From an optimization exercise on the open Yosys and OpenROAD flow, aimed at small area; shortcuts taken in it are not production practice. The RTL was checked by simulation tests, not by an equivalence proof against the original design. Some runs may be left out. An edit can pass the tests and still lose a function that they never use.

===== flow/design.v =====
package mcd212_pkg;
endpackage
module mcd212 (
    input clk,
    input reset,
    input [22:1] cpu_address,
    input [15:0] cpu_din,
    output bit [15:0] cpu_dout,
    input cpu_uds,
    input cpu_lds,
    input cpu_write_strobe,
    output bit cpu_bus_ack,
    input cs,
    output     [7:0] r,
    output     [7:0] g,
    output     [7:0] b,
    output           hsync,
    output           vsync,
    output bit       hblank,
    output           vblank,
    output bit [24:0] sdram_addr,
    output bit        sdram_rd,
    output bit        sdram_wr,
    output bit        sdram_word,
    output bit [15:0] sdram_din,
    input      [15:0] sdram_dout,
    input             sdram_busy,
    output bit        sdram_burst,
    output bit        sdram_refresh,
    input             sdram_burstdata_valid,
    output irq
);
    bit dcr1_cf;   
    bit dcr1_fd;   
    bit ic0;   
    bit dc0;   
    bit ic1;   
    bit dc1;   
    bit ft0;   
    bit ft1;   
    bit di1;   
    bit crsr_st;   
    bit di2;   
    bit it1;   
    bit it2;
    bit [2:0] early_rom_cnt;
    wire cs_early_rom = !early_rom_cnt[2];
    always_ff @(posedge clk) begin
        if (reset) begin
            early_rom_cnt <= 0;
        end else if (cs && cpu_uds && cs_early_rom && cpu_bus_ack) begin
            early_rom_cnt <= early_rom_cnt + 1;
        end
    end
    wire [22:0] cpu_addressb = {cpu_address[22:1], 1'b0};
    wire cs_ram = cpu_addressb <= 23'h3fffff && cs && !cs_early_rom;   
    wire cs_rom = cpu_addressb >= 23'h400000 && cpu_addressb <= 23'h4ffbff && cs;
    wire cs_channel2 = cpu_addressb >= 23'h4fffe0 && cpu_addressb <= 23'h4fffef && cs;
    wire cs_channel1 = cpu_addressb >= 23'h4ffff0 && cpu_addressb <= 23'h4fffff && cs;
    wire cs_rom_fused = (cs_rom || cs_early_rom) && cs;
    wire [19:1] ram_address = {cpu_address[21], cpu_address[18], cpu_address[17:1]};
    bit sdram_busy_q;
    bit parity;
    wire cpu_sdram_access = (cs_ram || cs_rom_fused) && (cpu_uds || cpu_lds);
    wire sdram_refresh_request;
    typedef enum bit [2:0] {
        REFRESH,
        ICA_DCA0,
        ICA_DCA1,
        FILE0,
        FILE1,
        CPU
    } e_arbit_target;
    e_arbit_target sdram_owner;
    e_arbit_target sdram_owner_q;
    e_arbit_target sdram_owner_next;
    bit [21:0] ica0_adr, ica1_adr, file0_adr, file1_adr;
    bit ica0_as, ica1_as, file0_as, file1_as;
    bit ica0_bus_ack, ica1_bus_ack, file0_bus_ack, file1_bus_ack;
    bit ica0_burstdata_valid, ica1_burstdata_valid, file0_burstdata_valid, file1_burstdata_valid;
    always_comb begin
        sdram_owner_next = CPU;
        if (file0_as) sdram_owner_next = FILE0;
        if (file1_as) sdram_owner_next = FILE1;
        if (ica0_as) sdram_owner_next = ICA_DCA0;
        if (ica1_as) sdram_owner_next = ICA_DCA1;
        if (sdram_refresh_request) sdram_owner_next = REFRESH;
        if (sdram_busy) sdram_owner = sdram_owner_q;
        else sdram_owner = sdram_owner_next;
    end
    assign irq = (it1 && !di1) || (it2 && !di2);
    wire [8:0] video_y;
    wire [15:0] status_register1 = {8'b0, video_y == 0, 1'b0, parity, 5'b0};
    wire [15:0] status_register2 = {13'b0, it1, it2, 1'b0};
    always_comb begin
        cpu_dout = 0;
        sdram_burst = 0;
        sdram_refresh = 0;
        cpu_bus_ack = !cpu_sdram_access;
        file0_bus_ack = 0;
        file0_burstdata_valid = 0;
        ica0_bus_ack = 0;
        ica0_burstdata_valid = 0;
        file1_bus_ack = 0;
        file1_burstdata_valid = 0;
        ica1_bus_ack = 0;
        ica1_burstdata_valid = 0;
        sdram_rd = 0;
        sdram_wr = 0;
        sdram_word = 0;
        sdram_addr = 0;
        if (!reset) begin
            case (sdram_owner)
                REFRESH: begin
                    sdram_refresh = 1;
                    sdram_rd = !sdram_busy;
                end
                ICA_DCA0: begin
                    sdram_word = 1;
                    if (ica0_as) begin
                        sdram_addr[19:1] = ica0_adr[19:1];
                        sdram_rd = !sdram_busy && !sdram_busy_q;
                        sdram_burst = 1;
                    end
                end
                FILE0: begin
                    sdram_word = 1;
                    if (file0_as) begin
                        sdram_addr[19:1] = file0_adr[19:1];
                        sdram_rd = !sdram_busy && !sdram_busy_q;
                        sdram_burst = 1;
                    end
                end
                ICA_DCA1: begin
                    sdram_word = 1;
                    if (ica1_as) begin
                        sdram_addr[18:1] = ica1_adr[18:1];
                        sdram_addr[19] = 1;
                        sdram_rd = !sdram_busy && !sdram_busy_q;
                        sdram_burst = 1;
                    end
                end
                FILE1: begin
                    sdram_word = 1;
                    if (file1_as) begin
                        sdram_addr[18:1] = file1_adr[18:1];
                        sdram_addr[19] = 1;
                        sdram_rd = !sdram_busy && !sdram_busy_q;
                        sdram_burst = 1;
                    end
                end
                CPU: begin
                    if (cpu_sdram_access) begin
                        if (cs_rom_fused) begin
                            sdram_word = 1;
                            sdram_addr[24:1] = {3'b001, cpu_address[21:1]};
                            sdram_addr[0] = 1'b0;
                            sdram_rd = !sdram_busy && !sdram_busy_q;
                            sdram_wr = 1'b0;
                        end else begin
                            sdram_addr[24:1] = {5'b0, ram_address[19:1]};
                            sdram_addr[0] = cpu_write_strobe ? !cpu_lds && cpu_uds : 1'b0;
                            sdram_word = (cpu_lds && cpu_uds) || !cpu_write_strobe;
                            sdram_rd = cs_ram && !cpu_write_strobe && !sdram_busy && !sdram_busy_q;
                            sdram_wr = cs_ram && cpu_write_strobe && !sdram_busy && !sdram_busy_q;
                        end
                    end
                end
                default: begin
                end
            endcase
            case (sdram_owner_q)
                CPU: begin
                    if (cpu_sdram_access) cpu_bus_ack = !sdram_busy && sdram_busy_q;
                end
                FILE0: begin
                    if (file0_as) begin
                        file0_bus_ack = !sdram_busy && sdram_busy_q;
                        file0_burstdata_valid = sdram_burstdata_valid;
                    end
                end
                ICA_DCA0: begin
                    if (ica0_as) begin
                        ica0_bus_ack = !sdram_busy && sdram_busy_q;
                        ica0_burstdata_valid = sdram_burstdata_valid;
                    end
                end
                FILE1: begin
                    if (file1_as) begin
                        file1_bus_ack = !sdram_busy && sdram_busy_q;
                        file1_burstdata_valid = sdram_burstdata_valid;
                    end
                end
                ICA_DCA1: begin
                    if (ica1_as) begin
                        ica1_bus_ack = !sdram_busy && sdram_busy_q;
                        ica1_burstdata_valid = sdram_burstdata_valid;
                    end
                end
                default: begin
                end
            endcase
        end
        sdram_din = cpu_din;
        if (cs_ram || cs_rom_fused) begin
            cpu_dout = sdram_dout;
        end else if (cs_channel1) begin
            if (cpu_addressb[7:0] == 8'hf0) cpu_dout = status_register1;
        end else if (cs_channel2) begin
            if (cpu_addressb[7:0] == 8'he0) cpu_dout = status_register2;
        end
    end
    always_ff @(posedge clk) begin
        if (reset) begin
            sdram_busy_q <= 0;
            sdram_owner_q <= CPU;
        end else begin
            sdram_busy_q  <= sdram_busy;
            sdram_owner_q <= sdram_owner;
        end
    end
    bit [12:0] video_x;
    bit [8:0] video_y_q;
    assign video_y = video_y_q;
    bit vt_hsync, vt_vsync, hblank_vt, vt_vblank, new_frame, new_line;
    assign hsync = vt_hsync;
    assign vsync = vt_vsync;
    assign vblank = vt_vblank;
    bit [12:0] h_total, h_active, h_start, h_sync;
    always_comb begin
        if (crsr_st && dcr1_cf) begin
            h_total  = 120 * 16;
            h_active = 90 * 16;
            h_start  = 23 * 16;
            h_sync   = 9 * 16;
        end else if (dcr1_cf) begin
            h_total  = 120 * 16;
            h_active = 96 * 16;
            h_start  = 20 * 16;
            h_sync   = 9 * 16;
        end else begin
            h_total  = 112 * 16;
            h_active = 90 * 16;
            h_start  = 19 * 16;
            h_sync   = 8 * 16;
        end
    end
    bit [8:0] v_total, v_active, v_start;
    always_comb begin
        if (dcr1_fd) begin
            v_total = 262;
            v_active = 240;
            v_start = 18;
        end else if (crsr_st) begin
            v_total = 312;
            v_active = 240;
            v_start = 46;
        end else begin
            v_total = 312;
            v_active = 280;
            v_start = 26;
        end
    end
    always_ff @(posedge clk) begin
        if (reset) begin
            video_x <= 0;
            video_y_q <= 0;
        end else begin
            if (video_x == (h_total - 1)) begin
                video_x <= 0;
                if (video_y_q == (v_total - 1)) video_y_q <= 0;
                else video_y_q <= video_y_q + 1;
            end else begin
                video_x <= video_x + 1;
            end
        end
    end
    always_ff @(posedge clk) begin
        vt_hsync <= video_x < h_sync;
        vt_vsync <= video_y_q < 3;
        new_frame <= video_x == 0 && video_y_q == 0;
        new_line <= video_x == 0;
        hblank_vt <= !(video_x >= h_start && video_x < (h_start + h_active));
        vt_vblank <= !(video_y_q >= v_start && video_y_q < (v_start + v_active));
    end
    wire new_pixel = video_x[1:0] == 1 && !hblank_vt && !vt_vblank;
    wire new_pixel_hires = video_x[0] == 1 && !hblank_vt && !vt_vblank;
    bit hblank_vt_q;
    assign sdram_refresh_request = video_x < 80 && video_x > 20;
    always_ff @(posedge clk) begin
        if (reset) begin
            hblank_vt_q <= 0;
            hblank <= 0;
            parity <= 0;
        end else begin
            hblank_vt_q <= hblank_vt;
            hblank <= hblank_vt_q;
            if (new_frame) parity <= !parity;
        end
    end
    bit ica0_strobe, ica0_ft1, ica1_strobe, ica1_ft1, ica0_irq, ica1_irq;
    always_ff @(posedge clk) begin
        if (reset) begin
            dcr1_cf <= 0;
            dcr1_fd <= 0;
            ic0 <= 0;
            dc0 <= 0;
            ic1 <= 0;
            dc1 <= 0;
            ft0 <= 0;
            ft1 <= 0;
            di1 <= 0;
            crsr_st <= 0;
            di2 <= 0;
            it1 <= 0;
            it2 <= 0;
        end else begin
            if (ica0_strobe) ft0 <= ica0_ft1;
            if (ica1_strobe) ft1 <= ica1_ft1;
            if ((cpu_lds || cpu_uds) && cs_channel1 && cpu_write_strobe) begin
                if (cpu_addressb[3:0] == 4'h2) begin
                    dcr1_cf <= cpu_din[14];
                    dcr1_fd <= cpu_din[13];
                    ic0 <= cpu_din[9];
                    dc0 <= cpu_din[8];
                end
                if (cpu_addressb[3:0] == 4'h0 && cpu_uds) di1 <= cpu_din[15];
                if (cpu_addressb[3:0] == 4'h0 && cpu_lds) crsr_st <= cpu_din[1];
            end
            if ((cpu_lds || cpu_uds) && cs_channel2 && cpu_write_strobe) begin
                if (cpu_addressb[3:0] == 4'h2) begin
                    ic1 <= cpu_din[9];
                    dc1 <= cpu_din[8];
                end
                if (cpu_addressb[3:0] == 4'h0) di2 <= cpu_din[15];
            end
            if (cpu_lds && cs_channel2 && !cpu_write_strobe && cpu_addressb[3:0] == 0) begin
                it1 <= 0;
                it2 <= 0;
            end
            if (ica0_irq) it1 <= 1;
            if (ica1_irq) it2 <= 1;
        end
    end
    bit plane_a_en;   
    bit plane_b_en;
    wire ica0_reset = new_frame || reset || !ic0;
    wire dca0_read = hblank_vt && !hblank_vt_q && !vt_vblank && dc0;
    bit [21:0] ica0_pointer;
    bit [21:0] dca0_pointer;
    bit [21:0] dca0_next_line_pointer;
    bit [2:0] dca0_burst_cnt;
    bit [31:0] ica0_instruction;
    bit ica0_ended;
    bit dca0_active;
    bit ica0_execute;
    typedef enum bit [3:0] {
        C0_IDLE,
        C0_ICA_READ0,
        C0_ICA_READ1,
        C0_ICA_WAIT_FOR_ACK,
        C0_ICA_EXECUTE,
        C0_DCA_READ0,
        C0_DCA_READ1,
        C0_DCA_READ2,
        C0_DCA_READ3
    } e_ica0_state;
    e_ica0_state ica0_state;
    wire [6:0] ch0_register_adr = ica0_instruction[30:24];
    wire [23:0] ch0_register_data = ica0_instruction[23:0];
    wire ch0_register_write = ica0_execute && ica0_instruction[31];
    wire ica0_reload_vsr = (ica0_execute && ica0_instruction[31:28] == 5) ||
                           (ica0_execute && ica0_ended && ica0_instruction[31:28] == 4);
    always_ff @(posedge clk) begin
        ica0_irq <= 0;
        ica0_strobe <= 0;
        ica0_execute <= 0;
        if (ica0_reset) begin
            ica0_pointer <= 22'h400;
            ica0_as <= 0;
            ica0_state <= C0_IDLE;
            ica0_ended <= 0;
            dca0_burst_cnt <= 0;
            dca0_active <= 0;
            ica0_ft1 <= 0;
            ica0_instruction <= 0;
        end else begin
            case (ica0_state)
                C0_IDLE: begin
                    if (!ica0_ended) begin
                        ica0_state <= C0_ICA_READ0;
                        ica0_adr <= ica0_pointer;
                        ica0_pointer <= ica0_pointer + 4;
                        ica0_as <= 1;
                    end else if (dca0_read) begin
                        dca0_active <= 1;
                        ica0_state <= C0_DCA_READ0;
                        ica0_as <= 1;
                        ica0_adr <= dca0_pointer;
                        dca0_pointer <= dca0_pointer + 8;
                        dca0_next_line_pointer <= dca0_pointer + 8 * 8;
                        dca0_burst_cnt <= 7;
                    end
                end
                C0_ICA_READ0: begin
                    if (ica0_burstdata_valid) begin
                        ica0_instruction[31:16] <= sdram_dout;
                        ica0_state <= C0_ICA_READ1;
                    end
                end
                C0_ICA_READ1: begin
                    if (ica0_burstdata_valid) begin
                        ica0_instruction[15:0] <= sdram_dout;
                        ica0_state <= C0_ICA_WAIT_FOR_ACK;
                        ica0_execute <= 1;
                    end
                end
                C0_ICA_WAIT_FOR_ACK: begin
                    if (ica0_bus_ack) begin
                        ica0_as <= 0;
                        ica0_state <= C0_ICA_EXECUTE;
                    end
                end
                C0_ICA_EXECUTE: begin
                    ica0_state <= C0_IDLE;
                end
                C0_DCA_READ0: begin
                    if (ica0_burstdata_valid) begin
                        ica0_instruction[31:16] <= sdram_dout;
                        ica0_state <= C0_DCA_READ1;
                    end
                end
                C0_DCA_READ1: begin
                    if (ica0_burstdata_valid) begin
                        ica0_instruction[15:0] <= sdram_dout;
                        ica0_state <= C0_DCA_READ2;
                        ica0_execute <= dca0_active;
                    end
                end
                C0_DCA_READ2: begin
                    if (ica0_burstdata_valid) begin
                        ica0_instruction[31:16] <= sdram_dout;
                        ica0_state <= C0_DCA_READ3;
                    end
                end
                C0_DCA_READ3: begin
                    if (ica0_burstdata_valid) begin
                        ica0_instruction[15:0] <= sdram_dout;
                        ica0_execute <= dca0_active;
                    end
                    if (ica0_bus_ack) begin
                        if (dca0_burst_cnt == 0 || !dca0_active) begin
                            ica0_state <= C0_IDLE;
                            dca0_pointer <= dca0_next_line_pointer;
                            dca0_active <= 0;
                            ica0_as <= 0;
                        end else begin
                            ica0_state <= C0_DCA_READ0;
                            ica0_as <= 1;
                            ica0_adr <= dca0_pointer;
                            dca0_pointer <= dca0_pointer + 8;
                            dca0_burst_cnt <= dca0_burst_cnt - 1;
                        end
                    end
                end
                default: begin
                end
            endcase
            if (ica0_execute) begin
                case (ica0_instruction[31:28])
                    0: begin
                        ica0_ended <= 1;
                        dca0_active <= 0;
                    end
                    2: begin
                        if (!ica0_ended) dca0_pointer <= ica0_instruction[21:0];
                    end
                    3: begin
                        dca0_pointer <= ica0_instruction[21:0];
                        dca0_next_line_pointer <= ica0_instruction[21:0];
                        dca0_active <= 0;
                        ica0_ended <= 1;
                    end
                    4: begin
                        ica0_pointer <= ica0_instruction[21:0];
                    end
                    5: begin
                        ica0_ended <= 1;
                        dca0_active <= 0;
                    end
                    6: begin
                        ica0_irq <= 1;
                    end
                    7: begin
                        if (ica0_instruction[27]) begin
                            ica0_ft1 <= ica0_instruction[1];
                            ica0_strobe <= 1;
                        end
                    end
                    default: begin
                    end
                endcase
            end
        end
    end
    wire file0_reset = new_frame || reset || !ic0;
    wire file0_read_pixels = !vt_vblank && plane_a_en;
    bit [21:0] file0_vsr;
    assign file0_adr = file0_vsr;
    bit file0_state;   
    bit [2:0] file0_count;
    wire file0_can_hold_burst = file0_count < 4;
    bit [2:0] file0_burst_index;
    wire file0_burst_overflow = file0_burst_index > 0 && file0_vsr[2:1] == 0 && file0_burstdata_valid;
    wire file0_din_valid = !file0_burst_overflow && file0_burstdata_valid;
    always_ff @(posedge clk) begin
        if (file0_reset) begin
            file0_as <= 0;
            file0_state <= 0;
            file0_vsr <= 0;
            file0_burst_index <= 0;
        end else if (ica0_reload_vsr) begin
            file0_state <= 0;
            file0_vsr <= ica0_instruction[21:0];
            file0_burst_index <= 0;
        end else begin
            if (file0_burstdata_valid) file0_burst_index <= file0_burst_index + 1;
            if (!file0_state) begin
                if (file0_read_pixels && file0_can_hold_burst) begin
                    file0_state <= 1;
                    file0_as <= 1;
                    file0_burst_index <= 0;
                end
            end else begin
                if (file0_bus_ack) begin
                    file0_as <= 0;
                    file0_state <= 0;
                end
                if (file0_din_valid) file0_vsr <= file0_vsr + 2;
            end
        end
    end
    bit [7:0][15:0] file0_mem;
    wire [7:0][15:0] file0_mem_nxt;
    bit [2:0] file0_read_index_d;
    bit [2:0] file0_read_index_q;
    bit [2:0] file0_write_index;
    bit file0_lower_byte;
    bit file0_ieq_q;
    bit file0_out_write;
    bit [7:0] file0_out_pixel;
    bit file0_out_strobe;
    assign file0_out_write = file0_count != 0 && !file0_reset && !file0_ieq_q;
    wire file0_pop = file0_out_strobe && file0_out_write;
    wire file0_fifo_clear = file0_reset || ica0_reload_vsr;
    always_comb begin
        file0_read_index_d = file0_read_index_q;
        if (file0_pop && file0_lower_byte) file0_read_index_d = file0_read_index_q + 1;
    end
    always_ff @(posedge clk) begin
        if (file0_fifo_clear) begin
            file0_write_index <= 0;
            file0_read_index_q <= 0;
            file0_count <= 0;
            file0_lower_byte <= 0;
            file0_ieq_q <= 0;
        end else begin
            if (file0_din_valid && !(file0_pop && file0_lower_byte)) file0_count <= file0_count + 1;
            if (!file0_din_valid && (file0_pop && file0_lower_byte)) file0_count <= file0_count - 1;
            if (file0_din_valid) file0_write_index <= file0_write_index + 1;
            if (file0_pop) file0_lower_byte <= !file0_lower_byte;
            file0_read_index_q <= file0_read_index_d;
            file0_ieq_q <= file0_write_index == file0_read_index_d && file0_din_valid;
        end
    end
    wire [7:0] file0_mem_we;
    for (genvar k = 0; k < 8; k++) begin : g_file0_mem
        assign file0_mem_we[k] = !file0_fifo_clear && file0_din_valid && file0_write_index == 3'(k);
        clut_hold_word #(16) u_hold (.en(file0_mem_we[k]), .d(sdram_dout), .q(file0_mem[k]), .y(file0_mem_nxt[k]));
    end
    always_ff @(posedge clk) file0_mem <= file0_mem_nxt;
    wire [15:0] file0_word = file0_mem[file0_read_index_q];
    assign file0_out_pixel = file0_lower_byte ? file0_word[7:0] : file0_word[15:8];
    wire rle0_reset = vt_vblank || reset || ica0_reload_vsr;
    wire rle0_passthrough = !ft0;
    bit rle0_out_write;
    bit [7:0] rle0_out_pixel;
    bit [1:0] rle0_state;   
    bit [7:0] rle0_counter;
    bit [6:0] rle0_stored_pixel;
    bit [10:0] rle0_pixelcounter;
    always_ff @(posedge clk) begin
        if (rle0_reset || rle0_pixelcounter == 0) rle0_pixelcounter <= 384;
        else if (rle0_out_write && new_pixel) rle0_pixelcounter <= rle0_pixelcounter - 1;
    end
    always_comb begin
        rle0_out_write = 0;
        file0_out_strobe = 0;
        rle0_out_pixel = {1'b0, rle0_stored_pixel};
        if (rle0_passthrough || rle0_reset) begin
            rle0_out_pixel = file0_out_pixel;
            file0_out_strobe = new_pixel;
            rle0_out_write = file0_out_write;
        end else begin
            case (rle0_state)
                0: begin
                    if (file0_out_pixel[7]) begin
                        file0_out_strobe = file0_out_write;
                    end else begin
                        rle0_out_pixel = {1'b0, file0_out_pixel[6:0]};
                        rle0_out_write = file0_out_write;
                        file0_out_strobe = new_pixel;
                    end
                end
                1: begin
                    if (file0_out_write) file0_out_strobe = 1;
                end
                2: begin
                    if (rle0_counter != 0) rle0_out_write = 1;
                end
                3: begin
                    if (rle0_pixelcounter != 0) rle0_out_write = 1;
                end
            endcase
        end
    end
    always_ff @(posedge clk) begin
        if (rle0_reset || rle0_passthrough) begin
            rle0_state <= 0;
            rle0_counter <= 0;
        end else begin
            case (rle0_state)
                0: begin
                    if (file0_out_write && file0_out_pixel[7]) begin
                        rle0_stored_pixel <= file0_out_pixel[6:0];
                        rle0_state <= 1;
                    end
                end
                1: begin
                    if (file0_out_write) begin
                        rle0_counter <= file0_out_pixel;
                        if (file0_out_pixel == 0) rle0_state <= 3;
                        else rle0_state <= 2;
                    end
                end
                2: begin
                    if (rle0_counter == 0) rle0_state <= 0;
                    else if (new_pixel) rle0_counter <= rle0_counter - 1;
                end
                3: begin
                    if (rle0_pixelcounter == 0) rle0_state <= 0;
                end
            endcase
        end
    end
    bit [6:0] synchronized_pixel0;
    always_ff @(posedge clk) begin
        if (new_line) synchronized_pixel0 <= 0;
        else if (rle0_out_write && new_pixel) synchronized_pixel0 <= rle0_out_pixel[6:0];
    end
    wire ica1_reset = new_frame || reset || !ic1;
    wire dca1_read = hblank_vt && !hblank_vt_q && !vt_vblank && dc1;
    bit [21:0] ica1_pointer;
    bit [21:0] dca1_pointer;
    bit [21:0] dca1_next_line_pointer;
    bit [2:0] dca1_burst_cnt;
    bit [31:0] ica1_instruction;
    bit ica1_ended;
    bit dca1_active;
    bit ica1_execute;
    typedef enum bit [3:0] {
        C1_IDLE,
        C1_ICA_READ0,
        C1_ICA_READ1,
        C1_ICA_WAIT_FOR_ACK,
        C1_ICA_EXECUTE,
        C1_DCA_READ0,
        C1_DCA_READ1,
        C1_DCA_READ2,
        C1_DCA_READ3
    } e_ica1_state;
    e_ica1_state ica1_state;
    wire [6:0] ch1_register_adr = ica1_instruction[30:24];
    wire [23:0] ch1_register_data = ica1_instruction[23:0];
    wire ch1_register_write = ica1_execute && ica1_instruction[31];
    wire ica1_reload_vsr = (ica1_execute && ica1_instruction[31:28] == 5) ||
                           (ica1_execute && ica1_ended && ica1_instruction[31:28] == 4);
    always_ff @(posedge clk) begin
        ica1_irq <= 0;
        ica1_strobe <= 0;
        ica1_execute <= 0;
        if (ica1_reset) begin
            ica1_pointer <= 22'h400;
            ica1_as <= 0;
            ica1_state <= C1_IDLE;
            ica1_ended <= 0;
            dca1_burst_cnt <= 0;
            dca1_active <= 0;
            ica1_ft1 <= 0;
            ica1_instruction <= 0;
        end else begin
            case (ica1_state)
                C1_IDLE: begin
                    if (!ica1_ended) begin
                        ica1_state <= C1_ICA_READ0;
                        ica1_adr <= ica1_pointer;
                        ica1_pointer <= ica1_pointer + 4;
                        ica1_as <= 1;
                    end else if (dca1_read) begin
                        dca1_active <= 1;
                        ica1_state <= C1_DCA_READ0;
                        ica1_as <= 1;
                        ica1_adr <= dca1_pointer;
                        dca1_pointer <= dca1_pointer + 8;
                        dca1_next_line_pointer <= dca1_pointer + 8 * 8;
                        dca1_burst_cnt <= 7;
                    end
                end
                C1_ICA_READ0: begin
                    if (ica1_burstdata_valid) begin
                        ica1_instruction[31:16] <= sdram_dout;
                        ica1_state <= C1_ICA_READ1;
                    end
                end
                C1_ICA_READ1: begin
                    if (ica1_burstdata_valid) begin
                        ica1_instruction[15:0] <= sdram_dout;
                        ica1_state <= C1_ICA_WAIT_FOR_ACK;
                        ica1_execute <= 1;
                    end
                end
                C1_ICA_WAIT_FOR_ACK: begin
                    if (ica1_bus_ack) begin
                        ica1_as <= 0;
                        ica1_state <= C1_ICA_EXECUTE;
                    end
                end
                C1_ICA_EXECUTE: begin
                    ica1_state <= C1_IDLE;
                end
                C1_DCA_READ0: begin
                    if (ica1_burstdata_valid) begin
                        ica1_instruction[31:16] <= sdram_dout;
                        ica1_state <= C1_DCA_READ1;
                    end
                end
                C1_DCA_READ1: begin
                    if (ica1_burstdata_valid) begin
                        ica1_instruction[15:0] <= sdram_dout;
                        ica1_state <= C1_DCA_READ2;
                        ica1_execute <= dca1_active;
                    end
                end
                C1_DCA_READ2: begin
                    if (ica1_burstdata_valid) begin
                        ica1_instruction[31:16] <= sdram_dout;
                        ica1_state <= C1_DCA_READ3;
                    end
                end
                C1_DCA_READ3: begin
                    if (ica1_burstdata_valid) begin
                        ica1_instruction[15:0] <= sdram_dout;
                        ica1_execute <= dca1_active;
                    end
                    if (ica1_bus_ack) begin
                        if (dca1_burst_cnt == 0 || !dca1_active) begin
                            ica1_state <= C1_IDLE;
                            dca1_pointer <= dca1_next_line_pointer;
                            dca1_active <= 0;
                            ica1_as <= 0;
                        end else begin
                            ica1_state <= C1_DCA_READ0;
                            ica1_as <= 1;
                            ica1_adr <= dca1_pointer;
                            dca1_pointer <= dca1_pointer + 8;
                            dca1_burst_cnt <= dca1_burst_cnt - 1;
                        end
                    end
                end
                default: begin
                end
            endcase
            if (ica1_execute) begin
                case (ica1_instruction[31:28])
                    0: begin
                        ica1_ended <= 1;
                        dca1_active <= 0;
                    end
                    2: begin
                        if (!ica1_ended) dca1_pointer <= ica1_instruction[21:0];
                    end
                    3: begin
                        dca1_pointer <= ica1_instruction[21:0];
                        dca1_next_line_pointer <= ica1_instruction[21:0];
                        dca1_active <= 0;
                        ica1_ended <= 1;
                    end
                    4: begin
                        ica1_pointer <= ica1_instruction[21:0];
                    end
                    5: begin
                        ica1_ended <= 1;
                        dca1_active <= 0;
                    end
                    6: begin
                        ica1_irq <= 1;
                    end
                    7: begin
                        if (ica1_instruction[27]) begin
                            ica1_ft1 <= ica1_instruction[1];
                            ica1_strobe <= 1;
                        end
                    end
                    default: begin
                    end
                endcase
            end
        end
    end
    wire file1_reset = new_frame || reset || !ic1;
    wire file1_read_pixels = !vt_vblank && plane_b_en;
    bit [21:0] file1_vsr;
    assign file1_adr = file1_vsr;
    bit file1_state;   
    bit [2:0] file1_count;
    wire file1_can_hold_burst = file1_count < 4;
    bit [2:0] file1_burst_index;
    wire file1_burst_overflow = file1_burst_index > 0 && file1_vsr[2:1] == 0 && file1_burstdata_valid;
    wire file1_din_valid = !file1_burst_overflow && file1_burstdata_valid;
    always_ff @(posedge clk) begin
        if (file1_reset) begin
            file1_as <= 0;
            file1_state <= 0;
            file1_vsr <= 0;
            file1_burst_index <= 0;
        end else if (ica1_reload_vsr) begin
            file1_state <= 0;
            file1_vsr <= ica1_instruction[21:0];
            file1_burst_index <= 0;
        end else begin
            if (file1_burstdata_valid) file1_burst_index <= file1_burst_index + 1;
            if (!file1_state) begin
                if (file1_read_pixels && file1_can_hold_burst) begin
                    file1_state <= 1;
                    file1_as <= 1;
                    file1_burst_index <= 0;
                end
            end else begin
                if (file1_bus_ack) begin
                    file1_as <= 0;
                    file1_state <= 0;
                end
                if (file1_din_valid) file1_vsr <= file1_vsr + 2;
            end
        end
    end
    bit [7:0][15:0] file1_mem;
    wire [7:0][15:0] file1_mem_nxt;
    bit [2:0] file1_read_index_d;
    bit [2:0] file1_read_index_q;
    bit [2:0] file1_write_index;
    bit file1_lower_byte;
    bit file1_ieq_q;
    bit file1_out_write;
    bit [7:0] file1_out_pixel;
    bit file1_out_strobe;
    assign file1_out_write = file1_count != 0 && !file1_reset && !file1_ieq_q;
    wire file1_pop = file1_out_strobe && file1_out_write;
    wire file1_fifo_clear = file1_reset || ica1_reload_vsr;
    always_comb begin
        file1_read_index_d = file1_read_index_q;
        if (file1_pop && file1_lower_byte) file1_read_index_d = file1_read_index_q + 1;
    end
    always_ff @(posedge clk) begin
        if (file1_fifo_clear) begin
            file1_write_index <= 0;
            file1_read_index_q <= 0;
            file1_count <= 0;
            file1_lower_byte <= 0;
            file1_ieq_q <= 0;
        end else begin
            if (file1_din_valid && !(file1_pop && file1_lower_byte)) file1_count <= file1_count + 1;
            if (!file1_din_valid && (file1_pop && file1_lower_byte)) file1_count <= file1_count - 1;
            if (file1_din_valid) file1_write_index <= file1_write_index + 1;
            if (file1_pop) file1_lower_byte <= !file1_lower_byte;
            file1_read_index_q <= file1_read_index_d;
            file1_ieq_q <= file1_write_index == file1_read_index_d && file1_din_valid;
        end
    end
    wire [7:0] file1_mem_we;
    for (genvar k = 0; k < 8; k++) begin : g_file1_mem
        assign file1_mem_we[k] = !file1_fifo_clear && file1_din_valid && file1_write_index == 3'(k);
        clut_hold_word #(16) u_hold (.en(file1_mem_we[k]), .d(sdram_dout), .q(file1_mem[k]), .y(file1_mem_nxt[k]));
    end
    always_ff @(posedge clk) file1_mem <= file1_mem_nxt;
    wire [15:0] file1_word = file1_mem[file1_read_index_q];
    assign file1_out_pixel = file1_lower_byte ? file1_word[7:0] : file1_word[15:8];
    wire rle1_reset = vt_vblank || reset || ica1_reload_vsr;
    wire rle1_passthrough = !ft1;
    bit rle1_out_write;
    bit [7:0] rle1_out_pixel;
    bit [1:0] rle1_state;   
    bit [7:0] rle1_counter;
    bit [6:0] rle1_stored_pixel;
    bit [10:0] rle1_pixelcounter;
    always_ff @(posedge clk) begin
        if (rle1_reset || rle1_pixelcounter == 0) rle1_pixelcounter <= 384;
        else if (rle1_out_write && new_pixel) rle1_pixelcounter <= rle1_pixelcounter - 1;
    end
    always_comb begin
        rle1_out_write = 0;
        file1_out_strobe = 0;
        rle1_out_pixel = {1'b0, rle1_stored_pixel};
        if (rle1_passthrough || rle1_reset) begin
            rle1_out_pixel = file1_out_pixel;
            file1_out_strobe = new_pixel;
            rle1_out_write = file1_out_write;
        end else begin
            case (rle1_state)
                0: begin
                    if (file1_out_pixel[7]) begin
                        file1_out_strobe = file1_out_write;
                    end else begin
                        rle1_out_pixel = {1'b0, file1_out_pixel[6:0]};
                        rle1_out_write = file1_out_write;
                        file1_out_strobe = new_pixel;
                    end
                end
                1: begin
                    if (file1_out_write) file1_out_strobe = 1;
                end
                2: begin
                    if (rle1_counter != 0) rle1_out_write = 1;
                end
                3: begin
                    if (rle1_pixelcounter != 0) rle1_out_write = 1;
                end
            endcase
        end
    end
    always_ff @(posedge clk) begin
        if (rle1_reset || rle1_passthrough) begin
            rle1_state <= 0;
            rle1_counter <= 0;
        end else begin
            case (rle1_state)
                0: begin
                    if (file1_out_write && file1_out_pixel[7]) begin
                        rle1_stored_pixel <= file1_out_pixel[6:0];
                        rle1_state <= 1;
                    end
                end
                1: begin
                    if (file1_out_write) begin
                        rle1_counter <= file1_out_pixel;
                        if (file1_out_pixel == 0) rle1_state <= 3;
                        else rle1_state <= 2;
                    end
                end
                2: begin
                    if (rle1_counter == 0) rle1_state <= 0;
                    else if (new_pixel) rle1_counter <= rle1_counter - 1;
                end
                3: begin
                    if (rle1_pixelcounter == 0) rle1_state <= 0;
                end
            endcase
        end
    end
    bit [6:0] synchronized_pixel1;
    always_ff @(posedge clk) begin
        if (new_line) synchronized_pixel1 <= 0;
        else if (rle1_out_write && new_pixel) synchronized_pixel1 <= rle1_out_pixel[6:0];
    end
    bit [1:0] clut_bank0;
    bit [1:0] clut_bank1;
    bit [9:0] cursor_y;
    bit [9:0] cursor_x;
    bit cursor_en;
    bit cursor_cuw;
    bit cursor_yb, cursor_r, cursor_g, cursor_b;
    bit [3:0] backdrop;   
    bit [5:0] weight_a;
    bit [5:0] weight_b;
    bit [17:0] trans_color_plane_a;
    bit [17:0] trans_color_plane_b;
    bit plane_b_in_front_of_a;
    wire [17:0] ch0_color = {ch0_register_data[23:18], ch0_register_data[15:10], ch0_register_data[7:2]};
    wire [17:0] ch1_color = {ch1_register_data[23:18], ch1_register_data[15:10], ch1_register_data[7:2]};
    always_ff @(posedge clk) begin
        if (reset) begin
            clut_bank0 <= 0;
            cursor_y <= 0;
            cursor_x <= 0;
            cursor_en <= 0;
            cursor_cuw <= 0;
            cursor_yb <= 0;
            cursor_r <= 0;
            cursor_g <= 0;
            cursor_b <= 0;
            backdrop <= 0;
            plane_a_en <= 0;
            plane_b_en <= 0;
        end else if (ch0_register_write) begin
            case (ch0_register_adr)
                7'h40: begin
                    plane_b_en <= ch0_register_data[11:8] != 0;
                    plane_a_en <= ch0_register_data[3:0] != 0;
                end
                7'h43: clut_bank0 <= ch0_register_data[1:0];
                7'h4d: begin
                    cursor_y <= ch0_register_data[21:12];
                    cursor_x <= ch0_register_data[9:0];
                end
                7'h4e: begin
                    cursor_en <= ch0_register_data[23];
                    cursor_cuw <= ch0_register_data[15];
                    cursor_yb <= ch0_register_data[3];
                    cursor_r <= ch0_register_data[2];
                    cursor_g <= ch0_register_data[1];
                    cursor_b <= ch0_register_data[0];
                end
                7'h58: backdrop <= ch0_register_data[3:0];
                default: begin
                end
            endcase
        end
    end
    always_ff @(posedge clk) begin
        if (!reset && ch0_register_write) begin
            case (ch0_register_adr)
                7'h42: plane_b_in_front_of_a <= ch0_register_data[0];
                7'h44: trans_color_plane_a <= ch0_color;
                7'h5b: weight_a <= ch0_register_data[5:0];
                default: begin
                end
            endcase
        end
        if (!reset && ch1_register_write) begin
            case (ch1_register_adr)
                7'h46: trans_color_plane_b <= ch1_color;
                7'h5c: weight_b <= ch1_register_data[5:0];
                default: begin
                end
            endcase
        end
    end
    always_ff @(posedge clk) begin
        if (reset) clut_bank1 <= 0;
        else if (ch1_register_write && ch1_register_adr == 7'h43) clut_bank1 <= ch1_register_data[1:0];
    end
    bit [15:0][15:0] cursor;
    wire [15:0][15:0] cursor_nxt;
    for (genvar k = 0; k < 16; k++) begin : g_cursor
        clut_hold_word #(16) u_hold (
            .en(!reset && ch0_register_write && ch0_register_adr == 7'h4f && ch0_register_data[19:16] == 4'(k)),
            .d(ch0_register_data[15:0]), .q(cursor[k]), .y(cursor_nxt[k]));
    end
    always_ff @(posedge clk) cursor <= cursor_nxt;
    bit [9:0] active_line;
    bit [9:0] active_pixel;
    bit [15:0] active_cursor_line;
    bit cursor_pixel;
    bit inside_cursor_window;
    always_ff @(posedge clk) begin
        if (hblank) active_pixel <= 1;
        else if (new_pixel_hires) active_pixel <= active_pixel + 1;
        if (vt_vblank) active_line <= -1;
        else if (new_line) active_line <= active_line + 1;
        active_cursor_line <= cursor[4'(active_line - cursor_y)];
        if (cursor_cuw) begin
            inside_cursor_window <= (active_line >= cursor_y) && (active_line < cursor_y + 16) &&
                                    (active_pixel > cursor_x) && (active_pixel <= cursor_x + 16);
            cursor_pixel <= active_cursor_line[4'(cursor_x - active_pixel)];
        end else begin
            inside_cursor_window <= (active_line >= cursor_y) && (active_line < cursor_y + 16) &&
                                    (active_pixel > cursor_x) && (active_pixel <= cursor_x + 32);
            cursor_pixel <= active_cursor_line[4'((cursor_x - active_pixel) >> 1)];
        end
    end
    wire clut_we0 = ch0_register_adr <= 7'h3f && ch0_register_write;
    wire clut_we1 = ch1_register_adr <= 7'h3f && ch1_register_write;
    wire clut_we = clut_we0 || clut_we1;
    wire [7:0] clut_wa = clut_we0 ? {clut_bank0, ch0_register_adr[5:0]} : {clut_bank1, ch1_register_adr[5:0]};
    wire [17:0] clut_wd = clut_we0 ? ch0_color : ch1_color;
    bit clut_ph;
    always_ff @(posedge clk) clut_ph <= !clut_ph;
    wire clut_now = clut_we && (clut_wa[0] != clut_ph);
    bit clut_pend;
    bit [7:0] clut_pend_a;
    bit [17:0] clut_pend_d;
    always_ff @(posedge clk) begin
        clut_pend <= clut_we && !clut_now;
        clut_pend_a <= clut_wa;
        clut_pend_d <= clut_wd;
    end
    wire clut_cv = clut_now || clut_pend;
    wire [6:0] clut_cm = clut_pend ? clut_pend_a[7:1] : clut_wa[7:1];
    wire [17:0] clut_cd = clut_pend ? clut_pend_d : clut_wd;
    bit [127:0][17:0] clut_head;
    bit [127:0][17:0] clut_tail;
    wire [127:0][17:0] clut_head_nxt;
    for (genvar k = 0; k < 128; k++) begin : g_clut
        clut_hold_word #(18) u_hold (.en(clut_cv && clut_cm == 7'(k)), .d(clut_cd), .q(clut_tail[k]), .y(clut_head_nxt[k]));
    end
    always_ff @(posedge clk) begin
        clut_head <= clut_head_nxt;
        clut_tail <= clut_head;
    end
    wire [6:0] clut_ra0 = {synchronized_pixel0[6:1], synchronized_pixel0[0] ^ clut_ph};
    wire [6:0] clut_ra1 = {synchronized_pixel1[6:1], synchronized_pixel1[0] ^ clut_ph};
    bit [127:0] clut_sel0, clut_sel1;
    always_comb begin
        for (int k = 0; k < 128; k++) begin
            clut_sel0[k] = clut_ra0 == 7'(k);
            clut_sel1[k] = clut_ra1 == 7'(k);
        end
    end
    wire [17:0] clut_ring0, clut_ring1;
    for (genvar j = 0; j < 18; j++) begin : g_clut_rd
        wire [127:0] d0, d1;
        for (genvar k = 0; k < 64; k++) begin : g_col
            assign d0[2*k] = clut_head[k][j];
            assign d0[2*k+1] = clut_tail[k][j];
            assign d1[2*k] = clut_head[64+k][j];
            assign d1[2*k+1] = clut_tail[64+k][j];
        end
        clut_rd128 u_rd0 (.sel(clut_sel0), .d(d0), .y(clut_ring0[j]));
        clut_rd128 u_rd1 (.sel(clut_sel1), .d(d1), .y(clut_ring1[j]));
    end
    wire [17:0] clut_rd0 = clut_pend && clut_pend_a == {1'b0, synchronized_pixel0} ? clut_pend_d : clut_ring0;
    wire [17:0] clut_rd1 = clut_pend && clut_pend_a == {1'b1, synchronized_pixel1} ? clut_pend_d : clut_ring1;
    bit [17:0] clut_out0;
    bit [17:0] clut_out1;
    always_ff @(posedge clk) begin
        clut_out0 <= clut_we0 ? ch0_color : clut_rd0;
        clut_out1 <= clut_we1 ? ch1_color : clut_rd1;
    end
    bit [23:0] plane_a;
    bit [23:0] plane_b;
    bit [23:0] vidout;
    assign {r, g, b} = vidout;
    bit plane_a_visible;
    bit plane_b_visible;
    always_comb begin
        plane_a[23:16] = 8'((12'(clut_out0[17:12]) * (12'(weight_a) + 12'd1)) >> 4);
        plane_a[15:8] = 8'((12'(clut_out0[11:6]) * (12'(weight_a) + 12'd1)) >> 4);
        plane_a[7:0] = 8'((12'(clut_out0[5:0]) * (12'(weight_a) + 12'd1)) >> 4);
        plane_a_visible = (clut_out0 != trans_color_plane_a) && ic0 && plane_a_en;
        plane_b[23:16] = 8'((12'(clut_out1[17:12]) * (12'(weight_b) + 12'd1)) >> 4);
        plane_b[15:8] = 8'((12'(clut_out1[11:6]) * (12'(weight_b) + 12'd1)) >> 4);
        plane_b[7:0] = 8'((12'(clut_out1[5:0]) * (12'(weight_b) + 12'd1)) >> 4);
        plane_b_visible = (clut_out1 != trans_color_plane_b) && ic1 && plane_b_en;
    end
    always_comb begin
        vidout = {{8{backdrop[2]}}, {8{backdrop[1]}}, {8{backdrop[0]}}};
        if (!backdrop[3]) begin
            vidout[23] = 0;
            vidout[15] = 0;
            vidout[7] = 0;
        end
        if (plane_b_in_front_of_a) begin
            if (plane_a_visible) vidout = plane_a;
            if (plane_b_visible) vidout = plane_b;
        end else begin
            if (plane_b_visible) vidout = plane_b;
            if (plane_a_visible) vidout = plane_a;
        end
        if (cursor_pixel && inside_cursor_window && cursor_en) begin
            vidout = {{8{cursor_r}}, {8{cursor_g}}, {8{cursor_b}}};
            if (!cursor_yb) begin
                vidout[23] = 0;
                vidout[15] = 0;
                vidout[7] = 0;
            end
        end
    end
endmodule
module clut_hold_word #(
    parameter int W = 18
) (
    input en,
    input [W-1:0] d,
    input [W-1:0] q,
    output [W-1:0] y
);
    wire en_n = !en;
    for (genvar j = 0; j < W; j++) begin : g
        clut_hold u (.en(en), .en_n(en_n), .d(d[j]), .q(q[j]), .y(y[j]));
    end
endmodule
module clut_hold (
    input en,
    input en_n,
    input d,
    input q,
    output y
);
    assign y = (en && d) || (en_n && q);
endmodule
module clut_aoi3 (
    input s0, d0, s1, d1, s2, d2,
    output y
);
    assign y = !((s0 && d0) || (s1 && d1) || (s2 && d2));
endmodule
module clut_aoi2 (
    input s0, d0, s1, d1,
    output y
);
    assign y = !((s0 && d0) || (s1 && d1));
endmodule
module clut_nand4 (
    input a, b, c, d,
    output y
);
    assign y = !(a && b && c && d);
endmodule
module clut_nand3 (
    input a, b, c,
    output y
);
    assign y = !(a && b && c);
endmodule
module clut_nor4 (
    input a, b, c, d,
    output y
);
    assign y = !(a || b || c || d);
endmodule
module clut_nor3 (
    input a, b, c,
    output y
);
    assign y = !(a || b || c);
endmodule
module clut_rd128 (
    input [127:0] sel,
    input [127:0] d,
    output y
);
    wire [42:0] l1;
    wire [10:0] l2;
    wire [2:0] l3;
    for (genvar i = 0; i < 42; i++) begin : g1
        clut_aoi3 u (
            .s0(sel[3*i]), .d0(d[3*i]), .s1(sel[3*i+1]), .d1(d[3*i+1]),
            .s2(sel[3*i+2]), .d2(d[3*i+2]), .y(l1[i]));
    end
    clut_aoi2 u42 (.s0(sel[126]), .d0(d[126]), .s1(sel[127]), .d1(d[127]), .y(l1[42]));
    for (genvar i = 0; i < 10; i++) begin : g2
        clut_nand4 u (.a(l1[4*i]), .b(l1[4*i+1]), .c(l1[4*i+2]), .d(l1[4*i+3]), .y(l2[i]));
    end
    clut_nand3 u10 (.a(l1[40]), .b(l1[41]), .c(l1[42]), .y(l2[10]));
    clut_nor4 u20 (.a(l2[0]), .b(l2[1]), .c(l2[2]), .d(l2[3]), .y(l3[0]));
    clut_nor4 u21 (.a(l2[4]), .b(l2[5]), .c(l2[6]), .d(l2[7]), .y(l3[1]));
    clut_nor3 u22 (.a(l2[8]), .b(l2[9]), .c(l2[10]), .y(l3[2]));
    clut_nand3 u30 (.a(l3[0]), .b(l3[1]), .c(l3[2]), .y(y));
endmodule

===== flow/run.sh =====
#!/bin/bash
# synth_recipe.tcl (not shown) runs the flow's synth.tcl, then flattens the netlist and writes it again
# the make line also repeats each setting of config.mk as NAME=value (left out here)
make -C /OpenROAD-flow-scripts/flow DESIGN_CONFIG=/design/flow/config.mk WORK_HOME=/design/flow/orfs CLKGATE_MAP_FILE= SYNTH_SCRIPT=/design/flow/synth_recipe.tcl finish

===== flow/config.mk =====
export PLATFORM = sky130hd
export DESIGN_NAME = mcd212
export DESIGN_NICKNAME = mcd212
export VERILOG_FILES = /design/flow/design.v
export SDC_FILE = /design/flow/constraint.sdc
export NUM_CORES = 4
export LEC_CHECK = 0
export CAP_MARGIN = 10
export CORE_MARGIN = 2
export CORE_UTILIZATION = 65
export CTS_BUF_LIST = sky130_fd_sc_hd__clkbuf_8 sky130_fd_sc_hd__clkbuf_16
export CTS_CLUSTER_DIAMETER = 80
export CTS_CLUSTER_SIZE = 25
export GPL_TIMING_DRIVEN = 0
export PLACE_DENSITY = 0.75
export SLEW_MARGIN = 10
export SYNTH_HIERARCHICAL = 1
export SYNTH_MEMORY_MAX_BITS = 8192
export SYNTH_MINIMUM_KEEP_SIZE = 0

===== flow/constraint.sdc =====
create_clock -name core_clock -period 15.0 [get_ports {clk}]
set_input_delay 3.0000 -clock core_clock [delete_from_list [all_inputs] [get_ports {clk}]]
set_output_delay 3.0000 -clock core_clock [all_outputs]
set_load 0.01 [all_outputs]

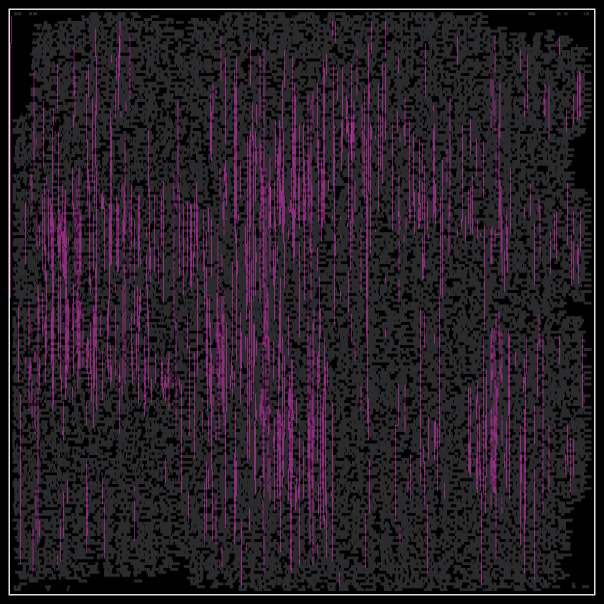
(run_1/layer_met4.png)
Cells faint in the background.
The wires run mostly vertical. 452 nets have wire on it. The layer holds 5.7% of the routed length. The layer carries 35.5 mm of wire. The longest straight run is 267 um.

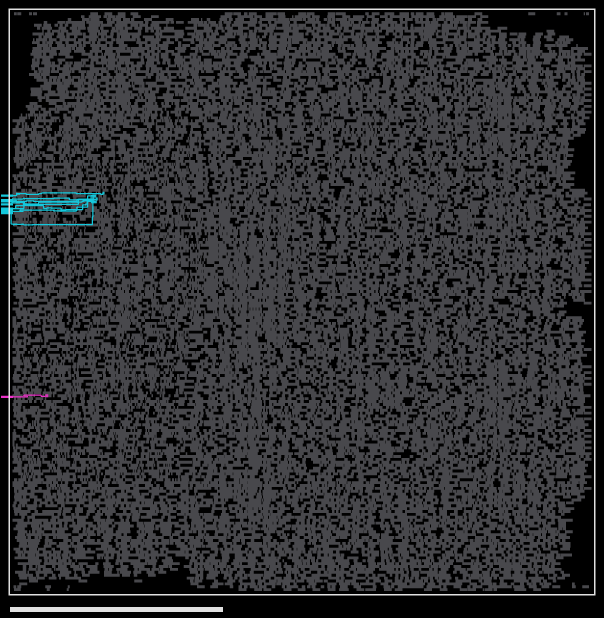
(run_1/io_fan.png)
Bar = 200 um.
Cyan is b, bits 8, direction output, end cells 8, buffers 8, wire 769 um. Magenta is cpu_bus_ack, bits 1, direction output, end cells 1, buffers 1, wire 37.6 um.
# IOs: 154
Port Buffers: 140

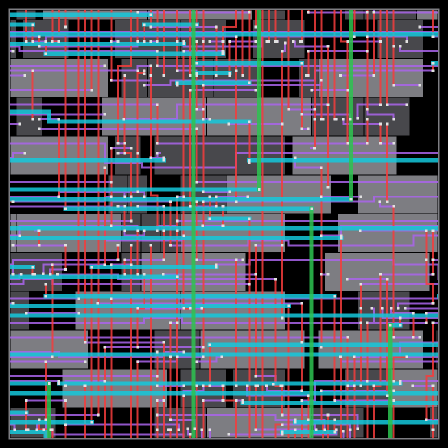
(run_1/detail.png)
Region (259, 259) to (289, 289) um. Cells in grey, sequential cells in the stronger grey; small squares are vias.
Purple is metal 1. Green is metal 4. Cyan is metal 3. Red is metal 2.
50 logic cells have their middle in the window. Sequential cells in the window: 20. Netlist names of flops here include clut_tail (11), clut_head (9). Most frequent: dfxtp_1 (20), a22o_1 (9), a222oi_1 (8).

==> results.ini, run 1 <==
[yosys]
netlist_top_cells_count = dfxtp_1 (5563), a22o_1 (2830), a222oi_1 (1514), nor2_1 (892), nand2_1 (524)
yosys-top-cells-area = dfxtp_1 (58%), a22o_1 (13%), a222oi_1 (7.9%), edfxtp_1 (2.7%), mux4_2 (1.8%)
syn-cell-area_mm2 = 0.193
yosys.area_share.simple = 0.0732
yosysWarnings = 7
ys_async_sr_fraction = 0
postSynthCellCount = 15500
ys.flop_type = dfxtp_1
synth_xor_area_frac = 0.0134
synth_top_family_by_area = compound AO/OA/AOI/OAI gates
ys_seq_area_frac = 0.604
synth_compound_area_frac = 0.236
yosysTopAreaCellShare = 0.577
avgSynthCellArea_um2 = 12.5
synthMuxAreaShare = 0.0313
synth_edf_count = 174
synth_top_area_cell = dfxtp_1
synth_fa_ha_area_frac = 0.0266

[timing]
report.final.slew_viol_count = 32
finalHoldViolations = 0
fin_hold_ws_ns = 0.304
setup_viol = 0
fin_setup_tns_ns = 0
slew_headroom = -0.0400
tightest_slew_ns = 1.56
period_minus_slack_ns = 10.77
fin_skew_ns = 0.0639

[critical_path]
critPathCaptureType = primary output
crit_start = weight_b[0]
crit_path_start_kind = register
cp.arrival_ns = 7.77
reg2reg_from = synchronized_pixel1[5]
critPathKind = register to primary output
worstPathRequired_ns = 12.00
path_max_fanout = 10

[final_layout]
syn2layout_area_growth_pct = 9.69
fin_area_mm2 = 0.212
post_route_cells_drive_above_1_share = 0.0888
post-route-util = 0.715
final_cells = 20100
nets = 16500

[die]
core_mm2 = 0.296
start_util = 0.652
die_x_um = 549
dieArea_mm2 = 0.301
row_count = 200

[min_path]
hold_path.class = register to register
worstHoldStart = clut_head[1022]
hold_depth = 0

[clock_tree]
ctsHoldBuffers = 0
clk-insertion-delay-late_ns = 0.98
cts.sink_count = 5737
cts_root_buffer = clkbuf_16
cts_setup_buffers = 0
cts.htree.levels = 5
cts_tree = built
cts.repair.resized = 0
ctsLongestPathBuffers = 4

[route]
drt-initial-drc-count = 25000
firstDrtPassIters = 13
drc = 0
via_per_inst = 7.31
vias = 147000
avgRoutedWirePerCell_um = 30.8
wirelength_mm = 621

[global_routing]
grtUsageTotal = 0.397
antenna_found_initial = 18
gr-total-overflow = 0
grt_first_pass_wirelength_mm = 914
grt_pass1_vias = 140000
grt_max_degree = 77

[status]
status = failed layout checks
violatedChecks = max-capacitance violations, max-slew violations

[job]
drv_cap = 5

[placed_design]
dp_cells = 19800
gp_congestion = 0.982

[run 1: cells by family after synthesis]
| group | Yosys count |
|---|---|
| flops | 5737 |
| compound gates | 5224 |
| simple gates | 2755 |
| buf+inv | 731 |
| mux | 399 |
| fa+ha+maj | 336 |
| xor+xnor | 296 |
| other cells | 2 |
[run 1: flip-flops by register name, summed over array words and instances, names as in the netlist, 19 cells and up]
name                    cells
clut_tail                2304
ica1_instruction           32
ica0_instruction           32
ica0_pointer               19
file0_vsr                  19
file1_mem                 128
clut_head                2304
dca0_pointer               19
cursor                    256
dca0_next_line_pointer     19
file0_mem                 128
ica0_adr                   19
[run 1: cell type report]
type	instances	area, um^2
sequential	5737	117000
fill	21000	84400
multi-input combinational	9014	74900
clock buffer	280	6980
tap	3939	4930
timing repair buffer	363	4890
inverter	404	1520
buffer	327	1360
clock inverter	52	490
antenna	7	17.5
[run 1: stage by stage]
step                setup WS (ns)
finish                       4.23
global route                 3.95
CTS                          4.39
detailed placement           5.42
global placement             4.94
floorplan                    7.06
[run 1: critical path: stages (launching register included)]
cell	delay, ns
edfxtp_1	0.56
nand3_1	0.16
xor2_1	0.75
clkbuf_1	0.55
nor2b_1	0.15
fa_1	0.57
inv_1	0.05
fa_1	0.48
fa_1	0.55
inv_1	0.04
ha_1	0.34
a21oi_1	0.15
o31ai_1	0.13
a211oi_1	0.38
o21bai_1	0.12
a21oi_1	0.19
xor2_1	0.11
a22o_1	0.22
o21ai_0	0.65
clkdlybuf4s50_1	0.68
[run 1: modules after synthesis (local to each module, per instance), a selection]
| module | cells | times used |
|---|---|---|
| clut_aoi2 | 1 | 36 |
| clut_aoi3 | 1 | 1512 |
| clut_hold | 1 | 2816 |
| clut_nand3 | 1 | 72 |
| clut_nand4 | 1 | 360 |
| clut_nor3 | 1 | 36 |
| clut_nor4 | 1 | 72 |
| mcd212 | 10400 | 1 |
[run 1: metal layers]
| metal | vias up | wire length [um] | track usage |
|---|---|---|---|
| li1 | 63200 | - | - |
| met1 | 72900 | 245000 | 0.552 |
| met2 | 9309 | 259000 | 0.573 |
| met3 | 1552 | 80800 | 0.107 |
| met4 | 25 | 35500 | 0.195 |
| met5 | - | 271 | 0.00380 |
[run 1: path summary, 6_finish.rpt]
| path | end | slack (ns) |
|---|---|---|
| max | r[6] | 4.23 |
| max reg2reg | clut_out1[1] | 8.56 |
| min reg2reg | clut_tail[1022] | 0.30 |
| min | clut_tail[1022] | 0.30 |
[run 1: layout by cell type, fill, tap and decap left out, types with 182 or more instances in the layout]
cell,n
nor2_2,388
dfxtp_1,5551
nor2_1,505
nand4_1,420
nand2_1,507
nand3_1,182
ha_1,212
clkbuf_1,254
a22o_1,2830
a21oi_1,242
clkbuf_16,278
o21ai_0,228
inv_1,420
a222oi_1,1514
==> run 2: too many edits to list; what changed since run 1 <==
flow/design.v: 1259 -> 1455 lines; modules unchanged: 5
  mcd212: edited, 1176 -> 1231 lines
  clut_load_word_n: new, 13 lines
  clut_oai22: new, 6 lines
  clut_fa: new, 6 lines
  clut_ha: new, 6 lines
  clut_nor2: new, 6 lines
  clut_nand2: new, 6 lines
  clut_or4: new, 6 lines
  clut_or3: new, 6 lines
  clut_rd16: new, 17 lines
  clut_or2: new, 6 lines
  clut_rd128: edited, 23 -> 23 lines
  clut_wmul: new, 81 lines
  removed: clut_aoi2, clut_nor4, clut_nor3
==> module clut_rd16 as of run 2 <==
module clut_rd16 (
    input [15:0] sel,
    input [15:0] d,
    output y
);
    wire [5:0] l1;
    wire [1:0] l2;
    for (genvar i = 0; i < 5; i++) begin : g1
        clut_aoi3 u (
            .s0(sel[3*i]), .d0(d[3*i]), .s1(sel[3*i+1]), .d1(d[3*i+1]),
            .s2(sel[3*i+2]), .d2(d[3*i+2]), .y(l1[i]));
    end
    clut_nand2 u5 (.a(sel[15]), .b(d[15]), .y(l1[5]));
    clut_nand4 u20 (.a(l1[0]), .b(l1[1]), .c(l1[2]), .d(l1[3]), .y(l2[0]));
    clut_nand2 u21 (.a(l1[4]), .b(l1[5]), .y(l2[1]));
    clut_or2 u30 (.a(l2[0]), .b(l2[1]), .y(y));
endmodule
==> module clut_ha as of run 2 <==
module clut_ha (
    input a, b,
    output s, co
);
    assign {co, s} = 2'(a) + 2'(b);
endmodule
==> module clut_load_word_n as of run 2 <==
module clut_load_word_n #(
    parameter int W = 18
) (
    input en,
    input [W-1:0] d,
    input [W-1:0] q,
    output [W-1:0] y
);
    wire en_n = !en;
    for (genvar j = 0; j < W; j++) begin : g
        clut_oai22 u (.en(en), .en_n(en_n), .d(d[j]), .q(q[j]), .y(y[j]));
    end
endmodule
==> module clut_rd128 as of run 2 <==
module clut_rd128 (
    input [127:0] sel,
    input [127:0] d,
    output y
);
    wire [43:0] l1;
    wire [10:0] l2;
    wire [2:0] l3;
    for (genvar i = 0; i < 42; i++) begin : g1
        clut_aoi3 u (
            .s0(sel[3*i]), .d0(d[3*i]), .s1(sel[3*i+1]), .d1(d[3*i+1]),
            .s2(sel[3*i+2]), .d2(d[3*i+2]), .y(l1[i]));
    end
    clut_nand2 u42 (.a(sel[126]), .b(d[126]), .y(l1[42]));
    clut_nand2 u43 (.a(sel[127]), .b(d[127]), .y(l1[43]));
    for (genvar i = 0; i < 11; i++) begin : g2
        clut_nand4 u (.a(l1[4*i]), .b(l1[4*i+1]), .c(l1[4*i+2]), .d(l1[4*i+3]), .y(l2[i]));
    end
    clut_or4 u20 (.a(l2[0]), .b(l2[1]), .c(l2[2]), .d(l2[3]), .y(l3[0]));
    clut_or4 u21 (.a(l2[4]), .b(l2[5]), .c(l2[6]), .d(l2[7]), .y(l3[1]));
    clut_or3 u22 (.a(l2[8]), .b(l2[9]), .c(l2[10]), .y(l3[2]));
    clut_or3 u30 (.a(l3[0]), .b(l3[1]), .c(l3[2]), .y(y));
endmodule
==> module clut_or3 as of run 2 <==
module clut_or3 (
    input a, b, c,
    output y
);
    assign y = a || b || c;
endmodule
==> module clut_or2 as of run 2 <==
module clut_or2 (
    input a, b,
    output y
);
    assign y = a || b;
endmodule
==> module clut_oai22 as of run 2 <==
module clut_oai22 (
    input en, en_n, d, q,
    output y
);
    assign y = !((q || en) && (d || en_n));
endmodule
==> module clut_or4 as of run 2 <==
module clut_or4 (
    input a, b, c, d,
    output y
);
    assign y = a || b || c || d;
endmodule
==> module clut_wmul as of run 2 <==
module clut_wmul (
    input [5:0] x,
    input [5:0] xn,
    input [5:0] wn,
    output [7:0] y
);
    wire p1, p2, p3, p4, p5, p6, p7, p8, p9, p10, p11, p12, p13, p14, p15, p16, p17, p18, p19, p20, p21, p22, p23, p24, p25, p26, p27, p28, p29, p30, p31, p32, p33, p34, p35, p36, s37, c38, s39, c40, s41, c42, s43, c44, s45, c46, s47, c48, s49, c50, s51, c52, s53, c54, s55, c56, s57, c58, s59, c60, s61, c62, s63, c64, s65, c66, s67, c68, s69, c70, s71, c72, s73, c74, s75, c76, s77, c78, s79, c80, s81, c82, s83, c84, s85, c86, s87, c88, s89, c90, s91, c92, s93, c94, s95, c96, s97, c98, s99, c100, s101, c102, s103, c104, s105, c106, s107, c108;
    clut_nor2 u_p1 (.a(xn[0]), .b(wn[0]), .y(p1));
    clut_nor2 u_p2 (.a(xn[0]), .b(wn[1]), .y(p2));
    clut_nor2 u_p3 (.a(xn[0]), .b(wn[2]), .y(p3));
    clut_nor2 u_p4 (.a(xn[0]), .b(wn[3]), .y(p4));
    clut_nor2 u_p5 (.a(xn[0]), .b(wn[4]), .y(p5));
    clut_nor2 u_p6 (.a(xn[0]), .b(wn[5]), .y(p6));
    clut_nor2 u_p7 (.a(xn[1]), .b(wn[0]), .y(p7));
    clut_nor2 u_p8 (.a(xn[1]), .b(wn[1]), .y(p8));
    clut_nor2 u_p9 (.a(xn[1]), .b(wn[2]), .y(p9));
    clut_nor2 u_p10 (.a(xn[1]), .b(wn[3]), .y(p10));
    clut_nor2 u_p11 (.a(xn[1]), .b(wn[4]), .y(p11));
    clut_nor2 u_p12 (.a(xn[1]), .b(wn[5]), .y(p12));
    clut_nor2 u_p13 (.a(xn[2]), .b(wn[0]), .y(p13));
    clut_nor2 u_p14 (.a(xn[2]), .b(wn[1]), .y(p14));
    clut_nor2 u_p15 (.a(xn[2]), .b(wn[2]), .y(p15));
    clut_nor2 u_p16 (.a(xn[2]), .b(wn[3]), .y(p16));
    clut_nor2 u_p17 (.a(xn[2]), .b(wn[4]), .y(p17));
    clut_nor2 u_p18 (.a(xn[2]), .b(wn[5]), .y(p18));
    clut_nor2 u_p19 (.a(xn[3]), .b(wn[0]), .y(p19));
    clut_nor2 u_p20 (.a(xn[3]), .b(wn[1]), .y(p20));
    clut_nor2 u_p21 (.a(xn[3]), .b(wn[2]), .y(p21));
    clut_nor2 u_p22 (.a(xn[3]), .b(wn[3]), .y(p22));
    clut_nor2 u_p23 (.a(xn[3]), .b(wn[4]), .y(p23));
    clut_nor2 u_p24 (.a(xn[3]), .b(wn[5]), .y(p24));
    clut_nor2 u_p25 (.a(xn[4]), .b(wn[0]), .y(p25));
    clut_nor2 u_p26 (.a(xn[4]), .b(wn[1]), .y(p26));
    clut_nor2 u_p27 (.a(xn[4]), .b(wn[2]), .y(p27));
    clut_nor2 u_p28 (.a(xn[4]), .b(wn[3]), .y(p28));
    clut_nor2 u_p29 (.a(xn[4]), .b(wn[4]), .y(p29));
    clut_nor2 u_p30 (.a(xn[4]), .b(wn[5]), .y(p30));
    clut_nor2 u_p31 (.a(xn[5]), .b(wn[0]), .y(p31));
    clut_nor2 u_p32 (.a(xn[5]), .b(wn[1]), .y(p32));
    clut_nor2 u_p33 (.a(xn[5]), .b(wn[2]), .y(p33));
    clut_nor2 u_p34 (.a(xn[5]), .b(wn[3]), .y(p34));
    clut_nor2 u_p35 (.a(xn[5]), .b(wn[4]), .y(p35));
    clut_nor2 u_p36 (.a(xn[5]), .b(wn[5]), .y(p36));
    clut_ha u_s37 (.a(p6), .b(p11), .s(s37), .co(c38));
    clut_ha u_s39 (.a(p4), .b(p9), .s(s39), .co(c40));
    clut_fa u_s41 (.a(p5), .b(p10), .c(p15), .s(s41), .co(c42));
    clut_ha u_s43 (.a(p20), .b(p25), .s(s43), .co(c44));
    clut_fa u_s45 (.a(s37), .b(p16), .c(p21), .s(s45), .co(c46));
    clut_fa u_s47 (.a(p26), .b(p31), .c(x[5]), .s(s47), .co(c48));
    clut_fa u_s49 (.a(p12), .b(p17), .c(p22), .s(s49), .co(c50));
    clut_fa u_s51 (.a(p27), .b(p32), .c(c38), .s(s51), .co(c52));
    clut_fa u_s53 (.a(p18), .b(p23), .c(p28), .s(s53), .co(c54));
    clut_ha u_s55 (.a(p3), .b(p8), .s(s55), .co(c56));
    clut_fa u_s57 (.a(s39), .b(p14), .c(p19), .s(s57), .co(c58));
    clut_fa u_s59 (.a(s41), .b(s43), .c(x[4]), .s(s59), .co(c60));
    clut_fa u_s61 (.a(s45), .b(s47), .c(c42), .s(s61), .co(c62));
    clut_fa u_s63 (.a(s49), .b(s51), .c(c46), .s(s63), .co(c64));
    clut_fa u_s65 (.a(s53), .b(p33), .c(c50), .s(s65), .co(c66));
    clut_fa u_s67 (.a(p24), .b(p29), .c(p34), .s(s67), .co(c68));
    clut_ha u_s69 (.a(p2), .b(p7), .s(s69), .co(c70));
    clut_fa u_s71 (.a(s55), .b(p13), .c(x[2]), .s(s71), .co(c72));
    clut_fa u_s73 (.a(s57), .b(x[3]), .c(c56), .s(s73), .co(c74));
    clut_fa u_s75 (.a(s59), .b(c40), .c(c58), .s(s75), .co(c76));
    clut_fa u_s77 (.a(s61), .b(c44), .c(c60), .s(s77), .co(c78));
    clut_fa u_s79 (.a(s63), .b(c48), .c(c62), .s(s79), .co(c80));
    clut_fa u_s81 (.a(s65), .b(c52), .c(c64), .s(s81), .co(c82));
    clut_fa u_s83 (.a(s67), .b(c54), .c(c66), .s(s83), .co(c84));
    clut_fa u_s85 (.a(p30), .b(p35), .c(c68), .s(s85), .co(c86));
    clut_ha u_s87 (.a(p1), .b(x[0]), .s(s87), .co(c88));
    clut_fa u_s89 (.a(s69), .b(x[1]), .c(c88), .s(s89), .co(c90));
    clut_fa u_s91 (.a(s71), .b(c70), .c(c90), .s(s91), .co(c92));
    clut_fa u_s93 (.a(s73), .b(c72), .c(c92), .s(s93), .co(c94));
    clut_fa u_s95 (.a(s75), .b(c74), .c(c94), .s(s95), .co(c96));
    clut_fa u_s97 (.a(s77), .b(c76), .c(c96), .s(s97), .co(c98));
    clut_fa u_s99 (.a(s79), .b(c78), .c(c98), .s(s99), .co(c100));
    clut_fa u_s101 (.a(s81), .b(c80), .c(c100), .s(s101), .co(c102));
    clut_fa u_s103 (.a(s83), .b(c82), .c(c102), .s(s103), .co(c104));
    clut_fa u_s105 (.a(s85), .b(c84), .c(c104), .s(s105), .co(c106));
    clut_fa u_s107 (.a(p36), .b(c86), .c(c106), .s(s107), .co(c108));
    assign y = {c108, s107, s105, s103, s101, s99, s97, s95};
endmodule
==> module clut_nor2 as of run 2 <==
module clut_nor2 (
    input a, b,
    output y
);
    assign y = !(a || b);
endmodule
==> module clut_fa as of run 2 <==
module clut_fa (
    input a, b, c,
    output s, co
);
    assign {co, s} = 2'(a) + 2'(b) + 2'(c);
endmodule
==> module clut_nand2 as of run 2 <==
module clut_nand2 (
    input a, b,
    output y
);
    assign y = !(a && b);
endmodule
--- a/flow/config.mk
+++ b/flow/config.mk
@@ -6,5 +6,5 @@
 export NUM_CORES = 4
 export LEC_CHECK = 0
-export CAP_MARGIN = 10
+export CAP_MARGIN = 20
 export CORE_MARGIN = 2
 export CORE_UTILIZATION = 65
@@ -14,5 +14,5 @@
 export GPL_TIMING_DRIVEN = 0
 export PLACE_DENSITY = 0.75
-export SLEW_MARGIN = 10
+export SLEW_MARGIN = 20
 export SYNTH_HIERARCHICAL = 1
 export SYNTH_MEMORY_MAX_BITS = 8192
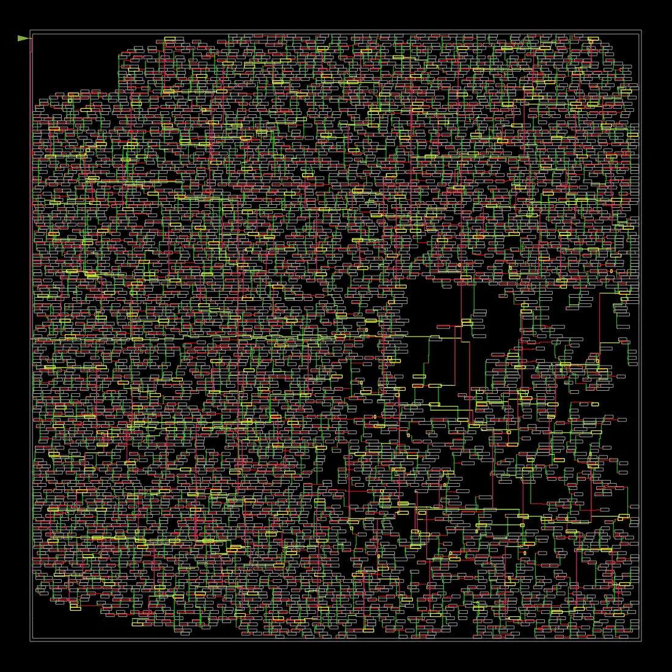
(run_2/clocks.png)
Final Skew: 0.0608 ns
clock latency (worst-skew pair): 0.96 ns
FF+latch count: 5759
clock buf count: 285

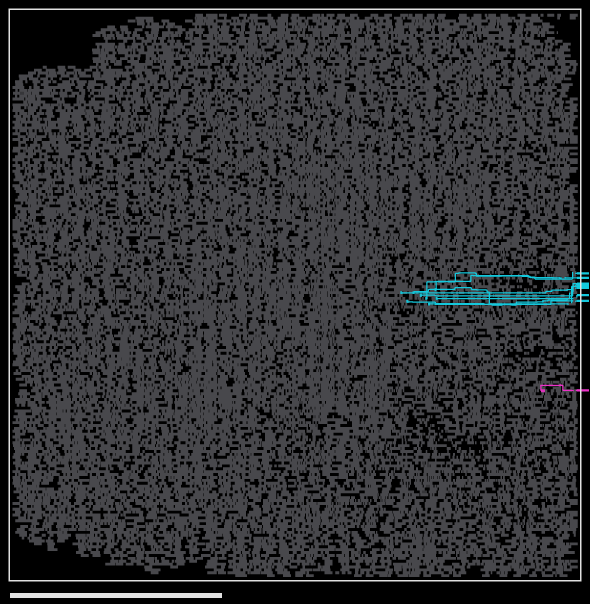
(run_2/io_fan.png)
Bar = 200 um.
Magenta is cpu_bus_ack, bits 1, direction output, end cells 1, buffers 1, wire 45.8 um. Cyan is b, bits 8, direction output, end cells 8, buffers 8, wire 1300 um.

==> run 2 against run 1 <==
  * The run now finishes clean
  * Non-clock buffer count up 148
  * Synthesized area is 4.4% lower
  * Wire length down 0.96%
  * Clock skew fell by 0.0030 ns
  * Via count up 0.84%
  * Flip-flop and latch count rose by 22
==> results.ini, run 2 <==
[route]
wirelength_mm = 615
drt-initial-drc-count = 26000
vias = 148000
drc = 0
avgRoutedWirePerCell_um = 30.7
firstDrtPassIters = 13
via_per_inst = 7.41

[yosys]
ys_async_sr_fraction = 0
synth_edf_count = 246
ys.flop_type = dfxtp_1
synth_top_area_cell = dfxtp_1
yosysTopAreaCellShare = 0.598
postSynthCellCount = 15400
yosys-top-cells-area = dfxtp_1 (60%), a222oi_1 (9.1%), o22ai_1 (8.3%), edfxtp_1 (4.0%), nor2_1 (2.2%)
avgSynthCellArea_um2 = 12.0
syn-cell-area_mm2 = 0.184
netlist_top_cells_count = dfxtp_1 (5513), o22ai_1 (2449), a222oi_1 (1678), nor2_1 (1094), nand2_1 (649)
yosysWarnings = 7

[timing]
fin_setup_tns_ns = 0
tightest_slew_ns = 1.28
finalHoldViolations = 0
period_minus_slack_ns = 11.45
fmax_mhz = 87.4
slew_headroom = 0.142
report.final.slew_viol_count = 0
setup_viol = 0

[placed_design]
gp_congestion = 1.00
portBuffers = 140
dp_cells = 19600

[die]
die_x_um = 537
io_pins = 154
dieArea_mm2 = 0.288
core_mm2 = 0.282

[min_path]
worstHoldStart = clut_head[1798]
min_to = clut_tail[1798]
hold_path.class = register to register
hold_depth = 0

[global_routing]
grtUsageTotal = 0.409
gr-total-overflow = 0
antenna_found_initial = 33
grt_first_pass_wirelength_mm = 903

[clock_tree]
ctsHoldBuffers = 0
cts.sink_count = 5759
cts_root_buffer = clkbuf_16
cts.repair.resized = 0
cts_tree = built
ctsLongestPathBuffers = 4
cts.htree.levels = 5

[final_layout]
final_common_cell = dfxtp_1
final_cells = 20000
syn2layout_area_growth_pct = 11.8
fin_area_mm2 = 0.206
nets = 16600

[status]
status = complete, no violations

[critical_path]
cp.arrival_ns = 8.45
rrSetupSlack_ns = 8.72
crit_path_start_kind = register
rr_endpoint = clut_out1[5]
critPathCaptureType = primary output
critPathKind = register to primary output
reg2reg_from = clut_cnt[0]
worstPathRequired_ns = 12.00

[job]
drv_cap = 0

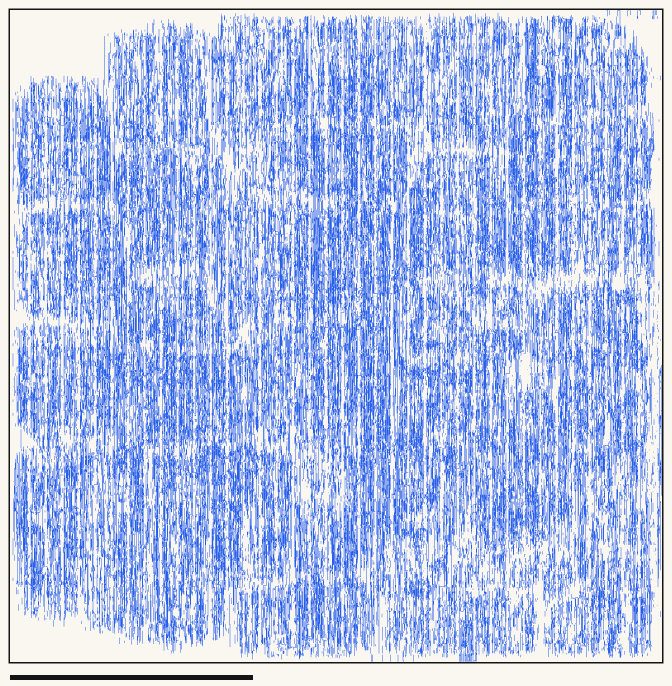
(run_2/layer_met2.png)
Bar = 200 um.
15004 nets have wire on it. The longest straight run is 145 um. The layer carries 257 mm of wire. The layer holds 42% of the routed length.

-- run 2: cell types whose count changed in the layout (fill, tap and decap cells not counted), moves of 122 or more --
cell,before,now
a222oi_1,1514,1678
a22o_1,2830,263
mux4_2,158,4
nand2_1,507,629
nor2_1,505,687
o22ai_1,9,2449
-- run 2: how the worst max path moves through the flow --
stage                               from         endpoint
CTS                          weight_b[3]             r[6]
detailed placement           weight_b[3]             r[6]
global route                 weight_b[3]             b[6]
floorplan                    weight_a[3]             b[6]
global placement    ica0_instruction[30]  clut_head[2258]
finish                       weight_a[3]             g[6]
-- run 2: final cells by class --
class / instances / area [um^2]
Tap cell: 3743 / 4680
Timing Repair Buffer: 484 / 7810
Sequential cell: 5759 / 118000
Fill cell: 19700 / 76000
Clock inverter: 50 / 507
Inverter: 316 / 1190
Antenna cell: 27 / 67.6
Buffer: 354 / 1660
Clock buffer: 285 / 7110
Multi-Input combinational cell: 8988 / 65500
-- run 2: cells by family after synthesis --
family          after synthesis  share of synthesized area
compound gates             5214                      0.214
xor+xnor                    337                     0.0160
fa+ha+maj                   330                     0.0299
buf+inv                     670                     0.0153
flops                      5759                      0.638
mux                         188                     0.0108
other cells                   1                  0.0000203
simple gates               2916                     0.0754
-- run 2: routing by layer --
layer  track usage  part of all wire
met1         0.562              0.38
met2         0.588              0.42
met3         0.106              0.13
met4         0.233             0.067
met5             0           0.00025
-- run 2: per-stage QoR --
step	worst slack [ns]	util	hold WS, ns
4_1_cts	3.59	0.730	0.313
5_1_grt	3.26	0.730	0.327
2_1_floorplan	6.13	-	0.330
3_5_place_dp	4.58	0.703	0.335
3_3_place_gp	0.904	0.675	0.330
6_report	3.55	0.731	0.322
-- run 2: Yosys stat by module, one instance, submodules excluded, excerpt --
module	copies in the design	flip-flops and latches	cells inside
clut_wmul	6	0	8
clut_nor2	216	0	1
clut_or3	72	0	1
clut_ha	36	0	1
clut_fa	180	0	1
clut_or4	72	0	1
clut_aoi3	1672	0	1
clut_nand2	136	0	1
clut_hold	256	0	1
clut_oai22	2432	0	1
clut_or2	32	0	1
mcd212	1	5759	9683
clut_nand4	428	0	1
-- run 2: critical path: stages, from the launching register on --
cell and delay (ns):
edfxtp_1 0.38, inv_1 0.52, nor2_1 0.14, ha_1 0.35
fa_1 0.52, fa_1 0.54, fa_1 0.51, fa_1 0.41
fa_1 0.40, fa_1 0.39, fa_1 0.41, fa_1 0.40
fa_1 0.39, fa_1 0.51, buf_4 0.11, o21ai_0 0.07
o21ai_0 0.74, clkdlybuf4s50_1 0.69
==> run 2 -> run 3 <==
==> flow/flow/run.sh (new file) <==
#!/bin/bash
# Layout: the standard flow (standard.sh, all of synthesis to the final
# layout), with two changes made through ORFS's own variables:
#  - the input and output ports get the smallest buffer cell, buf_1;
#  - the resizer's first repair pass (after global placement) does not use
#    buffers larger than buf_6 (see pre_resize.tcl).
# The full output of the flow goes to standard.log in the work folder; ORFS's
# per-step logs are under orfs/logs/.
set -euo pipefail
work=$(pwd)
flowdir=$(cd "$(dirname "${BASH_SOURCE[0]}")" && pwd)
export BUFFER_PORTS_ARGS="-buffer_cell sky130_fd_sc_hd__buf_1"
export PRE_RESIZE_TCL="$flowdir/pre_resize.tcl"
bash "$work/standard.sh" > "$work/standard.log" 2>&1
==> flow/flow/pre_resize.tcl (new file) <==
# Sourced before the resizer's first repair pass (ORFS hook PRE_RESIZE_TCL):
# repair long and high-fanout nets with buffers of at most x6 drive, rather
# than the x8 to x16 buffers it otherwise picks for them.
set_dont_use {sky130_fd_sc_hd__buf_8 sky130_fd_sc_hd__buf_12 sky130_fd_sc_hd__buf_16}
==> flow/standard.sh (new file) <==
#!/bin/bash
# synth_recipe.tcl (not shown) runs the flow's synth.tcl, then flattens the netlist and writes it again
# the make line also repeats each setting of config.mk as NAME=value (left out here)
make -C /OpenROAD-flow-scripts/flow DESIGN_CONFIG=/design/flow/config.mk WORK_HOME=/design/flow/orfs CLKGATE_MAP_FILE= SYNTH_SCRIPT=/design/flow/synth_recipe.tcl "${@:-finish}"
removed: flow/run.sh
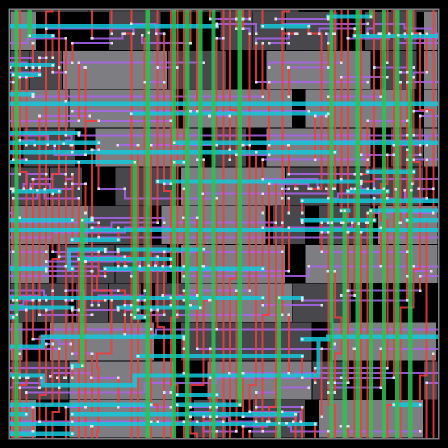
(run_3/detail.png)
Region (253, 253) to (283, 283) um. Cells in grey, sequential cells in the stronger grey; small squares are vias.
Cyan is metal 3. Purple is metal 1. Red is metal 2. Green is metal 4.
55 logic cells have their middle in the window. Most frequent: dfxtp_1 (21), o22ai_1 (13), a222oi_1 (11). Sequential cells in the window: 21. Netlist names of flops here include clut_head (12), clut_tail (9).

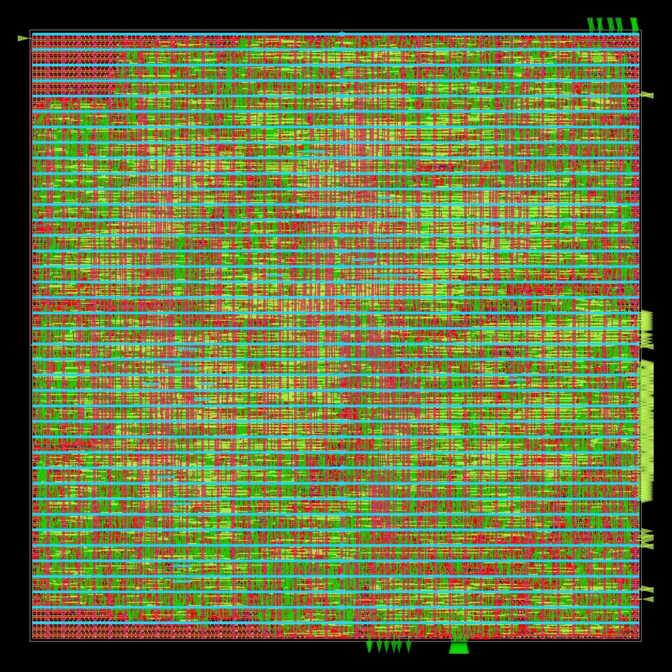
(run_3/chip.png)
drt total wl: 610 mm
Final Util: 0.717
Final Instance Area: 0.202 mm^2
die footprint: 0.288 mm^2

==> run 3 against run 2 <==
  * Now fails the layout checks on antenna violations
  * Maximum frequency up 4.2%
  * Worst hold slack got worse by 0.023 ns
  * Register-to-register slack got worse by 0.15 ns
  * Non-clock buffer count down 47
  * Wire length down 0.84%
  * Final cell count is 0.27% lower
  * Die area did not move
  * Setup slack improved by 0.46 ns
  * Via count fell by 0.81%
  * Synthesized cell count is the same
  * Critical path type unchanged
  * Critical endpoint is now r[6]
==> results.ini, run 3 <==
[status]
status = failed layout checks
violatedChecks = antenna violations

[timing]
fmax_mhz = 91.0
period_minus_slack_ns = 10.98
slew_headroom = 0.104
fin_skew_ns = 0.0942
report.final.slew_viol_count = 0
tightest_slew_ns = 1.34

[global_routing]
grt_pass1_vias = 137000
antenna_found_initial = 41
grt_max_degree = 48
grtUsageTotal = 0.405

[clock_tree]
cts.sink_count = 5759
ctsLongestPathBuffers = 4
cts_root_buffer = clkbuf_16
ctsHoldBuffers = 0

[yosys]
ys.flop_type = dfxtp_1
synth_edf_count = 246
syn-cell-area_mm2 = 0.184
postSynthCellCount = 15400
ys_seq_area_frac = 0.638
yosysTopAreaCellShare = 0.598
netlist_top_cells_count = dfxtp_1 (5513), o22ai_1 (2449), a222oi_1 (1678), nor2_1 (1094), nand2_1 (649)
yosysWarnings = 7
synth_top_area_cell = dfxtp_1
ys_async_sr_fraction = 0

[final_layout]
largest_registers = clut_head x2304, clut_tail x2304
mostFrequentLayoutCells = dfxtp_1 (5513), o22ai_1 (2449), a222oi_1 (1678)
final_cells = 20000

[die]
core_mm2 = 0.282
row_count = 195
die_x_um = 537

[min_path]
hold_path.class = register to register

[critical_path]
crit_top_cell = fa_1
cp_slowest_stage_delay_ns = 0.74
path_max_fanout = 18
worstPathRequired_ns = 12.00
critPathKind = register to primary output
crit_path_start_kind = register

[placed_design]
dp_cells = 19600
gp_congestion = 0.975

[route]
via_per_inst = 7.37
drc = 0
antenna_left = 1

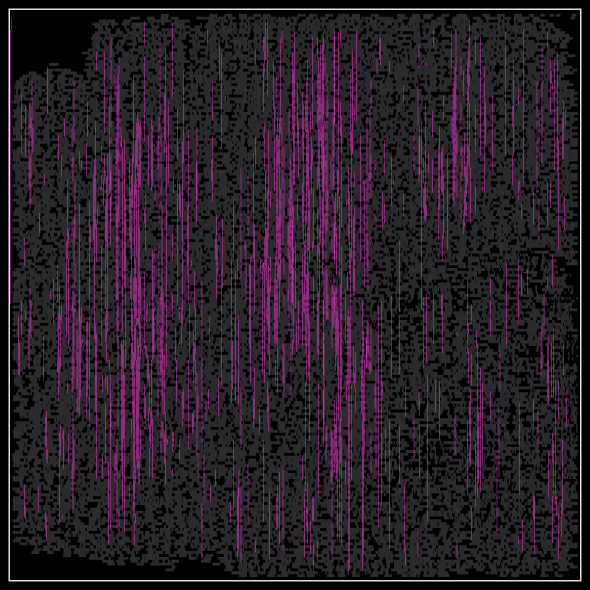
(run_3/layer_met4.png)
Cells faint in the background.
The layer carries 39.8 mm of wire. The wires run mostly vertical. The longest straight run is 257 um. 521 nets have wire on it.
DR vias: 147000

-- run 3: cell count changes in the layout (fill, tap and decap cells not counted), sizes merged --
cell	previous run	this run
clkdlybuf4s50	124	0
buf	463	540
diode	27	19
inv	350	344
clkbuf	536	540
clkinv	15	18
clkinvlp	1	0
-- run 3: cells by family after synthesis --
logic type,count (synthesis),synth area share
compound gates,5214,0.214
xor+xnor,337,0.0160
fa+ha+maj,330,0.0299
buf+inv,670,0.0153
flops,5759,0.638
mux,188,0.0108
other cells,1,0.0000203
simple gates,2916,0.0754
-- run 3: critical path, delay by kind of cell (launching register included) --
kind                       cells  cell delay [ns]
AOI/OAI and AO/OA              2             0.82
adders and majority gates     11             4.77
buffers and inverters          3             0.81
DFF                            1             0.38
muxes                          1             0.06
and+or+nand+nor                2             0.22
-- run 3: per-stage QoR --
step | utilization | worst slack, ns
6_report | 0.717 | 4.02
3_5_place_dp | 0.689 | 5.05
5_1_grt | 0.717 | 3.84
2_1_floorplan | - | 6.13
3_3_place_gp | 0.672 | 0.455
4_1_cts | 0.716 | 4.04
-- run 3: modules after synthesis, one instance, submodules excluded, excerpt --
module	cell area, um^2	flops+latches	copies in the design	cells inside
clut_nor2	3.75	0	216	1
mcd212	140000	5759	1	9683
clut_wmul	60.1	0	6	8
clut_oai22	6.26	0	2432	1
clut_hold	8.76	0	256	1
clut_or3	6.26	0	72	1
clut_aoi3	10.0	0	1672	1
clut_or2	6.26	0	32	1
clut_nand4	6.26	0	428	1
clut_fa	20.0	0	180	1
clut_ha	12.5	0	36	1
clut_or4	7.51	0	72	1
clut_nand2	3.75	0	136	1
-- run 3: layout make-up --
type,instances,area [um^2]
multi-input combinational,8988,65500
timing repair buffer,437,3830
clock inverter,46,459
sequential,5759,118000
antenna,19,47.5
buffer,354,1660
tap,3743,4680
inverter,316,1190
clock buffer,289,7210
fill,20400,80000
-- run 3: per-layer routing --
layer / vias to the layer above / routed length [um] / track usage
met3: 1679 / 80800 / 0.104
met1: 72200 / 234000 / 0.561
li1: 63300 / - / -
met5: - / 277 / 0
met2: 9824 / 255000 / 0.582
met4: 36 / 39800 / 0.220
-- run 3: path summary, 6_finish.rpt --
path | start | endpoint | slack (ns) | cells after the start
setup reg to reg | clut_cnt[0] | clut_out0[17] | 8.57 | 13
hold reg to reg | clut_head[1785] | clut_tail[1785] | 0.30 | 0
setup / recovery | weight_b[3] | r[6] | 4.02 | 19
hold / removal | clut_head[1785] | clut_tail[1785] | 0.30 | 0
==> run 3 -> run 4 <==
--- a/flow/config.mk
+++ b/flow/config.mk
@@ -10,7 +10,7 @@
 export CORE_UTILIZATION = 65
 export CTS_BUF_LIST = sky130_fd_sc_hd__clkbuf_8 sky130_fd_sc_hd__clkbuf_16
 export CTS_CLUSTER_DIAMETER = 80
-export CTS_CLUSTER_SIZE = 25
+export CTS_CLUSTER_SIZE = 27
 export GPL_TIMING_DRIVEN = 0
 export PLACE_DENSITY = 0.75
 export SLEW_MARGIN = 20
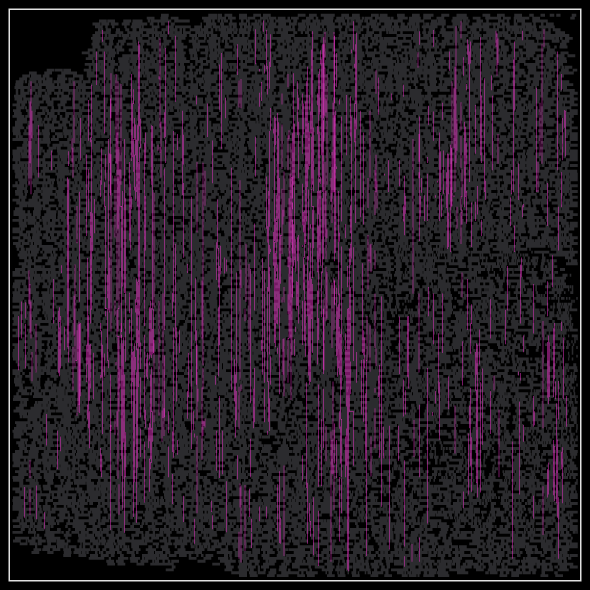
(run_4/layer_met4.png)
Cells faint in the background.
The wires run mostly vertical. 488 nets have wire on it.

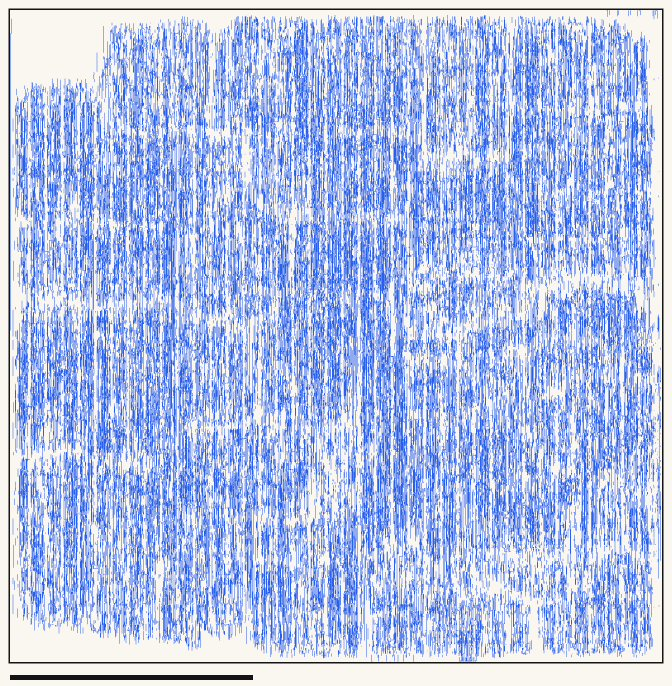
(run_4/layer_met2.png)
Bar = 200 um.
The wires run mostly vertical. 14919 nets have wire on it. The longest straight run is 245 um. The layer holds 42% of the routed length.

==> run 4 against run 3 <==
  * Synthesized area unchanged
  * Synthesized cell count unchanged
  * First-iteration DRC count decreased by 1.4%
  * Global-route usage decreased by 0.12 points
  * Setup slack got worse by 0.13 ns
  * Non-clock buffer count decreased by 1
  * Critical endpoint is now b[6]
  * Highest routed layer unchanged
  * Flip-flop and latch count unchanged
  * Now clean on timing, DRC and antenna
  * Final cell count decreased by 0.20%
  * Critical path type unchanged
  * Via count decreased by 0.12%
==> results.ini, run 4 <==
[clock_tree]
ctsLongestPathBuffers = 4
cts_tree = built
cts.repair.resized = 0
cts_made_buffers = 243
cts.sink_count = 5759
cts.htree.levels = 4
cts_setup_buffers = 0
cts_root_buffer = clkbuf_16
ctsHoldBuffers = 0
clk-insertion-delay-late_ns = 1.03
clk_pin_slew_worst_paths_ns = 0.10

[timing]
fin_setup_tns_ns = 0
final.setup.worst_slack_ns = 3.89
fin_skew_ns = 0.0969
rsz0062_at_grt = false
setup_viol = 0
finalCritPeriodShare = 0.741
period_minus_slack_ns = 11.11
finalHoldViolations = 0
fmax_mhz = 90.0
fin_hold_ws_ns = 0.269
slew_headroom = 0.0954
report.final.slew_viol_count = 0
tightest_slew_ns = 1.35

[placed_design]
post-place-ws_ns = 5.05
gp_congestion = 0.975
dp_hpwl_mm = 411
portBuffers = 140

[global_routing]
gr-total-overflow = 0
use_met3 = 0.103
gr-usage-met2 = 0.583
grt_first_pass_wirelength_mm = 889
grt_pass1_vias = 137000
grt_max_degree = 48
grtUsageTotal = 0.404
antenna_found_initial = 47
busiest_layer = met2
grt.met1_usage = 0.562

[die]
dieArea_mm2 = 0.288
die_x_um = 537
core_mm2 = 0.282
row_count = 195
io_pins = 154
chipHeight_um = 537
start_util = 0.653

[route]
drt-initial-drc-count = 26200
firstDrtPassIters = 13
avgRoutedWirePerCell_um = 30.6
vias = 147000
via_per_inst = 7.38
antenna_left = 0
drc = 0

[critical_path]
critPathKind = register to primary output
worstPathRequired_ns = 12.00
reg2reg_from = clut_cnt[0]
critPathCaptureType = primary output
crit_path_start_kind = register
crit_start = weight_b[3]
cp.arrival_ns = 8.11
path_max_fanout = 18

[yosys]
syn-cell-area_mm2 = 0.184
avgSynthCellArea_um2 = 12.0
ys.flop_type = dfxtp_1
post_synth_num_cell_types = 93
synth_top_area_cell = dfxtp_1
yosys-top-cells-area = dfxtp_1 (60%), a222oi_1 (9.1%), o22ai_1 (8.3%), edfxtp_1 (4.0%), nor2_1 (2.2%)
synth_edf_count = 246
ys_seq_area_frac = 0.638
synth.most_common_cell = dfxtp_1
postSynthCellCount = 15400
netlist_top_cells_count = dfxtp_1 (5513), o22ai_1 (2449), a222oi_1 (1678), nor2_1 (1094), nand2_1 (649)
ys_seq_elements = 5759
yosysTopAreaCellShare = 0.598
yosysWarnings = 7
ys_async_sr_fraction = 0

[final_layout]
post_route_cells_drive_above_1_share = 0.0779
largest_registers = clut_head x2304, clut_tail x2304
final_common_cell = dfxtp_1
syn2layout_area_growth_pct = 9.15
nets = 16500
mostFrequentLayoutCells = dfxtp_1 (5513), o22ai_1 (2449), a222oi_1 (1678)

[min_path]
hold_path.class = register to register
worstHoldStart = clut_head[1803]

[job]
drv_cap = 0

[status]
status = complete, no violations

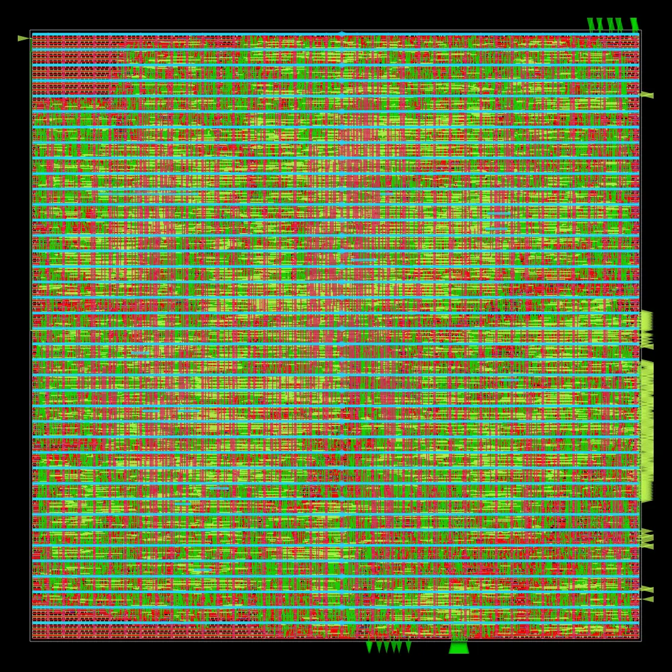
(run_4/chip.png)
drt total wl: 609 mm
Final Util: 0.713

## run 4: worst paths after layout
kind / end / slack, ns / cells after the start
max: b[6] / 3.89 / 19
min: clut_tail[1803] / 0.27 / 0
max reg2reg: clut_out0[17] / 8.62 / 13
min reg2reg: clut_tail[1803] / 0.27 / 0
## run 4: modules after synthesis, one instance, submodules excluded, excerpt
module     cell area [um^2]  cells  flip-flops and latches  copies in the design
mcd212               140000   9683                    5759                     1
clut_or4               7.51      1                       0                    72
clut_ha                12.5      1                       0                    36
clut_hold              8.76      1                       0                   256
clut_nor2              3.75      1                       0                   216
clut_wmul              60.1      8                       0                     6
clut_or3               6.26      1                       0                    72
clut_or2               6.26      1                       0                    32
## run 4: cell families after synthesis
family,share of synthesized area
compound gates,0.214
xor+xnor,0.0160
fa+ha+maj,0.0299
buf+inv,0.0153
flops,0.638
mux,0.0108
other cells,0.0000203
simple gates,0.0754
## run 4: layout make-up
class                      count  area, um^2
tap                         3743        4680
clock buffer                 252        6260
inverter                     316        1190
fill                       20500       80900
timing repair buffer         436        3810
sequential                  5759      118000
buffer                       354        1660
antenna                       20        50.0
clock inverter                43         462
multi-input combinational   8988       65500
## run 4: routing by layer
layer | vias up | part of all wire
met1 | 72200 | 0.39
met4 | 24 | 0.060
met2 | 9862 | 0.42
met5 | - | 0.00041
li1 | 63200 | -
met3 | 1555 | 0.13
## run 4: metrics by stage
stage                     cell area, um^2  cells
after global placement             190000  19300
final                              201000  19900
after detailed placement           195000  19600
after global routing               201000  19900
after floorplan                    184000  15400
after CTS                          201000  19900
## run 4: worst max-delay path, stage by stage (launching register included)
cell and delay (ns):
edfxtp_1 0.39, inv_1 0.49, nor2_1 0.12, ha_1 0.34
fa_1 0.52, fa_1 0.52, fa_1 0.46, fa_1 0.39
fa_1 0.41, fa_1 0.40, fa_1 0.39, fa_1 0.41
fa_1 0.40, fa_1 0.50, buf_4 0.12, mux2i_1 0.06
nand2_1 0.10, o21ai_0 0.08, o21ai_0 0.82, buf_1 0.24

[port drivers added, routing unchanged]
How much do the figures lean on ideal ports? The routed layouts below were timed once more, with nothing changed but the port constraints.
Step 1, drivers: a clkbuf_16 drives clk and a buf_2 each remaining input, both assumed.
Step 2 times the ports against the registers' clock, not the clock port: input delays grow and output delays shrink by t, the midpoint of the rising clock arrivals with the driver on.
a / b / c = ideal / step 1 / step 2; a / b = the first two.
| run | t (ns) | setup WS [ns] | worst setup path at the end | latest minus earliest clock arrival (ns) | cell pins on the clock port's net |
|---|---|---|---|---|---|
| run 1 | 1.042 | 4.229 / 4.126 / 5.168 | register to output | 0.081 / 0.081 | 1 |
| run 2 | 1.036 | 3.554 / 3.450 / 4.487 | register to output | 0.067 / 0.067 | 1 |
| run 3 | 1.048 | 4.016 / 3.909 / 4.957 | register to output | 0.097 / 0.098 | 1 |
| run 4 | 1.073 | 3.886 / 3.797 / 4.869 | register to output | 0.100 / 0.101 | 1 |
